What follows belongs to an exercise in optimizing a design on an open flow for small area; a production flow would make more cautious choices. Where RTL was checked, it was by simulation tests only, not by an equivalence proof against the original. Not every run is shown, and edits may drop behaviour that the tests do not exercise. The RTL of run 10 was laid out without a check of its function.

--- flow/config.mk ---
export PLATFORM = sky130hd
export DESIGN_NAME = scct
export DESIGN_NICKNAME = scct
export VERILOG_FILES = /design/flow/design.v
export SDC_FILE = /design/flow/constraint.sdc
export NUM_CORES = 4
export LEC_CHECK = 0
export CAP_MARGIN = 20
export CORE_MARGIN = 2
export CORE_UTILIZATION = 40
export PLACE_DENSITY = 0.6
export SLEW_MARGIN = 20
--- flow/constraint.sdc ---
create_clock -name core_clock -period 8.0 [get_ports {clk}]
set_input_delay 1.6000 -clock core_clock [delete_from_list [all_inputs] [get_ports {clk}]]
set_output_delay 1.6000 -clock core_clock [all_outputs]
set_load 0.01 [all_outputs]
--- flow/design.v ---
module scct_counter (
    input             clk,
    input             rst,
    input      [31:0] wd,         
    input             wen_ctr,
    input             wen_psc,
    input             wen_ie,
    input             wen_is,
    output reg [31:0] ctr,
    output reg        chg,        
    output reg [31:0] psc,
    output reg        ie,
    output reg        is
);
   reg [31:0] pd;
   reg        ovf;
   wire       tick = (pd == 32'd0);
   wire [32:0] inc = {1'b0, ctr} + 33'd1;
   always @(posedge clk or posedge rst)
     if (rst) begin
        ctr <= 0; chg <= 0; psc <= 0; ie <= 0; is <= 0; pd <= 0; ovf <= 0;
     end else begin
        pd  <= tick ? psc : pd - 32'd1;
        chg <= tick;
        if (wen_ctr) ctr <= wd;
        else if (tick) ctr <= inc[31:0];
        ovf <= tick & inc[32] & ~wen_ctr;
        if (wen_psc) psc <= wd;
        if (wen_ie) ie <= wd[0];
        if (ovf) is <= ie;
        else if (wen_is & wd[0]) is <= 1'b0;
     end
endmodule
module scct_channel (
    input             clk,
    input             rst,
    input      [31:0] ctr,
    input             chg,
    input      [31:0] wd,
    input             wd_k,       
    input      [1:0]  wd_act,     
    input             wen_ms,
    input             wen_act,
    input             wen_ie,
    input             wen_is,
    input             wen_ocf,
    input             wen_cc,
    input             pin_i,
    output reg        sel,
    output reg [1:0]  act,
    output reg        ie,
    output reg        is,
    output reg        out,
    output reg [31:0] cc
);
   reg pend, last;
   wire match = sel & chg & (cc == ctr);
   wire cap   = ~sel & ((act[0] & ~last & pin_i) | (act[1] & last & ~pin_i));
   wire frc   = sel & wen_ocf & wd_k;
   wire isclr = wen_is & wd_k;
   wire ev    = match | cap;
   always @(posedge clk or posedge rst)
     if (rst) begin
        sel <= 0; act <= 0; ie <= 0; is <= 0; out <= 0; cc <= 0; pend <= 0; last <= 0;
     end else begin
        if (wen_ms) sel <= wd_k;
        if (wen_act) act <= wd_act;
        if (wen_ie) ie <= wd_k;
        pend <= (ev & ~(wen_ms & (wd_k ^ sel))) | (pend & ~wen_ms & ~isclr);
        is <= ~isclr & ie & pend;
        if (match | frc)
          case (act)
            2'd1: out <= 1'b1;
            2'd2: out <= 1'b0;
            2'd3: out <= ~out;
            default: ;
          endcase
        if (cap) cc <= ctr;
        else if (wen_cc) cc <= wd;
        last <= pin_i;
     end
endmodule
module scct (
    input             clk,
    input             rst,
    input      [4:0]  address,
    input             read,
    output reg [31:0] readdata,
    input      [31:0] writedata,
    input             write,
    output            irq,
    input      [7:0]  pins_i,
    output     [7:0]  pins_o
);
   reg        wv;
   reg [4:0]  wa;
   reg [31:0] wd;
   always @(posedge clk) begin
      wa <= address;
      wd <= writedata;
   end
   always @(posedge clk or posedge rst)
     if (rst) wv <= 1'b0;
     else wv <= write;
   wire wen_lo  = wv & (wa[4:2] == 3'b000);
   wire wen_ch  = wv & (wa[4:3] == 2'b01);
   wire wen_ccr = wv & wa[4] & ~wa[3];
   wire wen_ctr = wen_lo & (wa[1:0] == 2'd0);
   wire wen_psc = wen_lo & (wa[1:0] == 2'd1);
   wire wen_cie = wen_lo & (wa[1:0] == 2'd2);
   wire wen_cis = wen_lo & (wa[1:0] == 2'd3);
   wire wen_ms  = wen_ch & (wa[2:0] == 3'd0);
   wire wen_act = wen_ch & (wa[2:0] == 3'd1);
   wire wen_ie  = wen_ch & (wa[2:0] == 3'd2);
   wire wen_is  = wen_ch & (wa[2:0] == 3'd3);
   wire wen_ocf = wen_ch & (wa[2:0] == 3'd4);
   wire [31:0] ctr, psc;
   wire        chg, cie, cis;
   scct_counter u_ctr (
      .clk(clk), .rst(rst), .wd(wd),
      .wen_ctr(wen_ctr), .wen_psc(wen_psc), .wen_ie(wen_cie), .wen_is(wen_cis),
      .ctr(ctr), .chg(chg), .psc(psc), .ie(cie), .is(cis));
   wire [7:0]  sel, ie, is;
   wire [15:0] act;
   wire [31:0] cc [0:7];
   genvar k;
   generate
      for (k = 0; k < 8; k = k + 1) begin : ch
         scct_channel u_ch (
            .clk(clk), .rst(rst), .ctr(ctr), .chg(chg),
            .wd(wd), .wd_k(wd[k]), .wd_act(wd[2*k+1:2*k]),
            .wen_ms(wen_ms), .wen_act(wen_act), .wen_ie(wen_ie), .wen_is(wen_is),
            .wen_ocf(wen_ocf), .wen_cc(wen_ccr & (wa[2:0] == k)),
            .pin_i(pins_i[k]),
            .sel(sel[k]), .act(act[2*k+1:2*k]), .ie(ie[k]), .is(is[k]),
            .out(pins_o[k]), .cc(cc[k]));
      end
   endgenerate
   assign irq = cis | (|is);
   always @(posedge clk or posedge rst)
     if (rst) readdata <= 32'd0;
     else if (read)
       case (address)
         5'h00: readdata <= ctr;
         5'h01: readdata <= psc;
         5'h02: readdata <= {31'd0, cie};
         5'h03: readdata <= {31'd0, cis};
         5'h08: readdata <= {24'd0, sel};
         5'h09: readdata <= {16'd0, act};
         5'h0a: readdata <= {24'd0, ie};
         5'h0b: readdata <= {24'd0, is};
         5'h0c: readdata <= 32'd0;
         5'h0d: readdata <= {24'd0, pins_i};
         5'h0e: readdata <= {24'd0, pins_o};
         5'h10, 5'h11, 5'h12, 5'h13, 5'h14, 5'h15, 5'h16, 5'h17:
           readdata <= cc[address[2:0]];
         default: ;
       endcase
endmodule
--- flow/run.sh ---
#!/bin/bash
# synth_recipe.tcl (not shown) runs the flow's synth.tcl, then flattens the netlist and writes it again
# the make line also repeats each setting of config.mk as NAME=value (left out here)
make -C /OpenROAD-flow-scripts/flow DESIGN_CONFIG=/design/flow/config.mk WORK_HOME=/design/flow/orfs CLKGATE_MAP_FILE= SYNTH_SCRIPT=/design/flow/synth_recipe.tcl finish
run_1/by_instance.png
Scale: 2 px per µm.
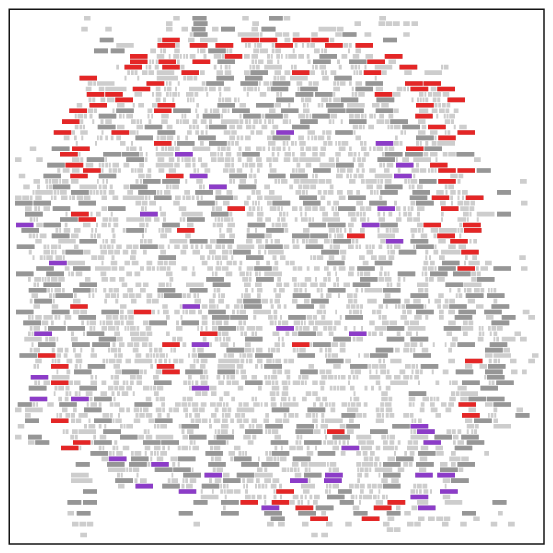
legend:
  purple:
    scope: ch[1]
    placed_flops: 40
  red:
    scope: u_ctr
    placed_flops: 100
    where: all over the die

run_1/wires.png
Scale: 1.5 px per µm.
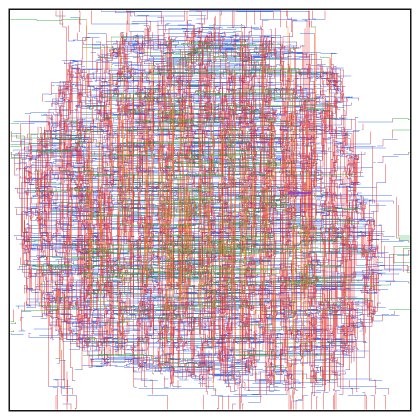
legend:
  purple:
    layer: metal 5
    wire_length: 13.8 µm
  red:
    layer: metal 2
    wire_length: 50.2 mm
  green:
    layer: metal 3
    wire_length: 10700 µm
  blue:
    layer: metal 1
    wire_length: 45.1 mm
  orange:
    layer: metal 4
    wire_length: 7660 µm
Detailed Route WL: 114000 µm
global routing usage summed across all routing layers: 0.319
average wire per standard cell: 29.9 µm

run_1/clocks.png
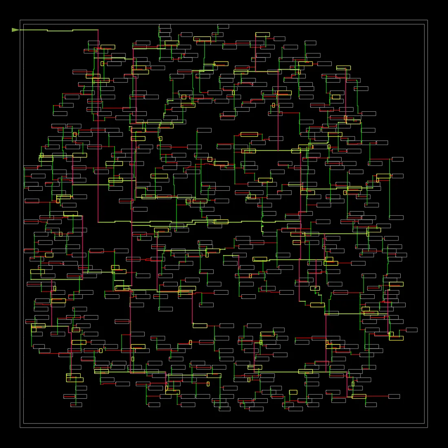
number of sinks driven by the clock tree: 490
clock latency on the worst-skew pair: 0.67 ns
count of clock-net buffers in the final layout: 86
number of flip-flops and latches: 490
number of buffers created by CTS: 58

run_1/placement_by_type.png
Scale: 1.5 px per µm. Fill, decap, tap and diode cells in grey.
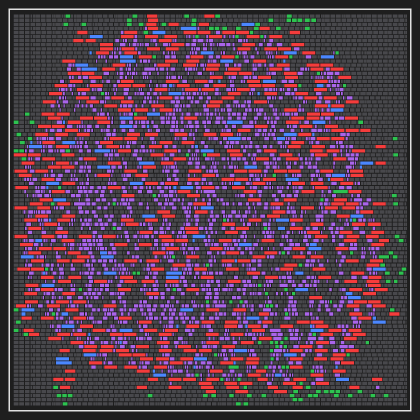
legend:
  green:
    class: other buffers and delay cells
    cells: 159
    share_of_their_area: 4.8%
  purple:
    class: combinational and other logic
    cells: 2161
    share_of_their_area: 48%
  red:
    class: flops
    cells: 490
    share_of_their_area: 40%
  blue:
    class: clock drivers and dummy loads
    cells: 110
    share_of_their_area: 6.7%
area of the placeable core: 0.0685 mm²
final non-filler cell area: 0.0312 mm²
share of the core filled with cells in the final layout: 0.456
share of the final layout cell area in sequential cells: 0.387
Site Rows: 96

## run 1: synthesized netlist by cell type, drive strengths merged, types with 32 or more instances
| cell type | count |
|---|---|
| dfxtp | 37 |
| a221oi | 35 |
| dfrtp | 453 |
| inv | 32 |
| buf | 61 |
| xnor2 | 149 |
| nand4 | 47 |
| nor4 | 56 |
| xor2 | 165 |
| mux2i | 285 |
| a21oi | 69 |
| mux2 | 80 |
| nand2 | 412 |
| clkbuf | 228 |
| o21ai | 383 |
| nor2 | 73 |
| nand3 | 64 |
## run 1: sequential cells by signal (all words and copies together) (netlist names), 5 cells and up
name / cells
ch.u_ch.act: 16
ch.u_ch.cc: 256
ch.u_ch.ie: 8
ch.u_ch.is: 8
ch.u_ch.last: 8
ch.u_ch.out: 8
ch.u_ch.pend: 8
ch.u_ch.sel: 8
readdata: 32
u_ctr.ctr: 32
u_ctr.pd: 32
u_ctr.psc: 32
wa: 5
wd: 32
## run 1: layer usage
metal,vias to the layer above,GRT usage,share of wire
met2,1350,0.485,0.44
met3,317,0.0653,0.094
met5,-,0,0.00011
met1,11800,0.420,0.40
met4,2,0.189,0.067
li1,10200,-,-
## run 1: cells by family after synthesis
family | after synthesis
mux | 369
buf+inv | 321
flops | 490
xor+xnor | 314
fa+ha+maj | 3
simple gates | 809
compound gates | 634
## run 1: worst max-delay path, delay by kind of cell, from the launching register on
family,cells,cell delay [ns]
mux,1,0.18
flops,1,0.99
xor+xnor,1,0.51
simple gates,3,1.97
compound gates,1,0.21
## run 1: cell type report
cell class	instances	area, µm²
clock buffer	86	1670
antenna	1	2.50
clock inverter	24	357
sequential	490	12100
multi-input combinational	2129	14500
timing repair buffer	159	1450
tap	882	1100
inverter	32	124
fill	6500	37200
## run 1: through the flow
stage | setup slack, ns | cell area [µm²]
detailed placement | 3.66 | 29200
CTS | 4.17 | 31200
global placement | 3.65 | 29200
global route | 3.98 | 31200
finish | 4.04 | 31200
floorplan | 0.273 | 27600
## run 1: final timing paths
path | startpoint | end | slack [ns] | cells past startpoint
min in group asynchronous | rst | ch[0].u_ch.cc[2]$_DFFE_PP0P_ | 1.41 | 2
setup reg to reg | u_ctr.ctr[0]$_DFFE_PP0P_ | ch[0].u_ch.out$_DFFE_PP0P_ | 4.04 | 6
hold reg to reg | u_ctr.ovf$_DFF_PP0_ | u_ctr.is$_DFFE_PP0P_ | 0.48 | 1
setup / recovery | u_ctr.ctr[0]$_DFFE_PP0P_ | ch[0].u_ch.out$_DFFE_PP0P_ | 4.04 | 6
hold / removal | u_ctr.ovf$_DFF_PP0_ | u_ctr.is$_DFFE_PP0P_ | 0.48 | 1
max in group asynchronous | rst | u_ctr.ctr[15]$_DFFE_PP0P_ | 4.65 | 5
==> flow_summary.json, run 1 <==
{
  "critical_path.endpoint_type": "register",
  "cts-root-to-sink-buffers": 3,
  "die_area_mm2": 0.0711,
  "syn2layout_area_growth_pct": 13.3,
  "largest_family_of_logic_cells_by_synthesized_area": "simple AND/OR/NAND/NOR gates",
  "grt_overflow": 0,
  "synthCells": 2940,
  "dp.final_hpwl_um": 77900,
  "root_buffer": "clkbuf_16",
  "syn_avg_cell_area_um2": 9.38,
  "num_io_pins": 90,
  "drtAntennaViolNets": 0,
  "drt_iter0_markers": 3220,
  "cp.required_ns": 8.56,
  "synth_seq_area_share": 0.438,
  "worst_setup_hold_path_clk_slew_ns": 0.06,
  "layout_commonest_cell": "dfrtp_1",
  "cts-hold-fix-buffers": 0,
  "outcome": "timing/DRC/antenna clean",
  "critPathKind": "reg -> reg",
  "slew-limit-headroom": 0.229,
  "finish.net_count": 2922,
  "post-route-period-util": 0.495,
  "ordered_cell_list_for_the_critical_path": "xor2_1 > nor4_1 > nand2_1 > nor4_1 > o21ai_0 > mux2i_1",
  "grt_start_max_net_pins": 185,
  "postSynthNetCount": 2992,
  "critical-path-slowest-cell": "dfrtp_1",
  "final_layout_size_suffix_gt1_frac": 0.100,
  "timing.hold.worst.class": "reg -> reg",
  "viasPerCell": 6.21,
  "cp_max_fo": 20,
  "die_height_um": 267,
  "synthAdderAreaFrac": 0.00136,
  "number_of_design_rule_violations_left_after_detail_routing": 0,
  "routed-via-count": 23600,
  "initial_core_util": 0.403,
  "synthTopCellsByArea": "dfrtp_1 (41%), mux2i_1 (10%), o21ai_0 (6.9%)",
  "synthSimpleGateAreaFrac": 0.140,
  "asyncSetResetFlopFracSynth": 0.924,
  "max_stage_delay_ns": 0.99,
  "share_of_yosys_cell_area_claimed_by_the_top_area_cell_type": 0.411,
  "synth-compound-area-share": 0.135,
  "synth-xor-area-share": 0.0997,
  "worst_path_most_repeated_cell": "nor4_1",
  "timing.final.setup_violations": 0,
  "antenna_found_initial": 2,
  "tritoncts_clock_tree": "built",
  "numPortBuffers": 89,
  "unrepaired_setup_endpoints_after_global_routing": "no",
  "crit_path_start_kind": "register",
  "synth_cell_types": 69,
  "fin_worst_hold_slack_ns": 0.476,
  "die_w_um": 267,
  "f_max_mhz": 252,
  "timing.max_cap.violations": 0,
  "mostFrequentLayoutCells": "dfrtp_1 (453), nand2_1 (405), o21ai_0 (382), mux2i_1 (285), xor2_1 (165)",
  "dp_cells": 3691,
  "setup-tns-final_ns": 0,
  "postSynth.topFlopCell": "dfrtp_1",
  "htree_levels": 2,
  "yosysTopAreaCell": "dfrtp_1",
  "cts_resized": 0,
  "worst_slew_pin_slew_ns": 1.15,
  "cts_post_setup_buffers_inserted": 0,
  "global_placement_routability_congestion": 0.988,
  "instances_no_fill": 3803,
  "via_count_of_the_first_global_routing_pass": 22600,
  "clock_skew_ns": 0.0423,
  "muxShareOfSynthArea": 0.139,
  "final-max-slew-violation-count": 0,
  "hold_viol_final": 0,
  "period_minus_slack_ns": 3.96,
  "detailedRoute.firstPassIterationCount": 9,
  "synth.cell_area_mm2": 0.0276,
  "synth_edf_count": 0,
  "ys_seq_elements": 490,
  "crit_arrival_ns": 4.52,
  "wire_length_of_the_first_global_routing_pass_um": 165000,
  "yosysWarningCount": 3
}
==> run 2: a larger rewrite; changed files in full <==
==> flow/design.v <==
module scct_counter (
    input             clk,
    input             rst,
    input      [31:0] wd,         
    input             wen_ctr,
    input             wen_psc,
    input             wen_ie,
    input             wen_is,
    output reg [31:0] ctr,
    output reg        chg,        
    output reg [31:0] psc,
    output reg        ie,
    output reg        is
);
   reg [31:0] pd;
   reg        ovf;
   wire [32:0] dec = {1'b0, pd} - 33'd1;
   wire        tick = dec[32];
   wire [32:0] inc = {1'b0, ctr} + {32'd0, tick};
   wire w_ctr = ~rst & wen_ctr;
   wire h_ctr = ~rst & ~wen_ctr;
   wire w_psc = ~rst & wen_psc;
   wire h_psc = ~rst & ~wen_psc;
   wire w_ie  = ~rst & wen_ie;
   wire h_ie  = ~rst & ~wen_ie;
   always @(posedge clk) begin
      ctr <= ({32{w_ctr}} & wd) | ({32{h_ctr}} & inc[31:0]);
      psc <= ({32{w_psc}} & wd) | ({32{h_psc}} & psc);
      ie  <= (w_ie & wd[0]) | (h_ie & ie);
   end
   always @(posedge clk or posedge rst)
     if (rst) begin
        chg <= 0; is <= 0; pd <= 0; ovf <= 0;
     end else begin
        pd  <= dec[31:0] & (psc | {32{~tick}});
        chg <= tick;
        ovf <= inc[32] & ~wen_ctr;
        if (ovf) is <= ie;
        else if (wen_is & wd[0]) is <= 1'b0;
     end
endmodule
module scct_channel (
    input             clk,
    input             rst,
    input      [31:0] ctr,
    input             chg,
    input      [31:0] wd,
    input             wd_k,       
    input      [1:0]  wd_act,     
    input             wen_ms,
    input             wen_act,
    input             wen_ie,
    input             wen_is,
    input             wen_ocf,
    input             wen_cc,
    input             pin_i,
    output reg        sel,
    output reg [1:0]  act,
    output reg        ie,
    output reg        is,
    output reg        out,
    output     [31:0] cc
);
   reg pend, last;
   reg [31:0] ccn;
   assign cc = ~ccn;
   wire match = sel & chg & (cc == ctr);
   wire cap   = ~sel & ((act[0] & ~last & pin_i) | (act[1] & last & ~pin_i));
   wire frc   = sel & wen_ocf & wd_k;
   wire isclr = wen_is & wd_k;
   wire ev    = match | cap;
   wire s_cap  = ~rst & cap;
   wire s_wr   = ~rst & ~cap & wen_cc;
   wire s_hold = ~rst & ~cap & ~wen_cc;
   always @(posedge clk) begin
      ccn  <= ~(({32{s_cap}} & ctr) | ({32{s_wr}} & wd) | ({32{s_hold}} & cc));
      sel  <= ~rst & (wen_ms ? wd_k : sel);
      act  <= {2{~rst}} & (wen_act ? wd_act : act);
      ie   <= ~rst & (wen_ie ? wd_k : ie);
      pend <= ~rst & ((ev & ~(wen_ms & (wd_k ^ sel))) | (pend & ~wen_ms & ~isclr));
   end
   always @(posedge clk or posedge rst)
     if (rst) begin
        is <= 0; out <= 0; last <= 0;
     end else begin
        is <= ~isclr & ie & pend;
        if (match | frc)
          case (act)
            2'd1: out <= 1'b1;
            2'd2: out <= 1'b0;
            2'd3: out <= ~out;
            default: ;
          endcase
        last <= pin_i;
     end
endmodule
module scct (
    input             clk,
    input             rst,
    input      [4:0]  address,
    input             read,
    output reg [31:0] readdata,
    input      [31:0] writedata,
    input             write,
    output            irq,
    input      [7:0]  pins_i,
    output     [7:0]  pins_o
);
   reg        wv;
   reg [4:0]  wa;
   reg [31:0] wd;
   always @(posedge clk) begin
      wa <= address;
      wd <= writedata;
   end
   always @(posedge clk or posedge rst)
     if (rst) wv <= 1'b0;
     else wv <= write;
   wire wen_lo  = wv & (wa[4:2] == 3'b000);
   wire wen_ch  = wv & (wa[4:3] == 2'b01);
   wire wen_ccr = wv & wa[4] & ~wa[3];
   wire wen_ctr = wen_lo & (wa[1:0] == 2'd0);
   wire wen_psc = wen_lo & (wa[1:0] == 2'd1);
   wire wen_cie = wen_lo & (wa[1:0] == 2'd2);
   wire wen_cis = wen_lo & (wa[1:0] == 2'd3);
   wire wen_ms  = wen_ch & (wa[2:0] == 3'd0);
   wire wen_act = wen_ch & (wa[2:0] == 3'd1);
   wire wen_ie  = wen_ch & (wa[2:0] == 3'd2);
   wire wen_is  = wen_ch & (wa[2:0] == 3'd3);
   wire wen_ocf = wen_ch & (wa[2:0] == 3'd4);
   wire [31:0] ctr, psc;
   wire        chg, cie, cis;
   scct_counter u_ctr (
      .clk(clk), .rst(rst), .wd(wd),
      .wen_ctr(wen_ctr), .wen_psc(wen_psc), .wen_ie(wen_cie), .wen_is(wen_cis),
      .ctr(ctr), .chg(chg), .psc(psc), .ie(cie), .is(cis));
   wire [7:0]  sel, ie, is;
   wire [15:0] act;
   wire [31:0] cc [0:7];
   genvar k;
   generate
      for (k = 0; k < 8; k = k + 1) begin : ch
         scct_channel u_ch (
            .clk(clk), .rst(rst), .ctr(ctr), .chg(chg),
            .wd(wd), .wd_k(wd[k]), .wd_act(wd[2*k+1:2*k]),
            .wen_ms(wen_ms), .wen_act(wen_act), .wen_ie(wen_ie), .wen_is(wen_is),
            .wen_ocf(wen_ocf), .wen_cc(wen_ccr & (wa[2:0] == k)),
            .pin_i(pins_i[k]),
            .sel(sel[k]), .act(act[2*k+1:2*k]), .ie(ie[k]), .is(is[k]),
            .out(pins_o[k]), .cc(cc[k]));
      end
   endgenerate
   assign irq = cis | (|is);
   wire hit_ccr = address[4] & ~address[3];
   wire hit_lo  = (address[4:2] == 3'b000);
   wire hit_ch  = (address[4:3] == 2'b01);
   wire r_ctr = hit_lo & (address[1:0] == 2'd0);
   wire r_psc = hit_lo & (address[1:0] == 2'd1);
   wire r_cie = hit_lo & (address[1:0] == 2'd2);
   wire r_cis = hit_lo & (address[1:0] == 2'd3);
   wire r_ms  = hit_ch & (address[2:0] == 3'd0);
   wire r_act = hit_ch & (address[2:0] == 3'd1);
   wire r_ie  = hit_ch & (address[2:0] == 3'd2);
   wire r_is  = hit_ch & (address[2:0] == 3'd3);
   wire r_inp = hit_ch & (address[2:0] == 3'd5);
   wire r_out = hit_ch & (address[2:0] == 3'd6);
   wire hit   = hit_lo | hit_ccr | (hit_ch & (address[2:0] != 3'd7));
   reg [31:0] rbus;
   integer j;
   always @* begin
      rbus = ({32{r_ctr}} & ctr) | ({32{r_psc}} & psc)
           | {31'd0, r_cie & cie} | {31'd0, r_cis & cis}
           | {24'd0, {8{r_ms}} & sel} | {16'd0, {16{r_act}} & act}
           | {24'd0, {8{r_ie}} & ie} | {24'd0, {8{r_is}} & is}
           | {24'd0, {8{r_inp}} & pins_i} | {24'd0, {8{r_out}} & pins_o};
      for (j = 0; j < 8; j = j + 1)
        rbus = rbus | ({32{hit_ccr & (address[2:0] == j)}} & cc[j]);
   end
   always @(posedge clk or posedge rst)
     if (rst) readdata <= 32'd0;
     else if (read & hit) readdata <= rbus;
endmodule
==> flow/config.mk <==
export PLATFORM = sky130hd
export DESIGN_NAME = scct
export DESIGN_NICKNAME = scct
export VERILOG_FILES = /design/flow/design.v
export SDC_FILE = /design/flow/constraint.sdc
export NUM_CORES = 4
export LEC_CHECK = 0
export CAP_MARGIN = 20
export CORE_MARGIN = 2
export CORE_UTILIZATION = 45
export PLACE_DENSITY = 0.6
export SLEW_MARGIN = 20
run_2/clocks.png
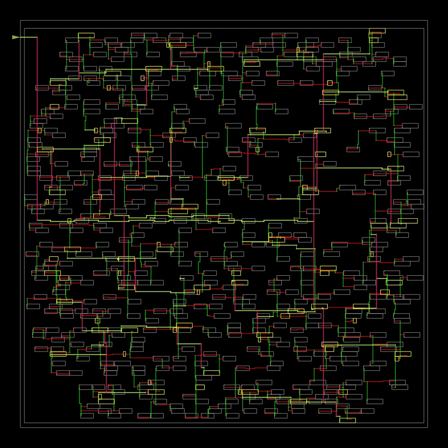
clock latency on the worst-skew pair: 0.63 ns
clock tree skew after final layout: 0.0135 ns

run_2/wires.png
Scale: 1.5 px per µm.
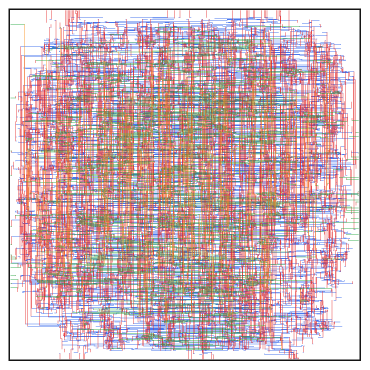
legend:
  green:
    layer: metal 3
    wire_length: 16100 µm
  blue:
    layer: metal 1
    wire_length: 43.7 mm
  orange:
    layer: metal 4
    wire_length: 8630 µm
  red:
    layer: metal 2
    wire_length: 47.7 mm

run_2/by_instance.png
Scale: 2 px per µm.
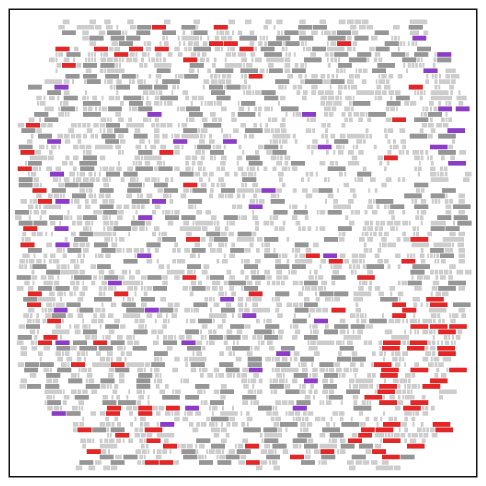
legend:
  red:
    scope: u_ctr
    placed_flops: 100
    where: all over the die
  purple:
    scope: ch[1]
    placed_flops: 40
die area: 0.0543 mm²
share of the core filled with cells in the final layout: 0.515

run_2/worst_path.png
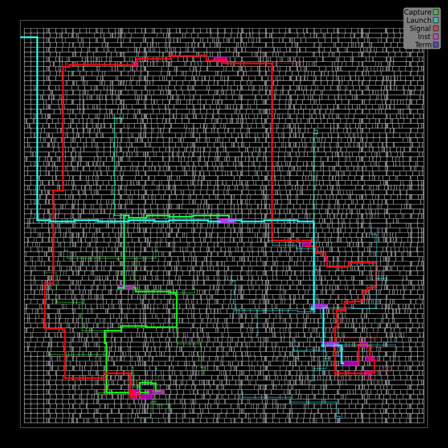
setup ws final: 2.84 ns
number of standard cells in the final layout excluding fillers: 3307
post-layout minimum cycle time: 5.16 ns
total negative slack for setup checks: 0 ns

==> flow_summary.json, run 2 <==
{
  "outcome": "timing/DRC/antenna clean",
  "final_layout_size_suffix_gt1_frac": 0.0808,
  "post_drt_wl_per_cell_um": 35.1,
  "grt_overflow": 0,
  "syn_avg_cell_area_um2": 8.86,
  "finish.net_count": 2633,
  "syn2layout_area_growth_pct": 12.6,
  "dp.final_hpwl_um": 75400,
  "core_region_area_mm2": 0.0516,
  "met2RoutedLength_um": 47700,
  "final-max-slew-violation-count": 0,
  "crit_path_start_kind": "register",
  "worst_slew_pin_slew_ns": 1.23,
  "root_buffer": "clkbuf_16",
  "regToRegStartpoint": "u_ctr.pd[20]$_DFF_PP0_",
  "drt_iter0_markers": 3831,
  "cts_resized": 0,
  "synth.cell_area_mm2": 0.0236,
  "ordered_cell_list_for_the_critical_path": "or4_4 > or4b_4 > or4_4 > inv_1 > ha_1 > ha_1 > and3_1 > nand3_1 > nor4_1 > xnor2_1 > a211oi_1",
  "synth_cell_types": 64,
  "cell_count_of_the_worst_reg_to_reg_path": 11,
  "routed-via-count": 23400,
  "dp_slack_ns": 2.99,
  "cp_max_fo": 28,
  "wire_length_of_the_first_global_routing_pass_um": 164000,
  "detailedRoute.firstPassIterationCount": 6,
  "ff2ff_setup_slack_ns": 2.84,
  "antenna_found_initial": 1,
  "cts-hold-fix-buffers": 0,
  "synth_seq_area_share": 0.435,
  "via_count_of_the_first_global_routing_pass": 21900,
  "hold_viol_final": 0,
  "initial_core_util": 0.457,
  "cts_inserted_buffers": 54,
  "unrepaired_setup_endpoints_after_global_routing": "no",
  "hold_path_end": "ch[2].u_ch.is$_DFF_PP0_",
  "critPathKind": "reg -> reg",
  "yosysWarningCount": 3,
  "number_of_stages_on_the_worst_hold_path": 1,
  "fin_worst_hold_slack_ns": 0.496,
  "clock_sinks": 490,
  "worst_setup_hold_path_clk_slew_ns": 0.06,
  "hold_path_startpoint": "ch[2].u_ch.pend$_DFF_P_",
  "synth_edf_count": 0,
  "slew-limit-headroom": 0.177,
  "wl_met3_um": 16100,
  "grt_start_max_net_pins": 65,
  "yosysTopAreaCell": "dfxtp_1",
  "mostFrequentLayoutCells": "nor2_1 (434), dfxtp_1 (398), xor2_1 (273), a221oi_1 (267)",
  "die_height_um": 233,
  "layout_commonest_cell": "nor2_1",
  "post-route-period-util": 0.644,
  "htree_levels": 2,
  "groute.usage.overall": 0.423,
  "number_of_design_rule_violations_left_after_detail_routing": 0,
  "timing.final.setup_violations": 0,
  "maxUsedRoutingLayer": "met4",
  "route.layer.met1.wl_um": 43700,
  "timing.max_cap.violations": 0,
  "synthTopCellsByArea": "dfxtp_1 (34%), xor2_1 (10%), a221oi_1 (9.9%)",
  "timing.rr.end": "u_ctr.ctr[24]$_DFF_P_",
  "ys_top_cells_by_count": "nor2_1 (434), dfxtp_1 (398), xor2_1 (273)",
  "critical-path-slowest-cell": "or4_4",
  "numPortBuffers": 89,
  "cts_post_setup_buffers_inserted": 0,
  "die_w_um": 233,
  "postSynth.topFlopCell": "dfxtp_1",
  "f_max_mhz": 194,
  "cts-root-to-sink-buffers": 3,
  "max_stage_delay_ns": 0.78,
  "postSynthNetCount": 2716,
  "timing.hold.worst.class": "reg -> reg",
  "synthCells": 2664,
  "share_of_yosys_cell_area_claimed_by_the_top_area_cell_type": 0.338,
  "global_placement_routability_congestion": 1.01,
  "most_used_standard_cell_by_instance_count_after_synthesis": "nor2_1",
  "crit_arrival_ns": 5.70,
  "detailed_route_wl_um": 116000,
  "placement_rows": 83,
  "asyncSetResetFlopFracSynth": 0.188,
  "cp.required_ns": 8.55,
  "num_io_pins": 90,
  "tritoncts_clock_tree": "built",
  "drtAntennaViolNets": 0,
  "ys_seq_elements": 490,
  "largest_register_ffs": 256,
  "viasPerCell": 7.09,
  "critical_path.endpoint_type": "register"
}
## run 2: cell types whose count changed in the layout (fill, tap and decap cells not counted), sizes merged, moves of 108 or more
cell and delta:
a221oi +232, dfrtp -361, dfxtp +361, mux2i -281
nand2 -313, nor2 +380, o21ai -369, xnor2 -110
xor2 +108
## run 2: how the worst max path moves through the flow
stage | startpoint | end | slack [ns] | cells past startpoint
after floorplan | rst | u_ctr.psc[10]$_DFF_P_ | 2.40 | 6
after global placement | u_ctr.pd[19]$_DFF_PP0_ | u_ctr.ctr[30]$_DFF_P_ | 3.02 | 11
after detailed placement | u_ctr.pd[20]$_DFF_PP0_ | u_ctr.ctr[30]$_DFF_P_ | 2.99 | 11
after CTS | u_ctr.pd[20]$_DFF_PP0_ | u_ctr.ctr[30]$_DFF_P_ | 2.96 | 11
after global routing | u_ctr.pd[0]$_DFF_PP0_ | u_ctr.ctr[26]$_DFF_P_ | 2.51 | 13
final | u_ctr.pd[20]$_DFF_PP0_ | u_ctr.ctr[24]$_DFF_P_ | 2.84 | 11
## run 2: layout make-up
type	instances	area (µm²)
Inverter	17	66.3
Sequential cell	490	10300
Multi-Input combinational cell	1864	12200
Clock buffer	78	1560
Antenna cell	2	5.00
Tap cell	680	851
Timing Repair Buffer	154	1380
Fill cell	4788	25000
Clock inverter	22	205
## run 2: logic make-up (layout without fill, tap and decap cells)
family / count (synthesis) / in the layout / synth area share
simple gates: 923 / 923 / 0.186
fa+ha+maj: 3 / 3 / 0.00159
xor+xnor: 312 / 312 / 0.116
other cells: 0 / 2 / 0
buf+inv: 310 / 271 / 0.0523
compound gates: 622 / 622 / 0.208
flops: 490 / 490 / 0.435
mux: 4 / 4 / 0.00170
## run 2: critical path: cells and delay by family (launching register included)
family,cells,cell delay [ns]
AND/OR/NAND/NOR,6,3.47
adder cells (fa/ha/maj),2,0.68
flip-flops,1,0.40
AO/OA/AOI/OAI,1,0.22
buffers and inverters,1,0.18
XOR/XNOR,1,0.10
## run 2: routing by layer
layer	global-route usage	vias to the layer above
met2	0.606	1912
met5	0	-
met3	0.143	458
met1	0.547	11400
met4	0.260	0
li1	-	9637
## run 2: stage by stage
stage          instance area (µm²)  cells
6_report                     26600   3307
5_1_grt                      26600   3305
4_1_cts                      26600   3305
3_5_place_dp                 24800   3205
3_3_place_gp                 24800   3204
2_1_floorplan                23600   2664
==> run 2 -> run 3 <==
--- a/flow/config.mk
+++ b/flow/config.mk
@@ -10,2 +10,5 @@
 export CORE_UTILIZATION = 45
+export CTS_BUF_LIST = sky130_fd_sc_hd__clkbuf_8
+export CTS_CLUSTER_DIAMETER = 50
+export CTS_CLUSTER_SIZE = 15
 export PLACE_DENSITY = 0.6
run_3/wires.png
Scale: 1.5 px per µm.
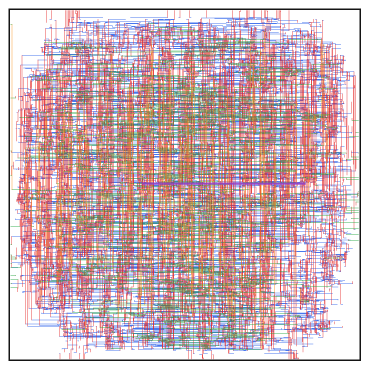
legend:
  green:
    layer: metal 3
    wire_length: 15800 µm
  blue:
    layer: metal 1
    wire_length: 43.5 mm
  purple:
    layer: metal 5
    wire_length: 108 µm
  orange:
    layer: metal 4
    wire_length: 8610 µm
  red:
    layer: metal 2
    wire_length: 48.0 mm
global routing usage summed across all routing layers: 0.422
Vias: 23.6k

run_3/by_instance.png
Scale: 2 px per µm.
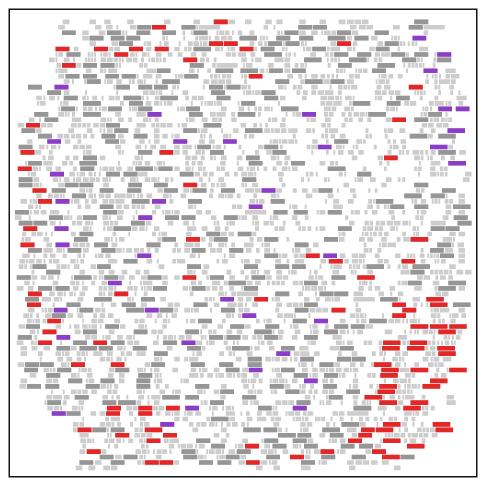
legend:
  purple:
    scope: ch[1]
    placed_flops: 40
  red:
    scope: u_ctr
    placed_flops: 100
    where: all over the die

run_3/worst_path.png
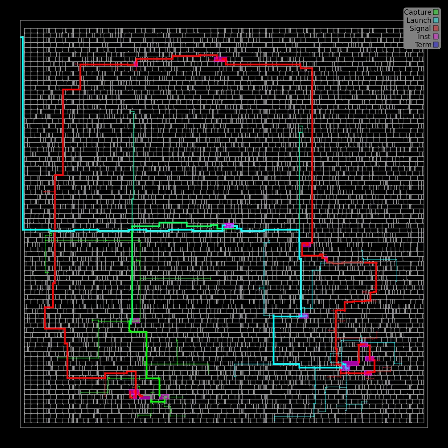
setup ws final: 2.84 ns
post-layout minimum cycle time: 5.16 ns
share of the core filled with cells in the final layout: 0.505

run_3/placement_by_type.png
Scale: 1.5 px per µm. Fill, decap, tap and diode cells in grey.
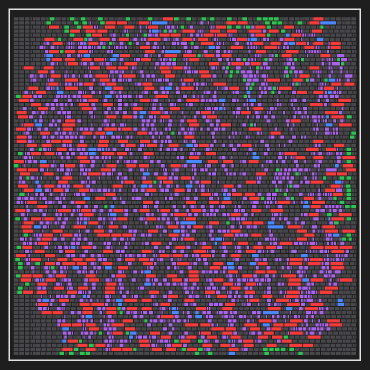
legend:
  purple:
    class: combinational and other logic
    cells: 1881
    share_of_their_area: 49%
  blue:
    class: clock drivers and dummy loads
    cells: 98
    share_of_their_area: 5.0%
  red:
    class: flops
    cells: 490
    share_of_their_area: 41%
  green:
    class: other buffers and delay cells
    cells: 154
    share_of_their_area: 5.5%
Site Rows: 83
final non-filler cell area: 0.0261 mm²

==> flow_summary.json, run 3 <==
{
  "outcome": "timing/DRC/antenna clean",
  "synthCells": 2664,
  "share_of_yosys_cell_area_claimed_by_the_top_area_cell_type": 0.338,
  "core_region_area_mm2": 0.0516,
  "cp_max_fo": 28,
  "detailed_route_wl_um": 116000,
  "die_height_um": 233,
  "number_of_design_rule_violations_left_after_detail_routing": 0,
  "detailedRoute.firstPassIterationCount": 6,
  "synth-xor-area-share": 0.116,
  "final_layout_size_suffix_gt1_frac": 0.0835,
  "synthTopCellsByArea": "dfxtp_1 (34%), xor2_1 (10%), a221oi_1 (9.9%)",
  "use_met3": 0.141,
  "timing.final.setup_violations": 0,
  "grt_start_max_net_pins": 65,
  "drt_iter0_markers": 3892,
  "most_used_standard_cell_by_instance_count_after_synthesis": "nor2_1",
  "asyncSetResetFlopFracSynth": 0.188,
  "wire_length_of_the_first_global_routing_pass_um": 163000,
  "via_count_of_the_first_global_routing_pass": 21900,
  "global_placement_routability_congestion": 1.01,
  "groute.layer.met1.usage": 0.537,
  "num_io_pins": 90,
  "ys_top_cells_by_count": "nor2_1 (434), dfxtp_1 (398), xor2_1 (273)",
  "mostFrequentLayoutCells": "nor2_1 (434), dfxtp_1 (398), xor2_1 (273), a221oi_1 (267)",
  "cp.required_ns": 8.64,
  "cts_resized": 0,
  "dp_slack_ns": 2.99,
  "setup-tns-final_ns": 0,
  "synth_cell_types": 64,
  "largest_family_of_logic_cells_by_synthesized_area": "compound AO/OA/AOI/OAI gates",
  "muxShareOfSynthArea": 0.00170,
  "tritoncts_clock_tree": "built",
  "numPortBuffers": 89,
  "htree_levels": 2,
  "clock_skew_ns": 0.0285,
  "cts-hold-fix-buffers": 0,
  "synth_seq_area_share": 0.435,
  "grt_most_used_layer": "met2",
  "largest_register_ffs": 256,
  "syn_avg_cell_area_um2": 8.86,
  "post-route-period-util": 0.646,
  "syn2layout_area_growth_pct": 10.5,
  "timing.hold.worst.class": "reg -> reg",
  "timing.max_cap.violations": 0,
  "antenna_found_initial": 4,
  "synth.cell_area_mm2": 0.0236,
  "cts-root-to-sink-buffers": 3,
  "finish.net_count": 2631,
  "globalRouteMet2Util": 0.612,
  "yosysTopAreaCell": "dfxtp_1",
  "yosysWarningCount": 3,
  "grt_overflow": 0,
  "clk_latency_ns": 0.73,
  "ys_seq_elements": 490,
  "cts_inserted_buffers": 52,
  "hold_viol_final": 0,
  "synthAdderAreaFrac": 0.00159,
  "synth-compound-area-share": 0.208,
  "crit_arrival_ns": 5.80,
  "postSynth.topFlopCell": "dfxtp_1",
  "critical_path.endpoint_type": "register",
  "post_drt_wl_per_cell_um": 35.1,
  "drtAntennaViolNets": 0,
  "dp.final_hpwl_um": 75400,
  "clock_sinks": 490,
  "slew-limit-headroom": 0.196,
  "synthSimpleGateAreaFrac": 0.186,
  "die_area_mm2": 0.0543,
  "layout_commonest_cell": "nor2_1",
  "postSynthNetCount": 2716,
  "critPathKind": "reg -> reg",
  "cts_post_setup_buffers_inserted": 0,
  "unrepaired_setup_endpoints_after_global_routing": "no",
  "initial_core_util": 0.457,
  "root_buffer": "clkbuf_8"
}
==> run 3: cell counts after synthesis <==
No cell type changed its count.
==> run 3: kinds of logic after synthesis <==
kind of cell	count (synthesis)
compound gates	622
xor+xnor	312
flops	490
buf+inv	310
fa+ha+maj	3
mux	4
simple gates	923
==> run 3: final cells by class <==
cell class                      count  area, µm²
Clock inverter                     39        457
Fill cell                        4860      25500
Tap cell                          680        851
Clock buffer                       59        812
Antenna cell                        4       10.0
Inverter                           17       66.3
Multi-Input combinational cell   1864      12200
Timing Repair Buffer              154       1380
Sequential cell                   490      10300
==> run 3: worst paths after layout <==
path	startpoint	cells past startpoint	to
worst max-delay path	u_ctr.pd[20]$_DFF_PP0_	11	u_ctr.ctr[24]$_DFF_P_
worst min-delay path	ch[7].u_ch.pend$_DFF_P_	1	ch[7].u_ch.is$_DFF_PP0_
worst max register to register	u_ctr.pd[20]$_DFF_PP0_	11	u_ctr.ctr[24]$_DFF_P_
worst min register to register	ch[7].u_ch.pend$_DFF_P_	1	ch[7].u_ch.is$_DFF_PP0_
max in group asynchronous	rst	3	readdata[27]$_DFFE_PP0P_
min in group asynchronous	rst	2	readdata[15]$_DFFE_PP0P_
==> run 3: routing by layer <==
metal,share of wire,up-vias,wire length [µm]
met1,0.37,11600,43500
li1,-,9647,-
met5,0.00092,-,107
met2,0.41,1913,48000
met3,0.14,475,15800
met4,0.074,2,8610
==> run 3: worst max-delay path, stage by stage, from the launching register on <==
cell and delay [ns]:
dfrtp_1 0.41, or4_4 0.55, or4b_4 0.58, or4_4 0.77, inv_1 0.19, ha_1 0.41
ha_1 0.26, and3_1 0.32, nand3_1 0.69, nor4_1 0.56, xnor2_1 0.10, a211oi_1 0.23
==> run 3: metrics by stage <==
stage	util	hold WS [ns]	std cells	area [µm²]
final	0.505	0.497	3307	26100
after global routing	0.505	0.516	3304	26100
after CTS	0.505	0.497	3303	26100
after detailed placement	0.481	0.484	3205	24800
after global placement	0.480	0.471	3204	24800
after floorplan	-	0.435	2664	23600
==> run 3 -> run 4 <==
==> flow/flow/run.sh (new file) <==
#!/bin/bash
# The standard synthesis, then its combinational logic re-mapped by ABC with
# an area-oriented script (every register stays as synthesis made it), then
# the standard layout from that netlist, with the smallest buffer on the
# ports, small repair buffers and a clock tree without dummy loads.
set -euo pipefail
R=orfs/results/$FLOW_PLATFORM/scct/base
LIB=$FLOW_HOME/platforms/$FLOW_PLATFORM/lib/sky130_fd_sc_hd__tt_025C_1v80.lib
bash standard.sh synth > standard_synth.log 2>&1
cp $R/1_2_yosys.v $R/1_2_yosys_std.v
bash flow/remap.sh $R/1_2_yosys_std.v $R/1_2_yosys.v "$LIB" flow/area.abc \
  "$FLOW_HOME/platforms/$FLOW_PLATFORM/config.mk" remap
rm -f $R/1_synth.odb $R/1_synth.sdc
export BUFFER_PORTS_ARGS="-buffer_cell sky130_fd_sc_hd__buf_1"
# clock tree: clkbuf_8 leaf buffers on clusters of up to 15 sinks, no dummy loads
export CTS_ARGS="-sink_clustering_enable -repair_clock_nets -dont_use_dummy_load -buf_list sky130_fd_sc_hd__clkbuf_8 -sink_clustering_size 15 -sink_clustering_max_diameter 50"
# repair buffers no larger than buf_2
DU="$(sed -n '/DONT_USE_CELLS/,/^$/p' $FLOW_HOME/platforms/$FLOW_PLATFORM/config.mk | tr -d '\\' | tr ' ' '\n' | grep sky130 | tr '\n' ' ')"
DU="$DU sky130_fd_sc_hd__buf_4 sky130_fd_sc_hd__buf_6 sky130_fd_sc_hd__buf_8 sky130_fd_sc_hd__buf_12 sky130_fd_sc_hd__buf_16 sky130_fd_sc_hd__bufbuf_8 sky130_fd_sc_hd__bufbuf_16"
bash standard.sh ${TARGET:-finish} "DONT_USE_CELLS=$DU" > standard_layout.log 2>&1
==> flow/flow/area.abc (new file) <==
&get -n
&st
&syn4
&dc2
&dch -f
&nf -R 1000
&st
&syn4
&dc2
&dch -f
&nf -R 1000
&put
==> flow/flow/remap.sh (new file) <==
#!/bin/bash
# Re-map the combinational logic of a mapped netlist with ABC.
# Sequential cells are kept as they are (same instances, names and types).
# usage: remap.sh IN.v OUT.v LIB ABCSCRIPT CONFIG_MK LOGPREFIX
set -euo pipefail
IN=$1; OUT=$2; LIB=$3; ABC=$4; PCFG=$5; LOG=$6
W=$(dirname "$OUT")
# the library's combinational cells as techmap rules
yosys -l "${LOG}_cells.log" -p "read_liberty -ignore_miss_func $LIB; delete sky130_fd_sc_hd__df* sky130_fd_sc_hd__dl[rx]* sky130_fd_sc_hd__edf* sky130_fd_sc_hd__sdf* sky130_fd_sc_hd__sedf* *inputisolatch*; write_verilog -noattr $W/cells_comb.v" > /dev/null
DU=$(sed -n '/DONT_USE_CELLS/,/^$/p' "$PCFG" | tr -d '\\' | tr ' ' '\n' | grep sky130 | sed 's/^/-dont_use /' | tr '\n' ' ')
yosys -l "${LOG}_remap.log" -p "
read_liberty -lib $LIB
read_verilog $IN
hierarchy -top scct
techmap -map $W/cells_comb.v
techmap
opt -fast
opt_clean -purge
abc -script $ABC -liberty $LIB $DU
opt_clean -purge
hilomap -singleton -hicell sky130_fd_sc_hd__conb_1 HI -locell sky130_fd_sc_hd__conb_1 LO
insbuf -buf sky130_fd_sc_hd__buf_4 A X
splitnets
opt_clean -purge
tee -o ${LOG}_stat.txt stat -liberty $LIB
write_verilog -noattr -noexpr -nohex -nodec $OUT
" > /dev/null
==> flow/standard.sh (new file) <==
#!/bin/bash
# synth_recipe.tcl (not shown) runs the flow's synth.tcl, then flattens the netlist and writes it again
# the make line also repeats each setting of config.mk as NAME=value (left out here)
make -C /OpenROAD-flow-scripts/flow DESIGN_CONFIG=/design/flow/config.mk WORK_HOME=/design/flow/orfs CLKGATE_MAP_FILE= SYNTH_SCRIPT=/design/flow/synth_recipe.tcl "${@:-finish}"
--- a/flow/config.mk
+++ b/flow/config.mk
@@ -10,5 +10,2 @@
 export CORE_UTILIZATION = 45
-export CTS_BUF_LIST = sky130_fd_sc_hd__clkbuf_8
-export CTS_CLUSTER_DIAMETER = 50
-export CTS_CLUSTER_SIZE = 15
 export PLACE_DENSITY = 0.6
removed: flow/run.sh
run_4/by_instance.png
Scale: 2 px per µm.
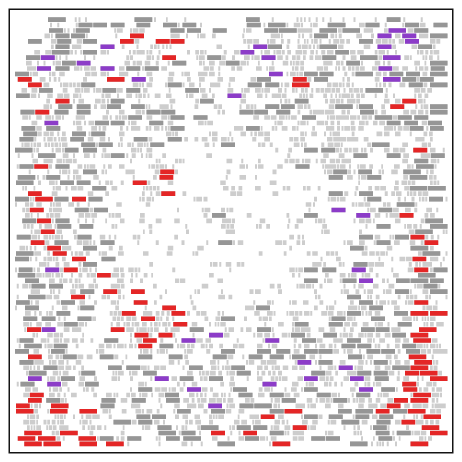
legend:
  purple:
    scope: ch[1]
    placed_flops: 40
    where: all over the die
  red:
    scope: u_ctr
    placed_flops: 100
    where: all over the die
not coloured: 350
die area: 0.0489 mm²
share of the core filled with cells in the final layout: 0.510
number of standard cells in the final layout excluding fillers: 3129

run_4/placement_by_type.png
Scale: 1.5 px per µm. Fill, decap, tap and diode cells in grey.
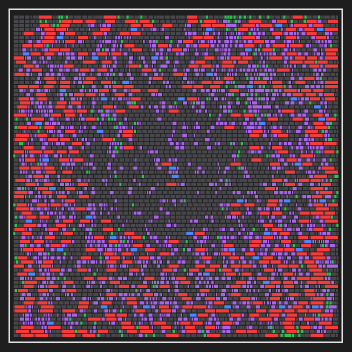
legend:
  purple:
    class: combinational and other logic
    cells: 1766
    share_of_their_area: 49%
  blue:
    class: clock drivers
    cells: 50
    share_of_their_area: 3.0%
  red:
    class: flops
    cells: 490
    share_of_their_area: 45%
  green:
    class: other buffers and delay cells
    cells: 209
    share_of_their_area: 3.8%
share of the final layout cell area in sequential cells: 0.433
final non-filler cell area: 0.0237 mm²
area of the placeable core: 0.0466 mm²
Site Rows: 79

run_4/worst_path.png
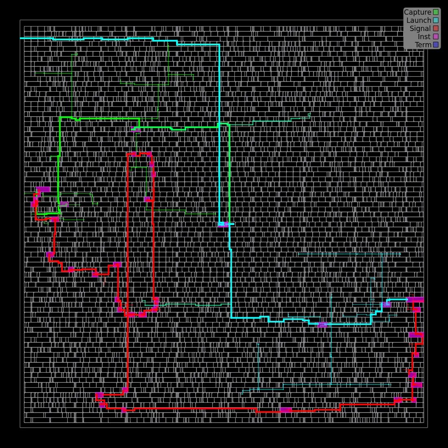
setup ws final: 0.347 ns
post-layout minimum cycle time: 7.65 ns

run_4/detail.png
Window x 101 to 121, y 101 to 121 µm. Cells in grey, sequential cells in the stronger grey; small squares are vias.
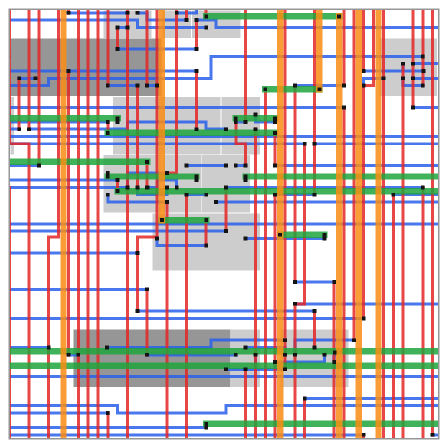
legend:
  blue:
    layer: metal 1
  orange:
    layer: metal 4
  green:
    layer: metal 3
  red:
    layer: metal 2
netlist names of flops here include: ch.u_ch.ccn (2)
sequential cells in the window: 2
cells with their middle in the window: 11

==> flow_summary.json, run 4 <==
{
  "postSynthNetCount": 2313,
  "via_count_of_the_first_global_routing_pass": 22200,
  "clock_skew_ns": 0.0672,
  "cp_max_fo": 5,
  "wire_length_of_the_first_global_routing_pass_um": 172000,
  "crit_arrival_ns": 8.26,
  "yosysWarningCount": 3,
  "placedInstanceArea_mm2": 0.0229,
  "cp.required_ns": 8.61,
  "worst_path_most_repeated_cell": "and3_1",
  "slew-limit-headroom": 0.0633,
  "detailedRoute.firstPassIterationCount": 8,
  "num_io_pins": 90,
  "root_buffer": "clkbuf_8",
  "detailed_route_wl_um": 125000,
  "outcome": "timing/DRC/antenna clean",
  "dp_cells": 3069,
  "die_height_um": 221,
  "syn_avg_cell_area_um2": 9.36,
  "final_layout_size_suffix_gt1_frac": 0.0652,
  "dp.final_hpwl_um": 88600,
  "post-route-period-util": 0.957,
  "htree_levels": 2,
  "grt_overflow": 0,
  "syn2layout_area_growth_pct": 12.0,
  "clock_sinks": 490,
  "synth.cell_area_mm2": 0.0212,
  "finish.net_count": 2566,
  "hold_path_startpoint": "ch[6].u_ch.ie$_DFF_P_",
  "max_stage_delay_ns": 0.57,
  "crit_start": "u_ctr.pd[1]$_DFF_PP0_",
  "timing.hold.worst.class": "reg -> reg",
  "groute.usage.overall": 0.492,
  "routed-via-count": 24400,
  "critPathKind": "reg -> reg",
  "synthCells": 2264,
  "largest_register_ffs": 256,
  "drt_iter0_markers": 4447,
  "clk_latency_ns": 0.69,
  "numPortBuffers": 89,
  "drtAntennaViolNets": 0,
  "tritoncts_clock_tree": "built",
  "critical_path.endpoint_type": "register",
  "grt_start_max_net_pins": 36,
  "cts-root-to-sink-buffers": 3,
  "global_placement_routability_congestion": 1.09,
  "antenna_found_initial": 7,
  "post_drt_wl_per_cell_um": 39.9,
  "timing.final.setup_violations": 0,
  "regToRegStartpoint": "u_ctr.pd[1]$_DFF_PP0_",
  "timing.max_cap.violations": 0,
  "number_of_design_rule_violations_left_after_detail_routing": 0,
  "mostFrequentLayoutCells": "nor2_1 (411), dfxtp_1 (398), a221oi_1 (292), nand2_1 (153), buf_1 (147)",
  "initial_core_util": 0.455,
  "cts-hold-fix-buffers": 0
}
## run 4: through the flow
stage                     TNS, ns  setup slack, ns  hold slack (ns)
after CTS                       0           0.0519            0.474
after global routing      -0.0148          -0.0148            0.494
final                           0            0.347            0.472
after detailed placement        0           0.0304            0.467
after floorplan                 0           0.0416            0.430
after global placement          0           0.0269            0.451
## run 4: worst paths after layout
check / to / slack, ns / depth (start not counted)
min: ch[6].u_ch.is$_DFF_PP0_ / 0.47 / 1
min reg2reg: ch[6].u_ch.is$_DFF_PP0_ / 0.47 / 1
max reg2reg: u_ctr.ctr[31]$_DFF_P_ / 0.35 / 33
max in group asynchronous: u_ctr.pd[24]$_DFF_PP0_ / 4.94 / 5
min in group asynchronous: ch[6].u_ch.is$_DFF_PP0_ / 1.25 / 3
max: u_ctr.ctr[31]$_DFF_P_ / 0.35 / 33
## run 4: metal layers
layer	part of all wire	global-route usage	up-vias	routed length (µm)
li1	-	-	9540	-
met1	0.37	0.630	11800	45700
met2	0.40	0.703	2458	50200
met3	0.14	0.170	611	17900
met4	0.088	0.317	4	11000
met5	0.00022	0	-	28
## run 4: worst max-delay path: cells and delay by family, from the launching register on
| family | cells | cell delay (ns) |
|---|---|---|
| AOI/OAI and AO/OA | 2 | 0.17 |
| buffers and inverters | 1 | 0.14 |
| DFF | 1 | 0.42 |
| and+or+nand+nor | 30 | 6.83 |
## run 4: final cells by class
type,instances,area (µm²)
inverter,6,28.8
timing repair buffer,209,862
antenna,7,17.5
sequential,490,10300
multi-input combinational,1760,11100
tap,607,759
clock buffer,50,688
fill,4393,22800
## run 4: what timing repair did
item                                    CTS  global route
pin swaps                                 0             2
resized for setup                         1            17
endpoints found under the setup margin    1             6
setup buffers                             0             3
==> run 4 -> run 5 <==
--- a/flow/design.v
+++ b/flow/design.v
@@ -16,4 +16,6 @@
    reg        ovf;
-   wire [32:0] dec = {1'b0, pd} - 33'd1;
-   wire        tick = dec[32];
+   reg        pnz;         
+   wire [31:0] dec = pd - 32'd1;
+   wire        tick = ~pnz;
+   wire [31:0] pd_next = dec & (psc | {32{~tick}});
    wire [32:0] inc = {1'b0, ctr} + {32'd0, tick};
@@ -32,5 +34,6 @@
      if (rst) begin
-        chg <= 0; is <= 0; pd <= 0; ovf <= 0;
+        chg <= 0; is <= 0; pd <= 0; ovf <= 0; pnz <= 0;
      end else begin
-        pd  <= dec[31:0] & (psc | {32{~tick}});
+        pd  <= pd_next;
+        pnz <= |pd_next;
         chg <= tick;
run_5/by_instance.png
Scale: 2 px per µm.
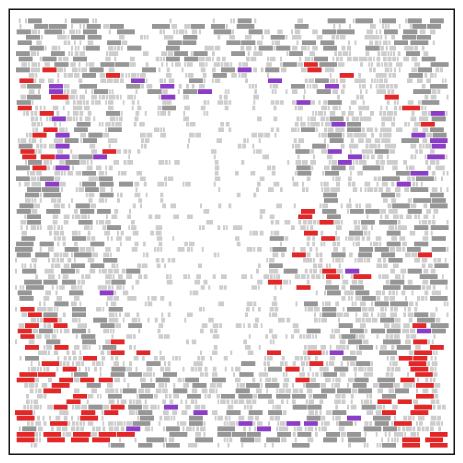
legend:
  purple:
    scope: ch[1]
    placed_flops: 40
    where: all over the die
  red:
    scope: u_ctr
    placed_flops: 101
    where: all over the die

run_5/wires.png
Scale: 1.5 px per µm.
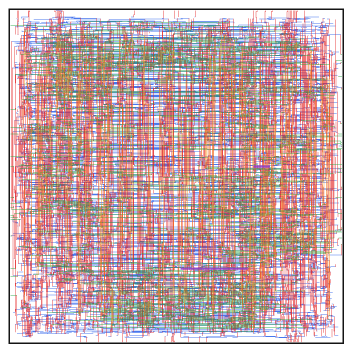
legend:
  blue:
    layer: metal 1
    wire_length: 44.7 mm
  orange:
    layer: metal 4
    wire_length: 11300 µm
  purple:
    layer: metal 5
    wire_length: 52.4 µm
  green:
    layer: metal 3
    wire_length: 18400 µm
  red:
    layer: metal 2
    wire_length: 50.7 mm

run_5/placement_by_type.png
Scale: 1.5 px per µm. Fill, decap, tap and diode cells in grey.
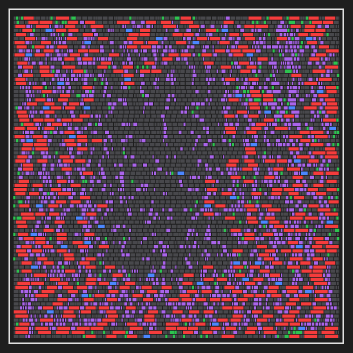
legend:
  blue:
    class: clock drivers
    cells: 49
    share_of_their_area: 2.9%
  red:
    class: flops
    cells: 491
    share_of_their_area: 45%
  purple:
    class: combinational and other logic
    cells: 1790
    share_of_their_area: 49%
  green:
    class: other buffers and delay cells
    cells: 192
    share_of_their_area: 3.5%

run_5/worst_path.png
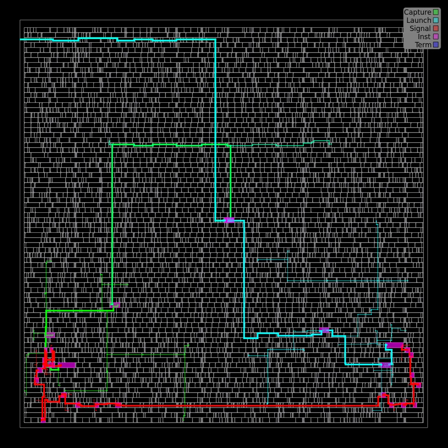
share of the core filled with cells in the final layout: 0.509
number of standard cells in the final layout excluding fillers: 3133
setup ws final: 1.81 ns

==> flow_summary.json, run 5 <==
{
  "outcome": "timing/DRC/antenna clean",
  "antenna_found_initial": 5,
  "cts_inserted_buffers": 49,
  "final-max-slew-violation-count": 0,
  "max_stage_delay_ns": 0.57,
  "worst_slew_pin_slew_ns": 1.34,
  "number_of_design_rule_violations_left_after_detail_routing": 0,
  "placement_rows": 79,
  "groute.usage.overall": 0.494,
  "slew-limit-headroom": 0.100,
  "clock_sinks": 491,
  "critical_path_buf_inv_count": 0,
  "clock_skew_ns": 0.102,
  "crit_path_start_kind": "register",
  "fillcell_total": 4511,
  "timing.final.setup_violations": 0,
  "die_area_mm2": 0.0492,
  "crit_arrival_ns": 6.73,
  "unrepaired_setup_endpoints_after_global_routing": "no",
  "clk_latency_ns": 0.72,
  "worst_setup_hold_path_clk_slew_ns": 0.09,
  "cts_resized": 0,
  "fin_worst_hold_slack_ns": 0.461,
  "period_minus_slack_ns": 6.19,
  "cp.required_ns": 8.54,
  "core_region_area_mm2": 0.0467,
  "timing.max_cap.violations": 0,
  "detailed_route_wl_um": 125000,
  "post-route-period-util": 0.774,
  "layout_commonest_cell": "nor2_1",
  "mostFrequentLayoutCells": "nor2_1 (427), dfxtp_1 (398), a221oi_1 (301), nand2_1 (143), buf_1 (136)",
  "critical_path.endpoint_type": "register",
  "dp.final_hpwl_um": 88100,
  "die_height_um": 222,
  "htree_levels": 2,
  "via_count_of_the_first_global_routing_pass": 22600,
  "num_io_pins": 90,
  "post_drt_wl_per_cell_um": 40.0,
  "syn_avg_cell_area_um2": 9.32,
  "synthCells": 2289,
  "global_placement_routability_congestion": 1.07,
  "numPortBuffers": 89,
  "postSynthNetCount": 2338,
  "largest_register_ffs": 256,
  "f_max_mhz": 162,
  "grt_start_max_net_pins": 35,
  "setup-tns-final_ns": 0,
  "die_w_um": 222,
  "timing.hold.worst.class": "reg -> reg",
  "syn2layout_area_growth_pct": 11.3,
  "viasPerCell": 7.75,
  "cp_max_fo": 5,
  "detailedRoute.firstPassIterationCount": 18,
  "finish.net_count": 2573,
  "root_buffer": "clkbuf_8",
  "tritoncts_clock_tree": "built",
  "wire_length_of_the_first_global_routing_pass_um": 173000,
  "drt_iter0_markers": 4589,
  "cts_post_setup_buffers_inserted": 0,
  "yosysWarningCount": 3,
  "critPathKind": "reg -> reg",
  "grt_overflow": 0,
  "critical-path-slowest-cell": "or4_1",
  "cts-hold-fix-buffers": 0,
  "routed-via-count": 24300,
  "hold_viol_final": 0,
  "critical_path.top_delay_family": "simple AND/OR/NAND/NOR gates",
  "ordered_cell_list_for_the_critical_path": "or3_1 > or2_0 > nor4_1 > nand2b_1 > nor3_1 > nand2b_1 > nor3_1 > nand2b_1 > or4_1 > nor3_1 > nand2b_1 > or4_1 > or3_1 > or3_1 > or3_1 > nor2_1 > xnor2_1 > nor2_1 > nor4_1 > nand3_1",
  "synth.cell_area_mm2": 0.0213,
  "initial_core_util": 0.457,
  "cts-root-to-sink-buffers": 3,
  "drtAntennaViolNets": 0,
  "final_layout_size_suffix_gt1_frac": 0.0555
}
## run 5: final cells by class
class | count | area (µm²) | share of cell area
inverters | 11 | 43.8 | 0.00184
multi-input cells | 1779 | 11200 | 0.470
flip-flops and latches | 491 | 10300 | 0.434
repair buffers | 192 | 811 | 0.0341
clock buffers | 49 | 674 | 0.0284
diodes | 4 | 10.0 | 0.000421
well taps | 607 | 759 | 0.0320
## run 5: layer usage
metal | track usage | share of wire | up-vias
met5 | 0.00587 | 0.00042 | -
met4 | 0.347 | 0.091 | 4
met3 | 0.175 | 0.15 | 597
met2 | 0.715 | 0.40 | 2385
met1 | 0.612 | 0.36 | 11700
li1 | - | - | 9630
## run 5: path summary, 6_finish.rpt
path | cells past startpoint | slack (ns) | startpoint | end
hold reg to reg | 1 | 0.46 | u_ctr.ctr[18]$_DFF_P_ | ch[0].u_ch.ccn[18]$_DFF_P_
setup reg to reg | 20 | 1.81 | u_ctr.pd[1]$_DFF_PP0_ | u_ctr.pnz$_DFF_PP0_
hold / removal | 1 | 0.46 | u_ctr.ctr[18]$_DFF_P_ | ch[0].u_ch.ccn[18]$_DFF_P_
setup / recovery | 20 | 1.81 | u_ctr.pd[1]$_DFF_PP0_ | u_ctr.pnz$_DFF_PP0_
min in group asynchronous | 2 | 0.91 | rst | u_ctr.chg$_DFF_PP0_
max in group asynchronous | 4 | 5.21 | rst | readdata[22]$_DFFE_PP0P_
## run 5: worst reg2reg max path: cells and delay by family, from the launching register on
| kind | cells | cell delay, ns |
|---|---|---|
| and+or+nand+nor | 19 | 5.42 |
| DFF | 1 | 0.41 |
| xor gates and xnor gates | 1 | 0.15 |
## run 5: per-stage QoR
stage,std cells,cell area [µm²],utilization,setup slack (ns)
3_5_place_dp,3077,23000,0.493,1.95
4_1_cts,3126,23700,0.508,1.86
3_3_place_gp,3075,23000,0.492,2.16
2_1_floorplan,2289,21300,-,1.45
5_1_grt,3129,23700,0.509,1.17
6_report,3133,23700,0.509,1.81
==> run 5 -> run 6 <==
--- a/flow/config.mk
+++ b/flow/config.mk
@@ -9,4 +9,4 @@
 export CORE_MARGIN = 2
-export CORE_UTILIZATION = 45
-export PLACE_DENSITY = 0.6
+export CORE_UTILIZATION = 65
+export PLACE_DENSITY = 0.75
 export SLEW_MARGIN = 20
run_6/wires.png
Scale: 2 px per µm.
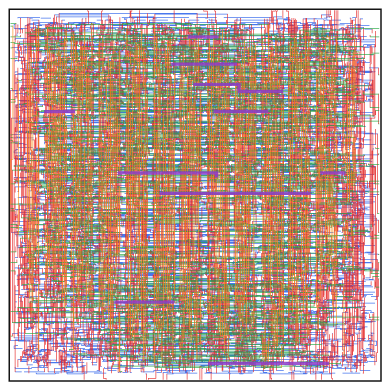
legend:
  purple:
    layer: metal 5
    wire_length: 353 µm
  red:
    layer: metal 2
    wire_length: 40.5 mm
  orange:
    layer: metal 4
    wire_length: 13900 µm
  green:
    layer: metal 3
    wire_length: 21.4 mm
  blue:
    layer: metal 1
    wire_length: 34.2 mm
average wire per standard cell: 37.4 µm
Vias: 25.3k

run_6/clocks.png
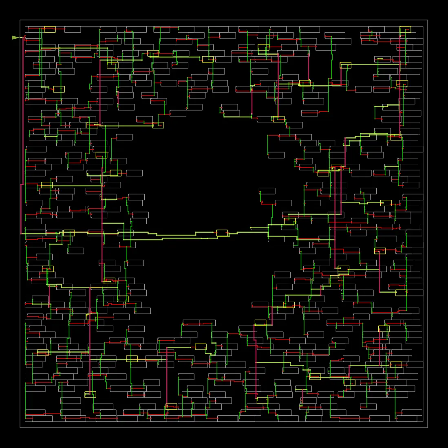
clock tree skew after final layout: 0.0795 ns
number of buffers created by CTS: 43

run_6/detail.png
Window x 83 to 103, y 83 to 103 µm. Cells in grey, sequential cells in the stronger grey; small squares are vias.
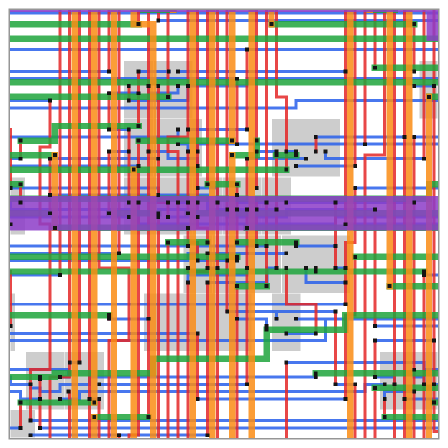
legend:
  purple:
    layer: metal 5
  green:
    layer: metal 3
  red:
    layer: metal 2
  orange:
    layer: metal 4
  blue:
    layer: metal 1
cells with their middle in the window: 17
most frequent: nor2_1 (3), nand2_1 (3), a221oi_1 (3)
sequential cells in the window: 0

run_6/by_instance.png
Scale: 3 px per µm.
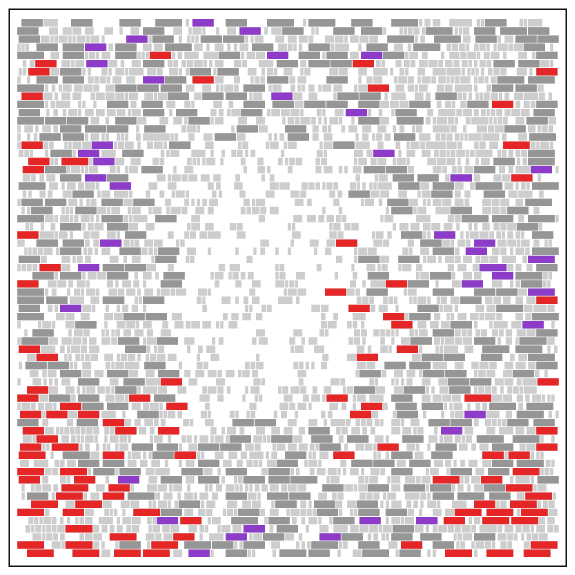
legend:
  red:
    scope: u_ctr
    placed_flops: 101
    where: all over the die
  purple:
    scope: ch[1]
    placed_flops: 40
    where: all over the die
not coloured: 350
number of standard cells in the final layout excluding fillers: 2956
share of the core filled with cells in the final layout: 0.723
die area: 0.0343 mm²

==> flow_summary.json, run 6 <==
{
  "crit_start": "u_ctr.pd[1]$_DFF_PP0_",
  "largest_register_ffs": 256,
  "final-seq-area_mm2": 0.0103,
  "critical_path_depth": 20,
  "postSynthNetCount": 2338,
  "period_minus_slack_ns": 6.13,
  "critical-path-slowest-cell": "or4_1",
  "outcome": "timing/DRC/antenna clean",
  "viasPerCell": 8.56,
  "cts_resized": 0,
  "final-max-slew-violation-count": 0,
  "timing.final.setup_violations": 0,
  "crit_path_start_kind": "register",
  "initial_core_util": 0.657,
  "placement_rows": 66,
  "timing.hold.worst.class": "reg -> reg",
  "globalRouteMet2Util": 0.838,
  "critical_path.top_delay_family": "simple AND/OR/NAND/NOR gates",
  "yosysWarningCount": 3,
  "die_height_um": 185,
  "use_met3": 0.400,
  "multiInputGateArea_mm2": 0.0112,
  "post-route-period-util": 0.766,
  "numPortBuffers": 89,
  "global_placement_routability_congestion": 1.25,
  "cp.required_ns": 8.50,
  "worst_setup_hold_path_clk_slew_ns": 0.10,
  "hold_viol_final": 0,
  "num_io_pins": 90,
  "detailedRoute.firstPassIterationCount": 13,
  "regToRegStartpoint": "u_ctr.pd[1]$_DFF_PP0_",
  "worst_slew_pin_slew_ns": 1.37,
  "cell_count_of_the_worst_reg_to_reg_path": 20,
  "critPathKind": "reg -> reg",
  "fillcell_total": 2512,
  "grt_start_max_net_pins": 43,
  "critical_path.endpoint_type": "register",
  "final_layout_size_suffix_gt1_frac": 0.0532,
  "grt_most_used_layer": "met2",
  "cts-hold-fix-buffers": 0,
  "endpoint": "u_ctr.pnz$_DFF_PP0_",
  "htree_levels": 2,
  "cts_post_setup_buffers_inserted": 0,
  "die_w_um": 185,
  "f_max_mhz": 163,
  "slew-limit-headroom": 0.0640,
  "timing.rr.end": "u_ctr.pnz$_DFF_PP0_",
  "tritoncts_clock_tree": "built",
  "hold_path_startpoint": "ch[2].u_ch.ie$_DFF_P_",
  "wire_length_of_the_first_global_routing_pass_um": 158000,
  "mostFrequentLayoutCells": "nor2_1 (425), dfxtp_1 (398), a221oi_1 (301), nand2_1 (141), buf_1 (133)",
  "via_count_of_the_first_global_routing_pass": 23200,
  "groute.layer.met1.usage": 0.717,
  "clock_sinks": 491,
  "drt_iter0_markers": 6582,
  "root_buffer": "clkbuf_8",
  "grt_overflow": 0,
  "unrepaired_setup_endpoints_after_global_routing": "no",
  "fin_worst_hold_slack_ns": 0.480,
  "core_region_area_mm2": 0.0325,
  "synthCells": 2289,
  "finish.net_count": 2553,
  "dp_cells": 2894,
  "groute.usage.overall": 0.640,
  "dp.final_hpwl_um": 73600,
  "detailed_route_wl_um": 110000,
  "ordered_cell_list_for_the_critical_path": "or3_1 > or2_0 > nor4_1 > nand2b_1 > nor3_1 > nand2b_1 > nor3_1 > nand2b_1 > or4_1 > nor3_1 > nand2b_1 > or4_1 > or3_1 > or3_1 > or3_1 > nor2_1 > xnor2_1 > nor2_1 > nor4_1 > nand3_1",
  "cts-root-to-sink-buffers": 3,
  "crit_arrival_ns": 6.63,
  "setup-tns-final_ns": 0,
  "antenna_found_initial": 14,
  "timing.max_cap.violations": 0,
  "layout_commonest_cell": "nor2_1",
  "synth.cell_area_mm2": 0.0213,
  "syn_avg_cell_area_um2": 9.32,
  "cp_max_fo": 5,
  "max_stage_delay_ns": 0.56,
  "number_of_design_rule_violations_left_after_detail_routing": 0,
  "critical_path_buf_inv_count": 0,
  "clk_latency_ns": 0.66,
  "ff2ff_setup_slack_ns": 1.87,
  "drtAntennaViolNets": 0,
  "syn2layout_area_growth_pct": 10.0
}
## run 6: cell type report
cell class / count / area share
inverters: 11 / 0.00187
flip-flops and latches: 491 / 0.439
diodes: 12 / 0.00128
well taps: 442 / 0.0236
clock buffers: 43 / 0.0252
repair buffers: 178 / 0.0337
multi-input cells: 1779 / 0.476
## run 6: routing by layer
layer / up-vias / share of wire / wire [µm]
met2: 3156 / 0.37 / 40500
met3: 1189 / 0.19 / 21400
met4: 21 / 0.13 / 13900
met1: 11300 / 0.31 / 34200
met5: - / 0.0032 / 353
li1: 9597 / - / -
## run 6: worst min-delay path by stage
stage                     slack [ns]  depth (start not counted)                  endpoint
final                           0.48                          1   ch[2].u_ch.is$_DFF_PP0_
after global placement          0.46                          2  readdata[11]$_DFFE_PP0P_
after floorplan                 0.44                          1      u_ctr.is$_DFFE_PP0P_
after global routing            0.50                          1   ch[2].u_ch.is$_DFF_PP0_
after detailed placement        0.46                          1    u_ctr.pd[31]$_DFF_PP0_
after CTS                       0.47                          1   ch[2].u_ch.is$_DFF_PP0_
## run 6: through the flow
stage	utilization	cell area (µm²)	setup WS, ns
6_report	0.723	23500	1.87
5_1_grt	0.722	23400	1.30
4_1_cts	0.717	23300	1.93
3_5_place_dp	0.699	22700	1.98
3_3_place_gp	0.699	22700	2.23
2_1_floorplan	-	21300	1.45
==> run 6 -> run 7 <==
--- a/flow/design.v
+++ b/flow/design.v
@@ -113,6 +113,7 @@
    reg [4:0]  wa;
-   reg [31:0] wd;
+   reg [31:0] wdn;            
+   wire [31:0] wd = ~wdn;
    always @(posedge clk) begin
       wa <= address;
-      wd <= writedata;
+      wdn <= ~writedata;
    end
--- a/flow/config.mk
+++ b/flow/config.mk
@@ -9,4 +9,4 @@
 export CORE_MARGIN = 2
-export CORE_UTILIZATION = 65
-export PLACE_DENSITY = 0.75
+export CORE_UTILIZATION = 55
+export PLACE_DENSITY = 0.7
 export SLEW_MARGIN = 20
run_7/clocks.png
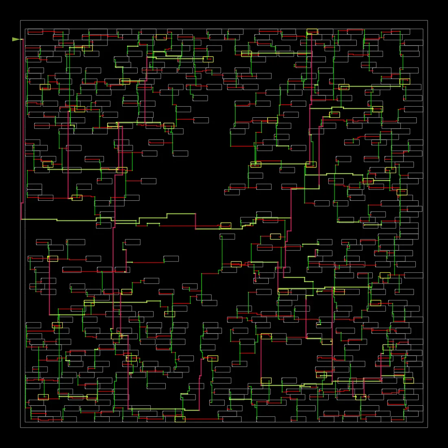
number of buffers created by CTS: 48
clock latency on the worst-skew pair: 0.72 ns
number of sinks driven by the clock tree: 491

run_7/by_instance.png
Scale: 3 px per µm.
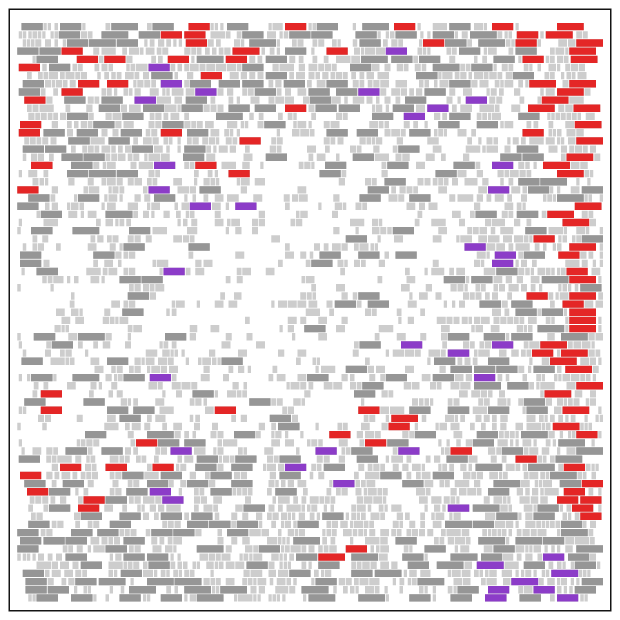
legend:
  red:
    scope: u_ctr
    placed_flops: 101
    where: all over the die
  purple:
    scope: ch[1]
    placed_flops: 40
    where: all over the die
not coloured: 350

run_7/placement_by_type.png
Scale: 2 px per µm. Fill, decap, tap and diode cells in grey.
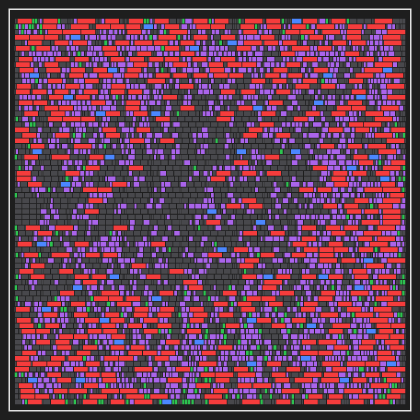
legend:
  blue:
    class: clock drivers
    cells: 48
    share_of_their_area: 2.9%
  red:
    class: flops
    cells: 491
    share_of_their_area: 45%
  purple:
    class: combinational and other logic
    cells: 1832
    share_of_their_area: 48%
  green:
    class: other buffers and delay cells
    cells: 187
    share_of_their_area: 3.4%
final non-filler cell area: 0.0233 mm²
area of the placeable core: 0.0378 mm²
Site Rows: 71
share of the final layout cell area in sequential cells: 0.442

run_7/worst_path.png
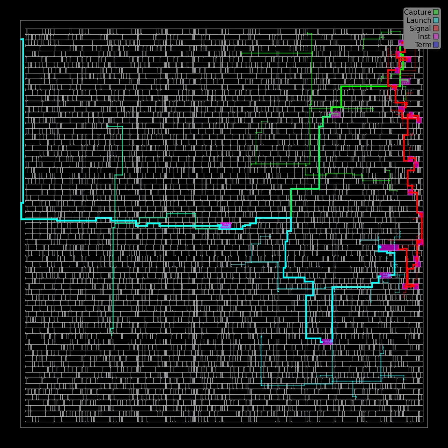
number of standard cells in the final layout excluding fillers: 3081
setup ws final: 1.47 ns
post-layout minimum cycle time: 6.53 ns

==> flow_summary.json, run 7 <==
{
  "numPortBuffers": 89,
  "clock_skew_ns": 0.0659,
  "synth.cell_area_mm2": 0.0211,
  "endpoint": "u_ctr.pnz$_DFF_PP0_",
  "htree_levels": 2,
  "detailedRoute.firstPassIterationCount": 11,
  "timing.final.setup_violations": 0,
  "root_buffer": "clkbuf_8",
  "viasPerCell": 8.29,
  "drt_iter0_markers": 5872,
  "cp.required_ns": 8.56,
  "cell_count_of_the_worst_reg_to_reg_path": 18,
  "ff2ff_setup_slack_ns": 1.47,
  "post_drt_wl_per_cell_um": 39.2,
  "slew-limit-headroom": 0.127,
  "crit_start": "u_ctr.pd[2]$_DFF_PP0_",
  "timing.hold.worst.class": "reg -> reg",
  "grt_start_max_net_pins": 36,
  "fin_worst_hold_slack_ns": 0.458,
  "yosysWarningCount": 3,
  "worst_setup_hold_path_clk_slew_ns": 0.08,
  "f_max_mhz": 153,
  "final-max-slew-violation-count": 0,
  "global_placement_routability_congestion": 1.18,
  "worst_slew_pin_slew_ns": 1.31,
  "critPathKind": "reg -> reg",
  "unrepaired_setup_endpoints_after_global_routing": "no",
  "cts_resized": 0,
  "number_of_design_rule_violations_left_after_detail_routing": 0,
  "regToRegStartpoint": "u_ctr.pd[2]$_DFF_PP0_",
  "post-route-period-util": 0.816,
  "cts-root-to-sink-buffers": 3,
  "die_w_um": 200,
  "tritoncts_clock_tree": "built",
  "die_area_mm2": 0.0400,
  "num_io_pins": 90,
  "cts-hold-fix-buffers": 0,
  "final_layout_size_suffix_gt1_frac": 0.0520,
  "via_count_of_the_first_global_routing_pass": 22800,
  "finish.net_count": 2609,
  "syn_avg_cell_area_um2": 9.07,
  "synthCells": 2331,
  "die_height_um": 200,
  "outcome": "timing/DRC/antenna clean",
  "initial_core_util": 0.560,
  "utilization": 0.617,
  "mostFrequentLayoutCells": "dfxtp_1 (398), o22ai_1 (342), a21oi_1 (336), nand2_1 (195), o21ai_0 (176)",
  "timing.rr.end": "u_ctr.pnz$_DFF_PP0_",
  "critical_path.endpoint_type": "register",
  "dp_cells": 3020,
  "routed-via-count": 25500,
  "drtAntennaViolNets": 0,
  "grt_overflow": 0,
  "placedInstanceArea_mm2": 0.0226,
  "hold_viol_final": 0,
  "detailed_route_wl_um": 121000,
  "groute.usage.overall": 0.592,
  "crit_path_start_kind": "register",
  "cp_max_fo": 5,
  "wire_length_of_the_first_global_routing_pass_um": 166000,
  "syn2layout_area_growth_pct": 10.2,
  "crit_arrival_ns": 7.09,
  "timing.max_cap.violations": 0,
  "largest_register_ffs": 256,
  "postSynthNetCount": 2380,
  "dp.final_hpwl_um": 83900,
  "cts_post_setup_buffers_inserted": 0,
  "layout_commonest_cell": "dfxtp_1",
  "setup-tns-final_ns": 0,
  "antenna_found_initial": 11
}
run 7: worst min path at each step:
stage / startpoint / cells past startpoint / endpoint
floorplan: u_ctr.ovf$_DFF_PP0_ / 1 / u_ctr.is$_DFFE_PP0P_
global placement: ch[3].u_ch.pend$_DFF_P_ / 1 / ch[3].u_ch.is$_DFF_PP0_
detailed placement: ch[0].u_ch.pend$_DFF_P_ / 1 / ch[0].u_ch.is$_DFF_PP0_
CTS: ch[0].u_ch.pend$_DFF_P_ / 1 / ch[0].u_ch.is$_DFF_PP0_
global route: ch[0].u_ch.pend$_DFF_P_ / 1 / ch[0].u_ch.is$_DFF_PP0_
finish: ch[0].u_ch.pend$_DFF_P_ / 1 / ch[0].u_ch.is$_DFF_PP0_
run 7: critical path: stages, from the launching register on:
cell and delay, ns:
dfrtp_1 0.40, or3_1 0.40, or2_0 0.31, nor4_1 0.29, nand2b_1 0.19, or4_1 0.53, nor3_1 0.30, nand2b_1 0.17
or3_1 0.37, or2_0 0.31, nor3_1 0.28, nand2b_1 0.18, or4_1 0.53, or3_1 0.43, or3_1 0.40, or3_1 0.39
nor3_1 0.24, a21oi_1 0.14, or4_1 0.52
run 7: final cells by class:
| type | count | area (µm²) |
|---|---|---|
| Clock buffer | 48 | 661 |
| Tap cell | 511 | 639 |
| Fill cell | 3297 | 14500 |
| Sequential cell | 491 | 10300 |
| Antenna cell | 12 | 30.0 |
| Inverter | 40 | 153 |
| Multi-Input combinational cell | 1792 | 10800 |
| Timing Repair Buffer | 187 | 774 |
run 7: metal layers:
metal / share of wire / global-route usage / vias up / routed length, µm
met5: 0.0036 / 0.0506 / - / 434
met3: 0.19 / 0.350 / 936 / 22900
met4: 0.10 / 0.426 / 32 / 12100
met1: 0.33 / 0.688 / 12000 / 39400
met2: 0.38 / 0.799 / 2894 / 45900
li1: - / - / 9703 / -
==> run 7 -> run 8 <==
--- a/flow/config.mk
+++ b/flow/config.mk
@@ -9,4 +9,4 @@
 export CORE_MARGIN = 2
-export CORE_UTILIZATION = 55
-export PLACE_DENSITY = 0.7
+export CORE_UTILIZATION = 45
+export PLACE_DENSITY = 0.6
 export SLEW_MARGIN = 20
run_8/detail.png
Window x 100 to 120, y 100 to 120 µm. Cells in grey, sequential cells in the stronger grey; small squares are vias.
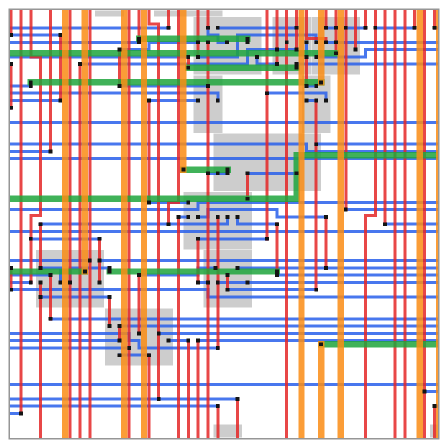
legend:
  green:
    layer: metal 3
  orange:
    layer: metal 4
  red:
    layer: metal 2
  blue:
    layer: metal 1
most frequent: nand2_1 (2), a2111oi_0 (2), o22ai_1 (2)
cells with their middle in the window: 10
sequential cells in the window: 0

run_8/wires.png
Scale: 1.5 px per µm.
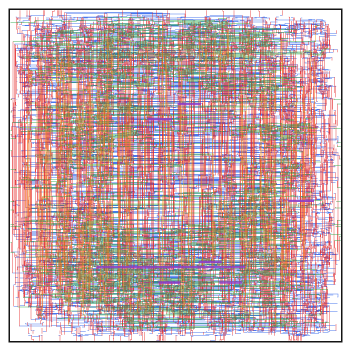
legend:
  red:
    layer: metal 2
    wire_length: 51.6 mm
  purple:
    layer: metal 5
    wire_length: 182 µm
  orange:
    layer: metal 4
    wire_length: 10600 µm
  green:
    layer: metal 3
    wire_length: 20.7 mm
  blue:
    layer: metal 1
    wire_length: 46.6 mm

run_8/worst_path.png
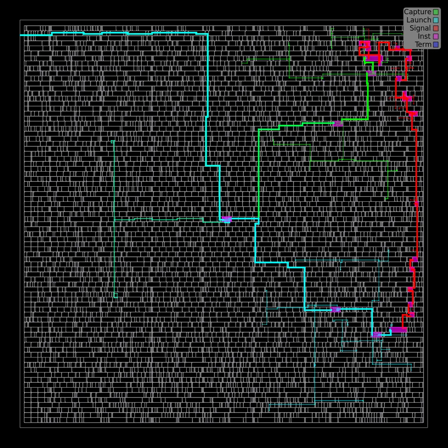
post-layout minimum cycle time: 6.61 ns
number of standard cells in the final layout excluding fillers: 3178
share of the core filled with cells in the final layout: 0.505
setup ws final: 1.39 ns

run_8/clocks.png
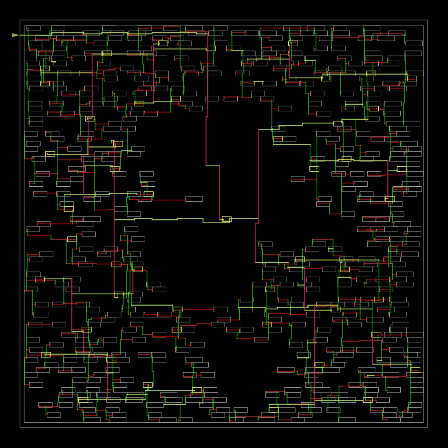
clock latency on the worst-skew pair: 0.73 ns
number of buffers created by CTS: 51

==> flow_summary.json, run 8 <==
{
  "crit_path_start_kind": "register",
  "wire_length_of_the_first_global_routing_pass_um": 176000,
  "groute.usage.overall": 0.520,
  "hold_viol_final": 0,
  "syn2layout_area_growth_pct": 10.9,
  "outcome": "timing/DRC/antenna clean",
  "number_of_design_rule_violations_left_after_detail_routing": 0,
  "use_met3": 0.220,
  "drtAntennaViolNets": 0,
  "tritoncts_clock_tree": "built",
  "via_count_of_the_first_global_routing_pass": 22300,
  "grt_most_used_layer": "met2",
  "antenna_found_initial": 13,
  "global_placement_routability_congestion": 1.08,
  "groute.layer.met1.usage": 0.654,
  "f_max_mhz": 151,
  "critPathKind": "reg -> reg",
  "post-route-period-util": 0.826,
  "core_region_area_mm2": 0.0465,
  "syn_avg_cell_area_um2": 9.07,
  "mostFrequentLayoutCells": "dfxtp_1 (397), o22ai_1 (342), a21oi_1 (336), nand2_1 (194), o21ai_0 (176)",
  "numPortBuffers": 89,
  "htree_levels": 2,
  "multiInputGateArea_mm2": 0.0107,
  "post_drt_wl_per_cell_um": 40.8,
  "die_height_um": 221,
  "cts_resized": 0,
  "fin_worst_hold_slack_ns": 0.441,
  "finish.net_count": 2616,
  "layout_commonest_cell": "dfxtp_1",
  "placedInstanceArea_mm2": 0.0227,
  "clock_sinks": 491,
  "globalRouteMet2Util": 0.731,
  "postSynthNetCount": 2380,
  "largest_register_ffs": 256,
  "viasPerCell": 7.83,
  "worst_slew_pin_slew_ns": 1.32,
  "dp_slack_ns": 1.43,
  "root_buffer": "clkbuf_8",
  "synth.cell_area_mm2": 0.0211,
  "routed-via-count": 24900,
  "fillcell_total": 4555,
  "yosysWarningCount": 3,
  "crit_arrival_ns": 7.17,
  "cp_max_fo": 5,
  "synthCells": 2331,
  "cts-root-to-sink-buffers": 3,
  "cts-hold-fix-buffers": 0,
  "detailedRoute.firstPassIterationCount": 10,
  "clock_skew_ns": 0.0792,
  "final-max-slew-violation-count": 0,
  "design_area_mm2": 0.0234,
  "cts_post_setup_buffers_inserted": 0,
  "die_area_mm2": 0.0487,
  "unrepaired_setup_endpoints_after_global_routing": "no",
  "initial_core_util": 0.455,
  "timing.final.setup_violations": 0,
  "cp.required_ns": 8.56,
  "grt_overflow": 0,
  "worst_setup_hold_path_clk_slew_ns": 0.11,
  "slew-limit-headroom": 0.117,
  "timing.hold.worst.class": "reg -> reg",
  "timing.max_cap.violations": 0,
  "die_w_um": 221,
  "final-seq-area_mm2": 0.0103,
  "detailed_route_wl_um": 130000,
  "final_layout_size_suffix_gt1_frac": 0.0542,
  "critical_path.endpoint_type": "register",
  "dp.final_hpwl_um": 91500,
  "num_io_pins": 90,
  "drt_iter0_markers": 4669,
  "placement_rows": 79,
  "grt_start_max_net_pins": 33,
  "setup-tns-final_ns": 0
}
run 8: cell count changes in the layout (fill, tap and decap cells not counted), moves of 2 or more:
cell and change:
diode_2 -6, nor4_1 +4, nor4_2 -4, nand3_2 -2, clkbuf_8 +3, buf_2 +6, nand3_1 +2
run 8: area by class of cell:
cell class,count,share of cell area
Antenna cell,6,0.000640
Inverter,40,0.00651
Multi-Input combinational cell,1792,0.457
Clock buffer,51,0.0299
Tap cell,607,0.0324
Sequential cell,491,0.439
Timing Repair Buffer,191,0.0339
run 8: worst max-delay path: stages (launching register included):
cell and delay (ns):
dfrtp_1 0.41, or3_1 0.38, or2_0 0.31, nor4_1 0.30, nand2b_1 0.17, or4_1 0.51, nor3_1 0.38, nand2b_1 0.19
or3_1 0.38, or2_0 0.29, nor3_1 0.29, nand2b_1 0.19, or4_1 0.53, or3_1 0.42, or3_1 0.40, or3_1 0.40
nor2_1 0.22, xnor2_1 0.15, nor2_1 0.08, or4_1 0.49
run 8: final timing paths:
check	from	endpoint	slack, ns	cells after the start
worst max-delay path	u_ctr.pd[1]$_DFF_PP0_	u_ctr.pnz$_DFF_PP0_	1.39	19
max in group asynchronous	rst	u_ctr.pd[23]$_DFF_PP0_	4.94	5
worst min register to register	ch[0].u_ch.pend$_DFF_P_	ch[0].u_ch.is$_DFF_PP0_	0.44	1
worst max register to register	u_ctr.pd[1]$_DFF_PP0_	u_ctr.pnz$_DFF_PP0_	1.39	19
min in group asynchronous	rst	ch[4].u_ch.is$_DFF_PP0_	1.26	3
worst min-delay path	ch[0].u_ch.pend$_DFF_P_	ch[0].u_ch.is$_DFF_PP0_	0.44	1
run 8: metal layers:
layer | vias to the layer above | part of all wire
met3 | 673 | 0.16
met4 | 14 | 0.082
met5 | - | 0.0014
met2 | 2553 | 0.40
li1 | 9697 | -
met1 | 11900 | 0.36
run 8: per-stage QoR:
step | utilization | instances
finish | 0.505 | 3178
global route | 0.504 | 3172
CTS | 0.504 | 3171
detailed placement | 0.489 | 3120
global placement | 0.488 | 3118
floorplan | - | 2331
==> run 8 -> run 9 <==
--- a/flow/design.v
+++ b/flow/design.v
@@ -113,7 +113,6 @@
    reg [4:0]  wa;
-   reg [31:0] wdn;            
-   wire [31:0] wd = ~wdn;
+   reg [31:0] wd;
    always @(posedge clk) begin
       wa <= address;
-      wdn <= ~writedata;
+      wd <= writedata;
    end
--- a/flow/flow/run.sh
+++ b/flow/flow/run.sh
@@ -4,3 +4,4 @@
 # the standard layout from that netlist, with the smallest buffer on the
-# ports, small repair buffers and a clock tree without dummy loads.
+# ports, small repair buffers, a clock tree without dummy loads and the
+# non-critical gates downsized after global routing.
 set -euo pipefail
@@ -19,2 +20,2 @@
 DU="$DU sky130_fd_sc_hd__buf_4 sky130_fd_sc_hd__buf_6 sky130_fd_sc_hd__buf_8 sky130_fd_sc_hd__buf_12 sky130_fd_sc_hd__buf_16 sky130_fd_sc_hd__bufbuf_8 sky130_fd_sc_hd__bufbuf_16"
-bash standard.sh ${TARGET:-finish} "DONT_USE_CELLS=$DU" > standard_layout.log 2>&1
+bash standard.sh ${TARGET:-finish} "DONT_USE_CELLS=$DU" RECOVER_POWER=100 > standard_layout.log 2>&1
--- a/flow/config.mk
+++ b/flow/config.mk
@@ -9,4 +9,4 @@
 export CORE_MARGIN = 2
-export CORE_UTILIZATION = 45
-export PLACE_DENSITY = 0.6
+export CORE_UTILIZATION = 50
+export PLACE_DENSITY = 0.65
 export SLEW_MARGIN = 20
run_9/detail.png
Window x 95 to 115, y 95 to 115 µm. Cells in grey, sequential cells in the stronger grey; small squares are vias.
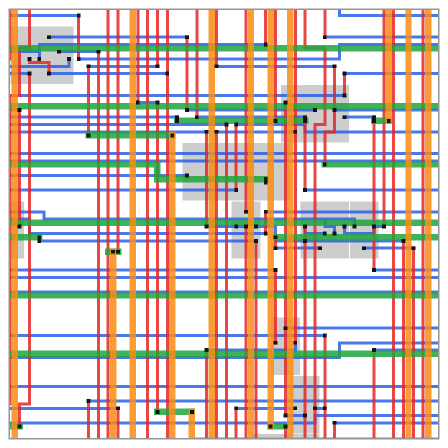
legend:
  red:
    layer: metal 2
  green:
    layer: metal 3
  orange:
    layer: metal 4
  blue:
    layer: metal 1
most frequent: nand2_1 (2), nor2_1 (2)
cells with their middle in the window: 8
sequential cells in the window: 0

run_9/placement_by_type.png
Scale: 2 px per µm. Fill, decap, tap and diode cells in grey.
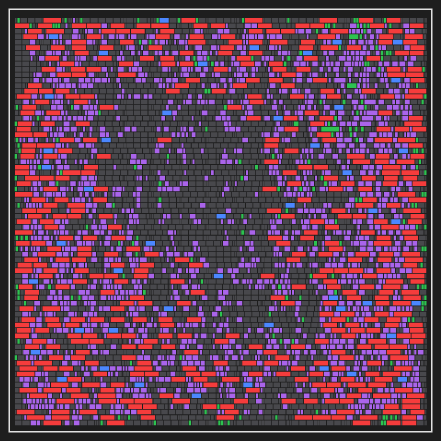
legend:
  red:
    class: flops
    cells: 491
    share_of_their_area: 45%
  purple:
    class: combinational and other logic
    cells: 1790
    share_of_their_area: 49%
  blue:
    class: clock drivers
    cells: 47
    share_of_their_area: 2.8%
  green:
    class: other buffers and delay cells
    cells: 193
    share_of_their_area: 3.6%
final non-filler cell area: 0.0236 mm²
share of the final layout cell area in sequential cells: 0.437

run_9/wires.png
Scale: 2 px per µm.
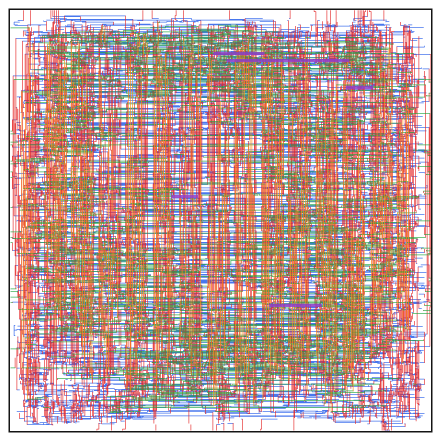
legend:
  green:
    layer: metal 3
    wire_length: 20.4 mm
  orange:
    layer: metal 4
    wire_length: 13800 µm
  blue:
    layer: metal 1
    wire_length: 42.3 mm
  purple:
    layer: metal 5
    wire_length: 132 µm
  red:
    layer: metal 2
    wire_length: 47.3 mm
global routing usage summed across all routing layers: 0.545
average wire per standard cell: 40.4 µm
Detailed Route WL: 124000 µm

run_9/worst_path.png
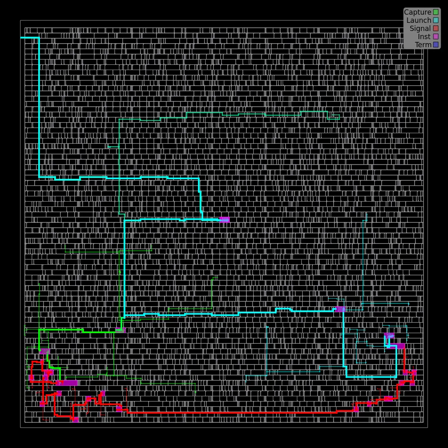
share of the core filled with cells in the final layout: 0.561
post-layout minimum cycle time: 6.24 ns
setup ws final: 1.76 ns

==> flow_summary.json, run 9 <==
{
  "placement_rows": 75,
  "finish.net_count": 2572,
  "tritoncts_clock_tree": "built",
  "outcome": "complete, but fails checks",
  "worst_slew_pin_slew_ns": 3.65,
  "die_w_um": 211,
  "number_of_design_rule_violations_left_after_detail_routing": 0,
  "hold_path_startpoint": "ch[7].u_ch.ie$_DFF_P_",
  "routed-via-count": 25000,
  "yosysWarningCount": 3,
  "root_buffer": "clkbuf_8",
  "max_stage_delay_ns": 0.58,
  "clock_skew_ns": 0.109,
  "wire_length_of_the_first_global_routing_pass_um": 171000,
  "viasPerCell": 8.15,
  "final_layout_size_suffix_gt1_frac": 0.0472,
  "final-max-slew-violation-count": 396,
  "critical_path_buf_inv_count": 0,
  "grt_overflow": 0,
  "synthCells": 2289,
  "cts-hold-fix-buffers": 0,
  "crit_path_start_kind": "register",
  "hold_viol_final": 0,
  "cts-root-to-sink-buffers": 3,
  "hold_path_end": "ch[7].u_ch.is$_DFF_PP0_",
  "so_faults": "capacitance limit, slew limit",
  "critical-path-slowest-cell": "or4_1",
  "detailedRoute.firstPassIterationCount": 13,
  "timing.final.setup_violations": 0,
  "num_io_pins": 90,
  "clock_sinks": 491,
  "dp_slack_ns": 1.86,
  "critical_path.endpoint_type": "register",
  "timing.hold.worst.class": "reg -> reg",
  "syn_avg_cell_area_um2": 9.32,
  "postSynthNetCount": 2338,
  "slew-limit-headroom": -1.45,
  "crit_arrival_ns": 6.86,
  "setup-tns-final_ns": 0,
  "cts_post_setup_buffers_inserted": 0,
  "mostFrequentLayoutCells": "nor2_1 (427), dfxtp_1 (398), a221oi_1 (301), nand2_1 (142)",
  "timing.rr.end": "u_ctr.pnz$_DFF_PP0_",
  "ff2ff_setup_slack_ns": 1.76,
  "synth.cell_area_mm2": 0.0213,
  "largest_register_ffs": 256,
  "syn2layout_area_growth_pct": 10.5,
  "clk_latency_ns": 0.75,
  "regToRegStartpoint": "u_ctr.pd[1]$_DFF_PP0_",
  "via_count_of_the_first_global_routing_pass": 23200,
  "critPathKind": "reg -> reg",
  "timing.max_cap.violations": 15,
  "drt_iter0_markers": 5371,
  "critical_path.top_delay_family": "simple AND/OR/NAND/NOR gates",
  "die_height_um": 211,
  "unrepaired_setup_endpoints_after_global_routing": "no",
  "drtAntennaViolNets": 0,
  "numPortBuffers": 89,
  "dp.final_hpwl_um": 86200,
  "post-route-period-util": 0.780,
  "cts_inserted_buffers": 47,
  "grt_start_max_net_pins": 34
}
==> run 9: final cells by class <==
cell class | count | area, µm²
diodes | 7 | 17.5
multi-input cells | 1779 | 11100
clock buffers | 47 | 647
flip-flops and latches | 491 | 10300
repair buffers | 193 | 818
inverters | 11 | 42.5
fillers | 3802 | 18500
well taps | 539 | 674
==> run 9: worst max-delay path by stage <==
stage,start,to,slack [ns],depth (start not counted)
after floorplan,rst,ch[7].u_ch.ccn[0]$_DFF_P_,1.45,5
after global placement,u_ctr.pd[1]$_DFF_PP0_,u_ctr.pnz$_DFF_PP0_,2.16,20
after detailed placement,u_ctr.pd[1]$_DFF_PP0_,u_ctr.pnz$_DFF_PP0_,1.86,19
after CTS,u_ctr.pd[1]$_DFF_PP0_,u_ctr.pnz$_DFF_PP0_,1.86,19
after global routing,u_ctr.pd[1]$_DFF_PP0_,u_ctr.pnz$_DFF_PP0_,1.25,20
final,u_ctr.pd[1]$_DFF_PP0_,u_ctr.pnz$_DFF_PP0_,1.76,20
==> run 9: routing by layer <==
layer  up-vias  global-route usage  share of wire
met3       876               0.250           0.16
met5         -              0.0111         0.0011
met1     11700               0.658           0.34
met4        10               0.443           0.11
met2      2778               0.740           0.38
li1       9614                   -              -
==> run 9: through the flow <==
stage / util / cells / instance area (µm²) / hold slack (ns)
5_1_grt: 0.560 / 3062 / 23600 / 0.470
3_5_place_dp: 0.544 / 3008 / 22900 / 0.473
6_report: 0.561 / 3067 / 23600 / 0.467
4_1_cts: 0.560 / 3055 / 23500 / 0.462
3_3_place_gp: 0.544 / 3005 / 22900 / 0.464
2_1_floorplan: - / 2289 / 21300 / 0.436
## Run 10: large edit since run 9, in outline
flow/design.v: 185 -> 645 lines; modules unchanged: 0
  scct_counter: edited, 44 -> 96 lines
  scct_channel: edited, 55 -> 120 lines
  scct: edited, 86 -> 429 lines
==> module scct_channel as of run 10 <==
module scct_channel (
		 clk, rst, counter, counter_changed,
		 icoc_select_i, icoc_select_i_wen,
		 icoc_action_i, icoc_action_i_wen,
		 i_cc_reg, i_cc_reg_wen,
		 irq_enable_i, irq_enable_i_wen,
		 irq_status_i, irq_status_i_wen,
		 force_oc_i, force_oc_i_wen,
		 icoc_select_o, icoc_action_o, cc_reg_o, irq_enable_o, irq_status_o,
		 pin_i, pin_o
		 );
   input 			     clk;
   input 			     rst;
   input [32-1:0] counter;
   input 			       counter_changed;
   input 			       icoc_select_i;
   input 			       icoc_select_i_wen;
   input [1:0] 			       icoc_action_i;
   input 			       icoc_action_i_wen;
   input [32-1:0] i_cc_reg;
   input 			       i_cc_reg_wen;
   input 			       irq_enable_i;
   input 			       irq_enable_i_wen;
   input 			       irq_status_i;  
   input 			       irq_status_i_wen;
   input 			       force_oc_i;
   input 			       force_oc_i_wen;
   output 			       icoc_select_o;
   output [1:0] 		       icoc_action_o;
   output [32-1:0] cc_reg_o;
   output 				irq_enable_o;
   output 				irq_status_o;
   input 				pin_i;
   output 				pin_o;
   reg 					outval;
   reg 					icoc_select;
   reg [1:0] 				icoc_action;
   reg 					irq_enable;
   reg 					irq_status;
   reg 					icirq;  
   reg 					ocirq;  
   wire 				intistat;
   reg [32-1:0] 	cc_reg;
   wire 				oc_match;
   reg 					last_input_state;
   assign icoc_select_o = icoc_select;
   assign icoc_action_o = icoc_action;
   assign cc_reg_o = cc_reg;
   assign irq_enable_o = irq_enable;
   assign irq_status_o = irq_status;
   assign pin_o = outval;
   assign intistat = (icoc_select == 1'b0) ? icirq : ocirq;
   assign oc_match = (cc_reg == counter) && counter_changed;
   always @(posedge clk or posedge rst)
     begin
	if (rst)
	  begin
	     cc_reg <= 32'b0;
	     icoc_select <= 1'b0;
	     icoc_action <= 2'b00;
	     irq_enable <= 1'b0;
	     icirq <= 1'b0;
	     ocirq <= 1'b0;
	     irq_status <= 1'b0;
	     outval <= 1'b0;
	     last_input_state <= 1'b0;	     
	  end
	else
	  begin
	     if (icoc_select_i_wen)
	       begin
		  icoc_select <= icoc_select_i;
		  case (icoc_select_i)
		    1'b0: icirq <= 0;
		    1'b1: ocirq <= 0;
		  endcase  
	       end
	     if (icoc_action_i_wen)
	       icoc_action <= icoc_action_i;
	     if (i_cc_reg_wen)
	       cc_reg <= i_cc_reg;
	     if (irq_enable_i_wen)
	       irq_enable <= irq_enable_i;
	     if ( (irq_status_i_wen) && (irq_status_i == 1) )
	       begin
		  icirq <= 0;
		  ocirq <= 0;
		  irq_status <= 0;
	       end
	     else
 	       irq_status <= irq_enable ? intistat : 0;
	     if (icoc_select == 1'b1)
	       begin
		  if ( oc_match || (force_oc_i_wen && force_oc_i) )
		    begin
		       case (icoc_action)
			 2'b01: outval <= 1;
			 2'b10: outval <= 0;
			 2'b11: outval <= !outval;
		       endcase
		       if (oc_match) ocirq <= 1;
		    end
	       end  
	     else if (icoc_select == 1'b0)
	       begin
		  if ( (icoc_action[0] == 1) && (last_input_state == 0) && (pin_i == 1) )
		    begin
		       cc_reg <= counter;
		       icirq <= 1;
		    end
		  else if ( (icoc_action[1] == 1) && (last_input_state == 1) && (pin_i == 0) )
		    begin
		       cc_reg <= counter;
		       icirq <= 1;
		    end
	       end
	     last_input_state <= pin_i;
	  end
     end
endmodule  
==> flow/run.sh (new file) <==
#!/bin/bash
# synth_recipe.tcl (not shown) runs the flow's synth.tcl, then flattens the netlist and writes it again
# the make line also repeats each setting of config.mk as NAME=value (left out here)
make -C /OpenROAD-flow-scripts/flow DESIGN_CONFIG=/design/flow/config.mk WORK_HOME=/design/flow/orfs CLKGATE_MAP_FILE= SYNTH_SCRIPT=/design/flow/synth_recipe.tcl finish
--- a/flow/config.mk
+++ b/flow/config.mk
@@ -8,5 +8,5 @@
 export CAP_MARGIN = 20
 export CORE_MARGIN = 2
-export CORE_UTILIZATION = 50
-export PLACE_DENSITY = 0.65
+export CORE_UTILIZATION = 40
+export PLACE_DENSITY = 0.6
 export SLEW_MARGIN = 20
removed: flow/flow/run.sh
removed: flow/flow/area.abc
removed: flow/flow/remap.sh
removed: flow/standard.sh
run_10/detail.png
Window x 148 to 168, y 148 to 168 µm. Cells in grey, sequential cells in the stronger grey; small squares are vias.
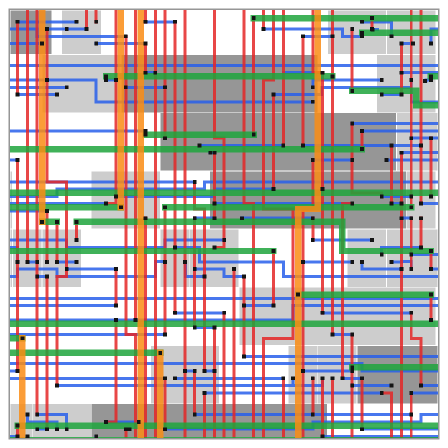
legend:
  orange:
    layer: metal 4
  red:
    layer: metal 2
  blue:
    layer: metal 1
  green:
    layer: metal 3
cells with their middle in the window: 23
most frequent: nand2_1 (4), o21ai_0 (3)
netlist names of flops here include: ch_i_cc_reg (2)
sequential cells in the window: 4

run_10/worst_path.png
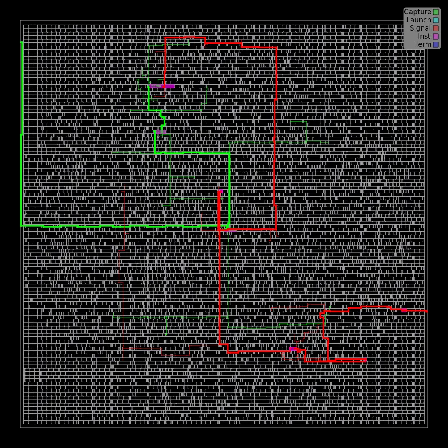
setup ws final: 3.37 ns
number of standard cells in the final layout excluding fillers: 4678

run_10/wires.png
Scale: 1 px per µm.
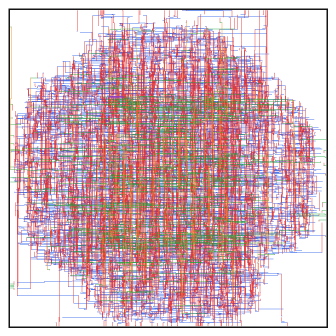
legend:
  purple:
    layer: metal 5
    wire_length: 12.9 µm
  green:
    layer: metal 3
    wire_length: 13600 µm
  orange:
    layer: metal 4
    wire_length: 6470 µm
  red:
    layer: metal 2
    wire_length: 65.3 mm
  blue:
    layer: metal 1
    wire_length: 59.6 mm
global routing usage summed across all routing layers: 0.289
average wire per standard cell: 31.0 µm
Detailed Route WL: 145000 µm
Vias: 27.9k

run_10/placement_by_type.png
Scale: 1 px per µm. Fill, decap, tap and diode cells in grey.
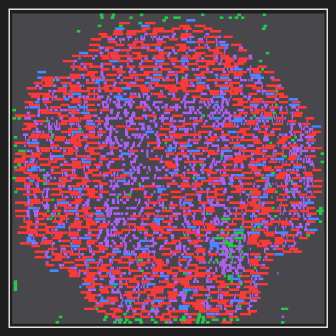
legend:
  blue:
    class: clock drivers and dummy loads
    cells: 180
    share_of_their_area: 7.4%
  green:
    class: other buffers and delay cells
    cells: 168
    share_of_their_area: 3.8%
  purple:
    class: combinational and other logic
    cells: 2174
    share_of_their_area: 34%
  red:
    class: flops
    cells: 879
    share_of_their_area: 55%
share of the core filled with cells in the final layout: 0.463
final non-filler cell area: 0.0448 mm²
Site Rows: 114
share of the final layout cell area in sequential cells: 0.533
area of the placeable core: 0.0967 mm²

==> flow_summary.json, run 10 <==
{
  "grt_overflow": 0,
  "crit_path_start_kind": "input port",
  "finish.net_count": 3370,
  "mostFrequentLayoutCells": "nand2_1 (499), dfrtp_1 (499), edfxtp_1 (370), o21ai_0 (303), mux2i_1 (265)",
  "timing.hold.worst.class": "reg -> reg",
  "number_of_design_rule_violations_left_after_detail_routing": 0,
  "outcome": "timing/DRC/antenna clean",
  "drtAntennaViolNets": 0,
  "root_buffer": "clkbuf_16",
  "numPortBuffers": 89,
  "dp.final_hpwl_um": 96500,
  "synth.cell_area_mm2": 0.0390,
  "clock_sinks": 879,
  "hold_path_end": "my_counter.my_counter[10]$_DFFE_PP0P_",
  "syn_avg_cell_area_um2": 11.8,
  "regToRegStartpoint": "my_counter.my_counter[4]$_DFFE_PP0P_",
  "cts_inserted_buffers": 96,
  "asyncSetResetFlopFracSynth": 0.579,
  "wire_length_of_the_first_global_routing_pass_um": 205000,
  "die_w_um": 316,
  "hold_viol_final": 0,
  "cts-root-to-sink-buffers": 3,
  "antenna_found_initial": 7,
  "cell_count_of_the_worst_reg_to_reg_path": 6,
  "dp_cells": 4494,
  "detailedRoute.firstPassIterationCount": 9,
  "synth_seq_area_share": 0.611,
  "cts-hold-fix-buffers": 0,
  "die_area_mm2": 0.100,
  "cts_resized": 0,
  "syn2layout_area_growth_pct": 14.7,
  "final-max-slew-violation-count": 0,
  "timing.rr.end": "my_counter.my_counter[30]$_DFFE_PP0P_",
  "number_of_stages_on_the_worst_hold_path": 2,
  "synth_edf_count": 370,
  "clock_skew_ns": 0.0202,
  "fillcell_total": 8829,
  "final-seq-area_mm2": 0.0239,
  "synth_cell_types": 62,
  "timing.max_cap.violations": 0,
  "ff2ff_setup_slack_ns": 4.07,
  "worst_slew_pin_slew_ns": 1.23,
  "ys_seq_elements": 879,
  "slew-limit-headroom": 0.177,
  "synthCells": 3301,
  "die_height_um": 316,
  "tritoncts_clock_tree": "built",
  "worst_setup_hold_path_clk_slew_ns": 0.06,
  "num_io_pins": 90,
  "timing.final.setup_violations": 0,
  "multiInputGateArea_mm2": 0.0144,
  "critical_path.endpoint_type": "register",
  "grt_start_max_net_pins": 162,
  "yosysTopAreaCell": "dfrtp_1",
  "critPathKind": "in -> reg",
  "clk_latency_ns": 0.68,
  "drt_iter0_markers": 3838,
  "initial_core_util": 0.404,
  "period_minus_slack_ns": 4.63,
  "ys_top_cells_by_count": "dfrtp_1 (509), nand2_1 (499), edfxtp_1 (370)",
  "final_layout_size_suffix_gt1_frac": 0.102,
  "viasPerCell": 5.97,
  "via_count_of_the_first_global_routing_pass": 26400,
  "postSynthNetCount": 3352,
  "hold_path_startpoint": "ctr_counter_i[10]$_DFFE_PP_",
  "global_placement_routability_congestion": 1.03,
  "synthTopCellsByArea": "dfrtp_1 (33%), edfxtp_1 (28%), mux2i_1 (6.8%)",
  "f_max_mhz": 216,
  "share_of_yosys_cell_area_claimed_by_the_top_area_cell_type": 0.326,
  "largest_register_ffs": 256,
  "yosysWarningCount": 5,
  "most_used_standard_cell_by_instance_count_after_synthesis": "dfrtp_1",
  "cts_post_setup_buffers_inserted": 0,
  "unrepaired_setup_endpoints_after_global_routing": "no",
  "crit_arrival_ns": 4.96,
  "postSynth.topFlopCell": "dfrtp_1",
  "htree_levels": 3,
  "cp.required_ns": 8.33,
  "post-route-period-util": 0.579,
  "cp_max_fo": 19
}
==> run 10: cell type report <==
type / count / share of cell area
Inverter: 17 / 0.00156
Clock inverter: 33 / 0.00841
Multi-Input combinational cell: 2157 / 0.322
Antenna cell: 1 / 0.0000559
Tap cell: 1276 / 0.0357
Timing Repair Buffer: 168 / 0.0366
Clock buffer: 147 / 0.0629
Sequential cell: 879 / 0.533
==> run 10: how the worst max path moves through the flow <==
stage / end / cells past startpoint / start / slack (ns)
global route: ctr_prescaler_i[22]$_DFFE_PP_ / 5 / rst / 3.20
global placement: ctr_prescaler_i[22]$_DFFE_PP_ / 5 / rst / 2.69
floorplan: ch_i_cc_reg[2][0]$_DFFE_PP_ / 4 / rst / -2.82
finish: ch_i_cc_reg[1][16]$_DFFE_PP_ / 4 / write / 3.37
detailed placement: ctr_prescaler_i[22]$_DFFE_PP_ / 5 / rst / 2.68
CTS: ctr_prescaler_i[22]$_DFFE_PP_ / 5 / rst / 3.38
==> run 10: cell families after synthesis <==
kind of cell / after synthesis / synth area share
flip-flops: 879 / 0.611
buffers and inverters: 265 / 0.0271
AND/OR/NAND/NOR: 932 / 0.111
XOR/XNOR: 334 / 0.0749
AO/OA/AOI/OAI: 565 / 0.0902
multiplexers: 324 / 0.0850
adder cells (fa/ha/maj): 2 / 0.000641
==> run 10: critical path: stages <==
cell             delay [ns]
clkdlybuf4s50_1        0.93
nand2_1                0.76
nor3_4                 1.10
buf_4                  0.49
==> run 10: routing by layer <==
metal,GRT usage,vias to the layer above,wire (µm)
li1,-,11900,-
met4,0.111,2,6470
met5,0,-,12
met2,0.448,1426,65300
met3,0.0659,327,13600
met1,0.397,14300,59600
==> run 10: metrics by stage <==
step | instance area, µm² | hold slack (ns) | setup slack, ns | setup TNS [ns]
2_1_floorplan | 39100 | 0.430 | -2.82 | -1305.82
3_3_place_gp | 41400 | 0.432 | 2.69 | 0
3_5_place_dp | 41500 | 0.446 | 2.68 | 0
4_1_cts | 44700 | 0.459 | 3.38 | 0
5_1_grt | 44800 | 0.470 | 3.20 | 0
6_report | 44800 | 0.453 | 3.37 | 0

==> gallery <==
Placement by cell class.
image #1
Scale: 1.5 px per µm. Fill, decap, tap and diode cells in grey.
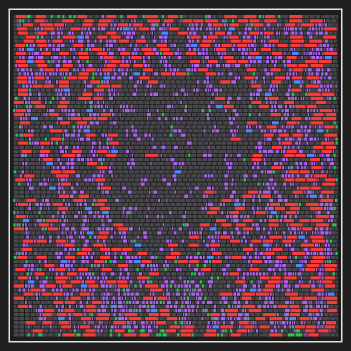
image #2
Scale: 2 px per µm. Fill, decap, tap and diode cells in grey.
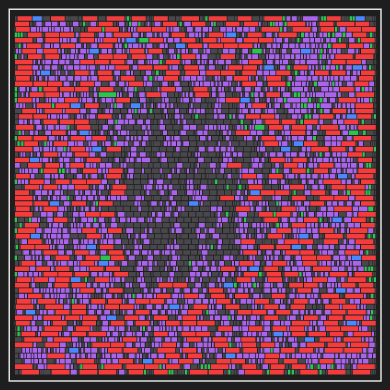
image #3
Scale: 1.5 px per µm. Fill, decap, tap and diode cells in grey.
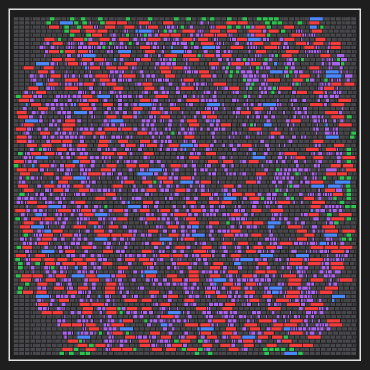
- run 2 = image #3
- run 6 = image #2
- run 8 = image #1
- highest utilization: image #2

Key to image #1:
legend:
  purple:
    class: combinational and other logic
    cells: 1832
    share_of_their_area: 48%
  blue:
    class: clock drivers
    cells: 51
    share_of_their_area: 3.1%
  green:
    class: other buffers and delay cells
    cells: 191
    share_of_their_area: 3.5%
  red:
    class: flops
    cells: 491
    share_of_their_area: 45%

separate check: timing with driven ports:
Ports are ideal in the flow. The routed layouts listed here were re-timed in OpenROAD. Step 1 sets driving cells, clkbuf_16 on the clock port and buf_2 on the other inputs (assumed; they add their load-dependent delay and slew). Step 2 times the ports against the registers' clock, not the clock port: input delays grow and output delays shrink by t, the midpoint of the rising clock arrivals with the driver on. Slacks: ideal ports / drivers / drivers and shift; pairs: ideal ports / drivers.
| run | t, ns | setup slack, ns | slew at the worst register clock pin (ns) | cell pins on the clock port's net |
|---|---|---|---|---|
| run 1 | 0.713 | 4.037 / 4.037 / 3.450 | 0.07 / 0.07 | 1 |
| run 2 | 0.693 | 2.844 / 2.844 / 2.831 | 0.07 / 0.07 | 1 |
| run 3 | 0.768 | 2.836 / 2.836 / 2.811 | 0.11 / 0.11 | 1 |
| run 4 | 0.722 | 0.347 / 0.347 / 0.347 | 0.11 / 0.11 | 1 |
| run 5 | 0.730 | 1.810 / 1.810 / 1.810 | 0.10 / 0.10 | 1 |
| run 6 | 0.675 | 1.870 / 1.870 / 1.870 | 0.10 / 0.10 | 1 |
| run 7 | 0.740 | 1.474 / 1.474 / 1.474 | 0.10 / 0.10 | 1 |
| run 8 | 0.748 | 1.395 / 1.395 / 1.395 | 0.11 / 0.11 | 1 |
| run 9 | 0.752 | 1.759 / 1.759 / 1.320 | 0.10 / 0.10 | 1 |
| run 10 | 0.736 | 3.370 / 3.407 / 2.671 | 0.07 / 0.07 | 1 |
The setup slack of run 10, which loses most, moves by +0.037 ns with the drivers and by -0.699 ns with both steps.
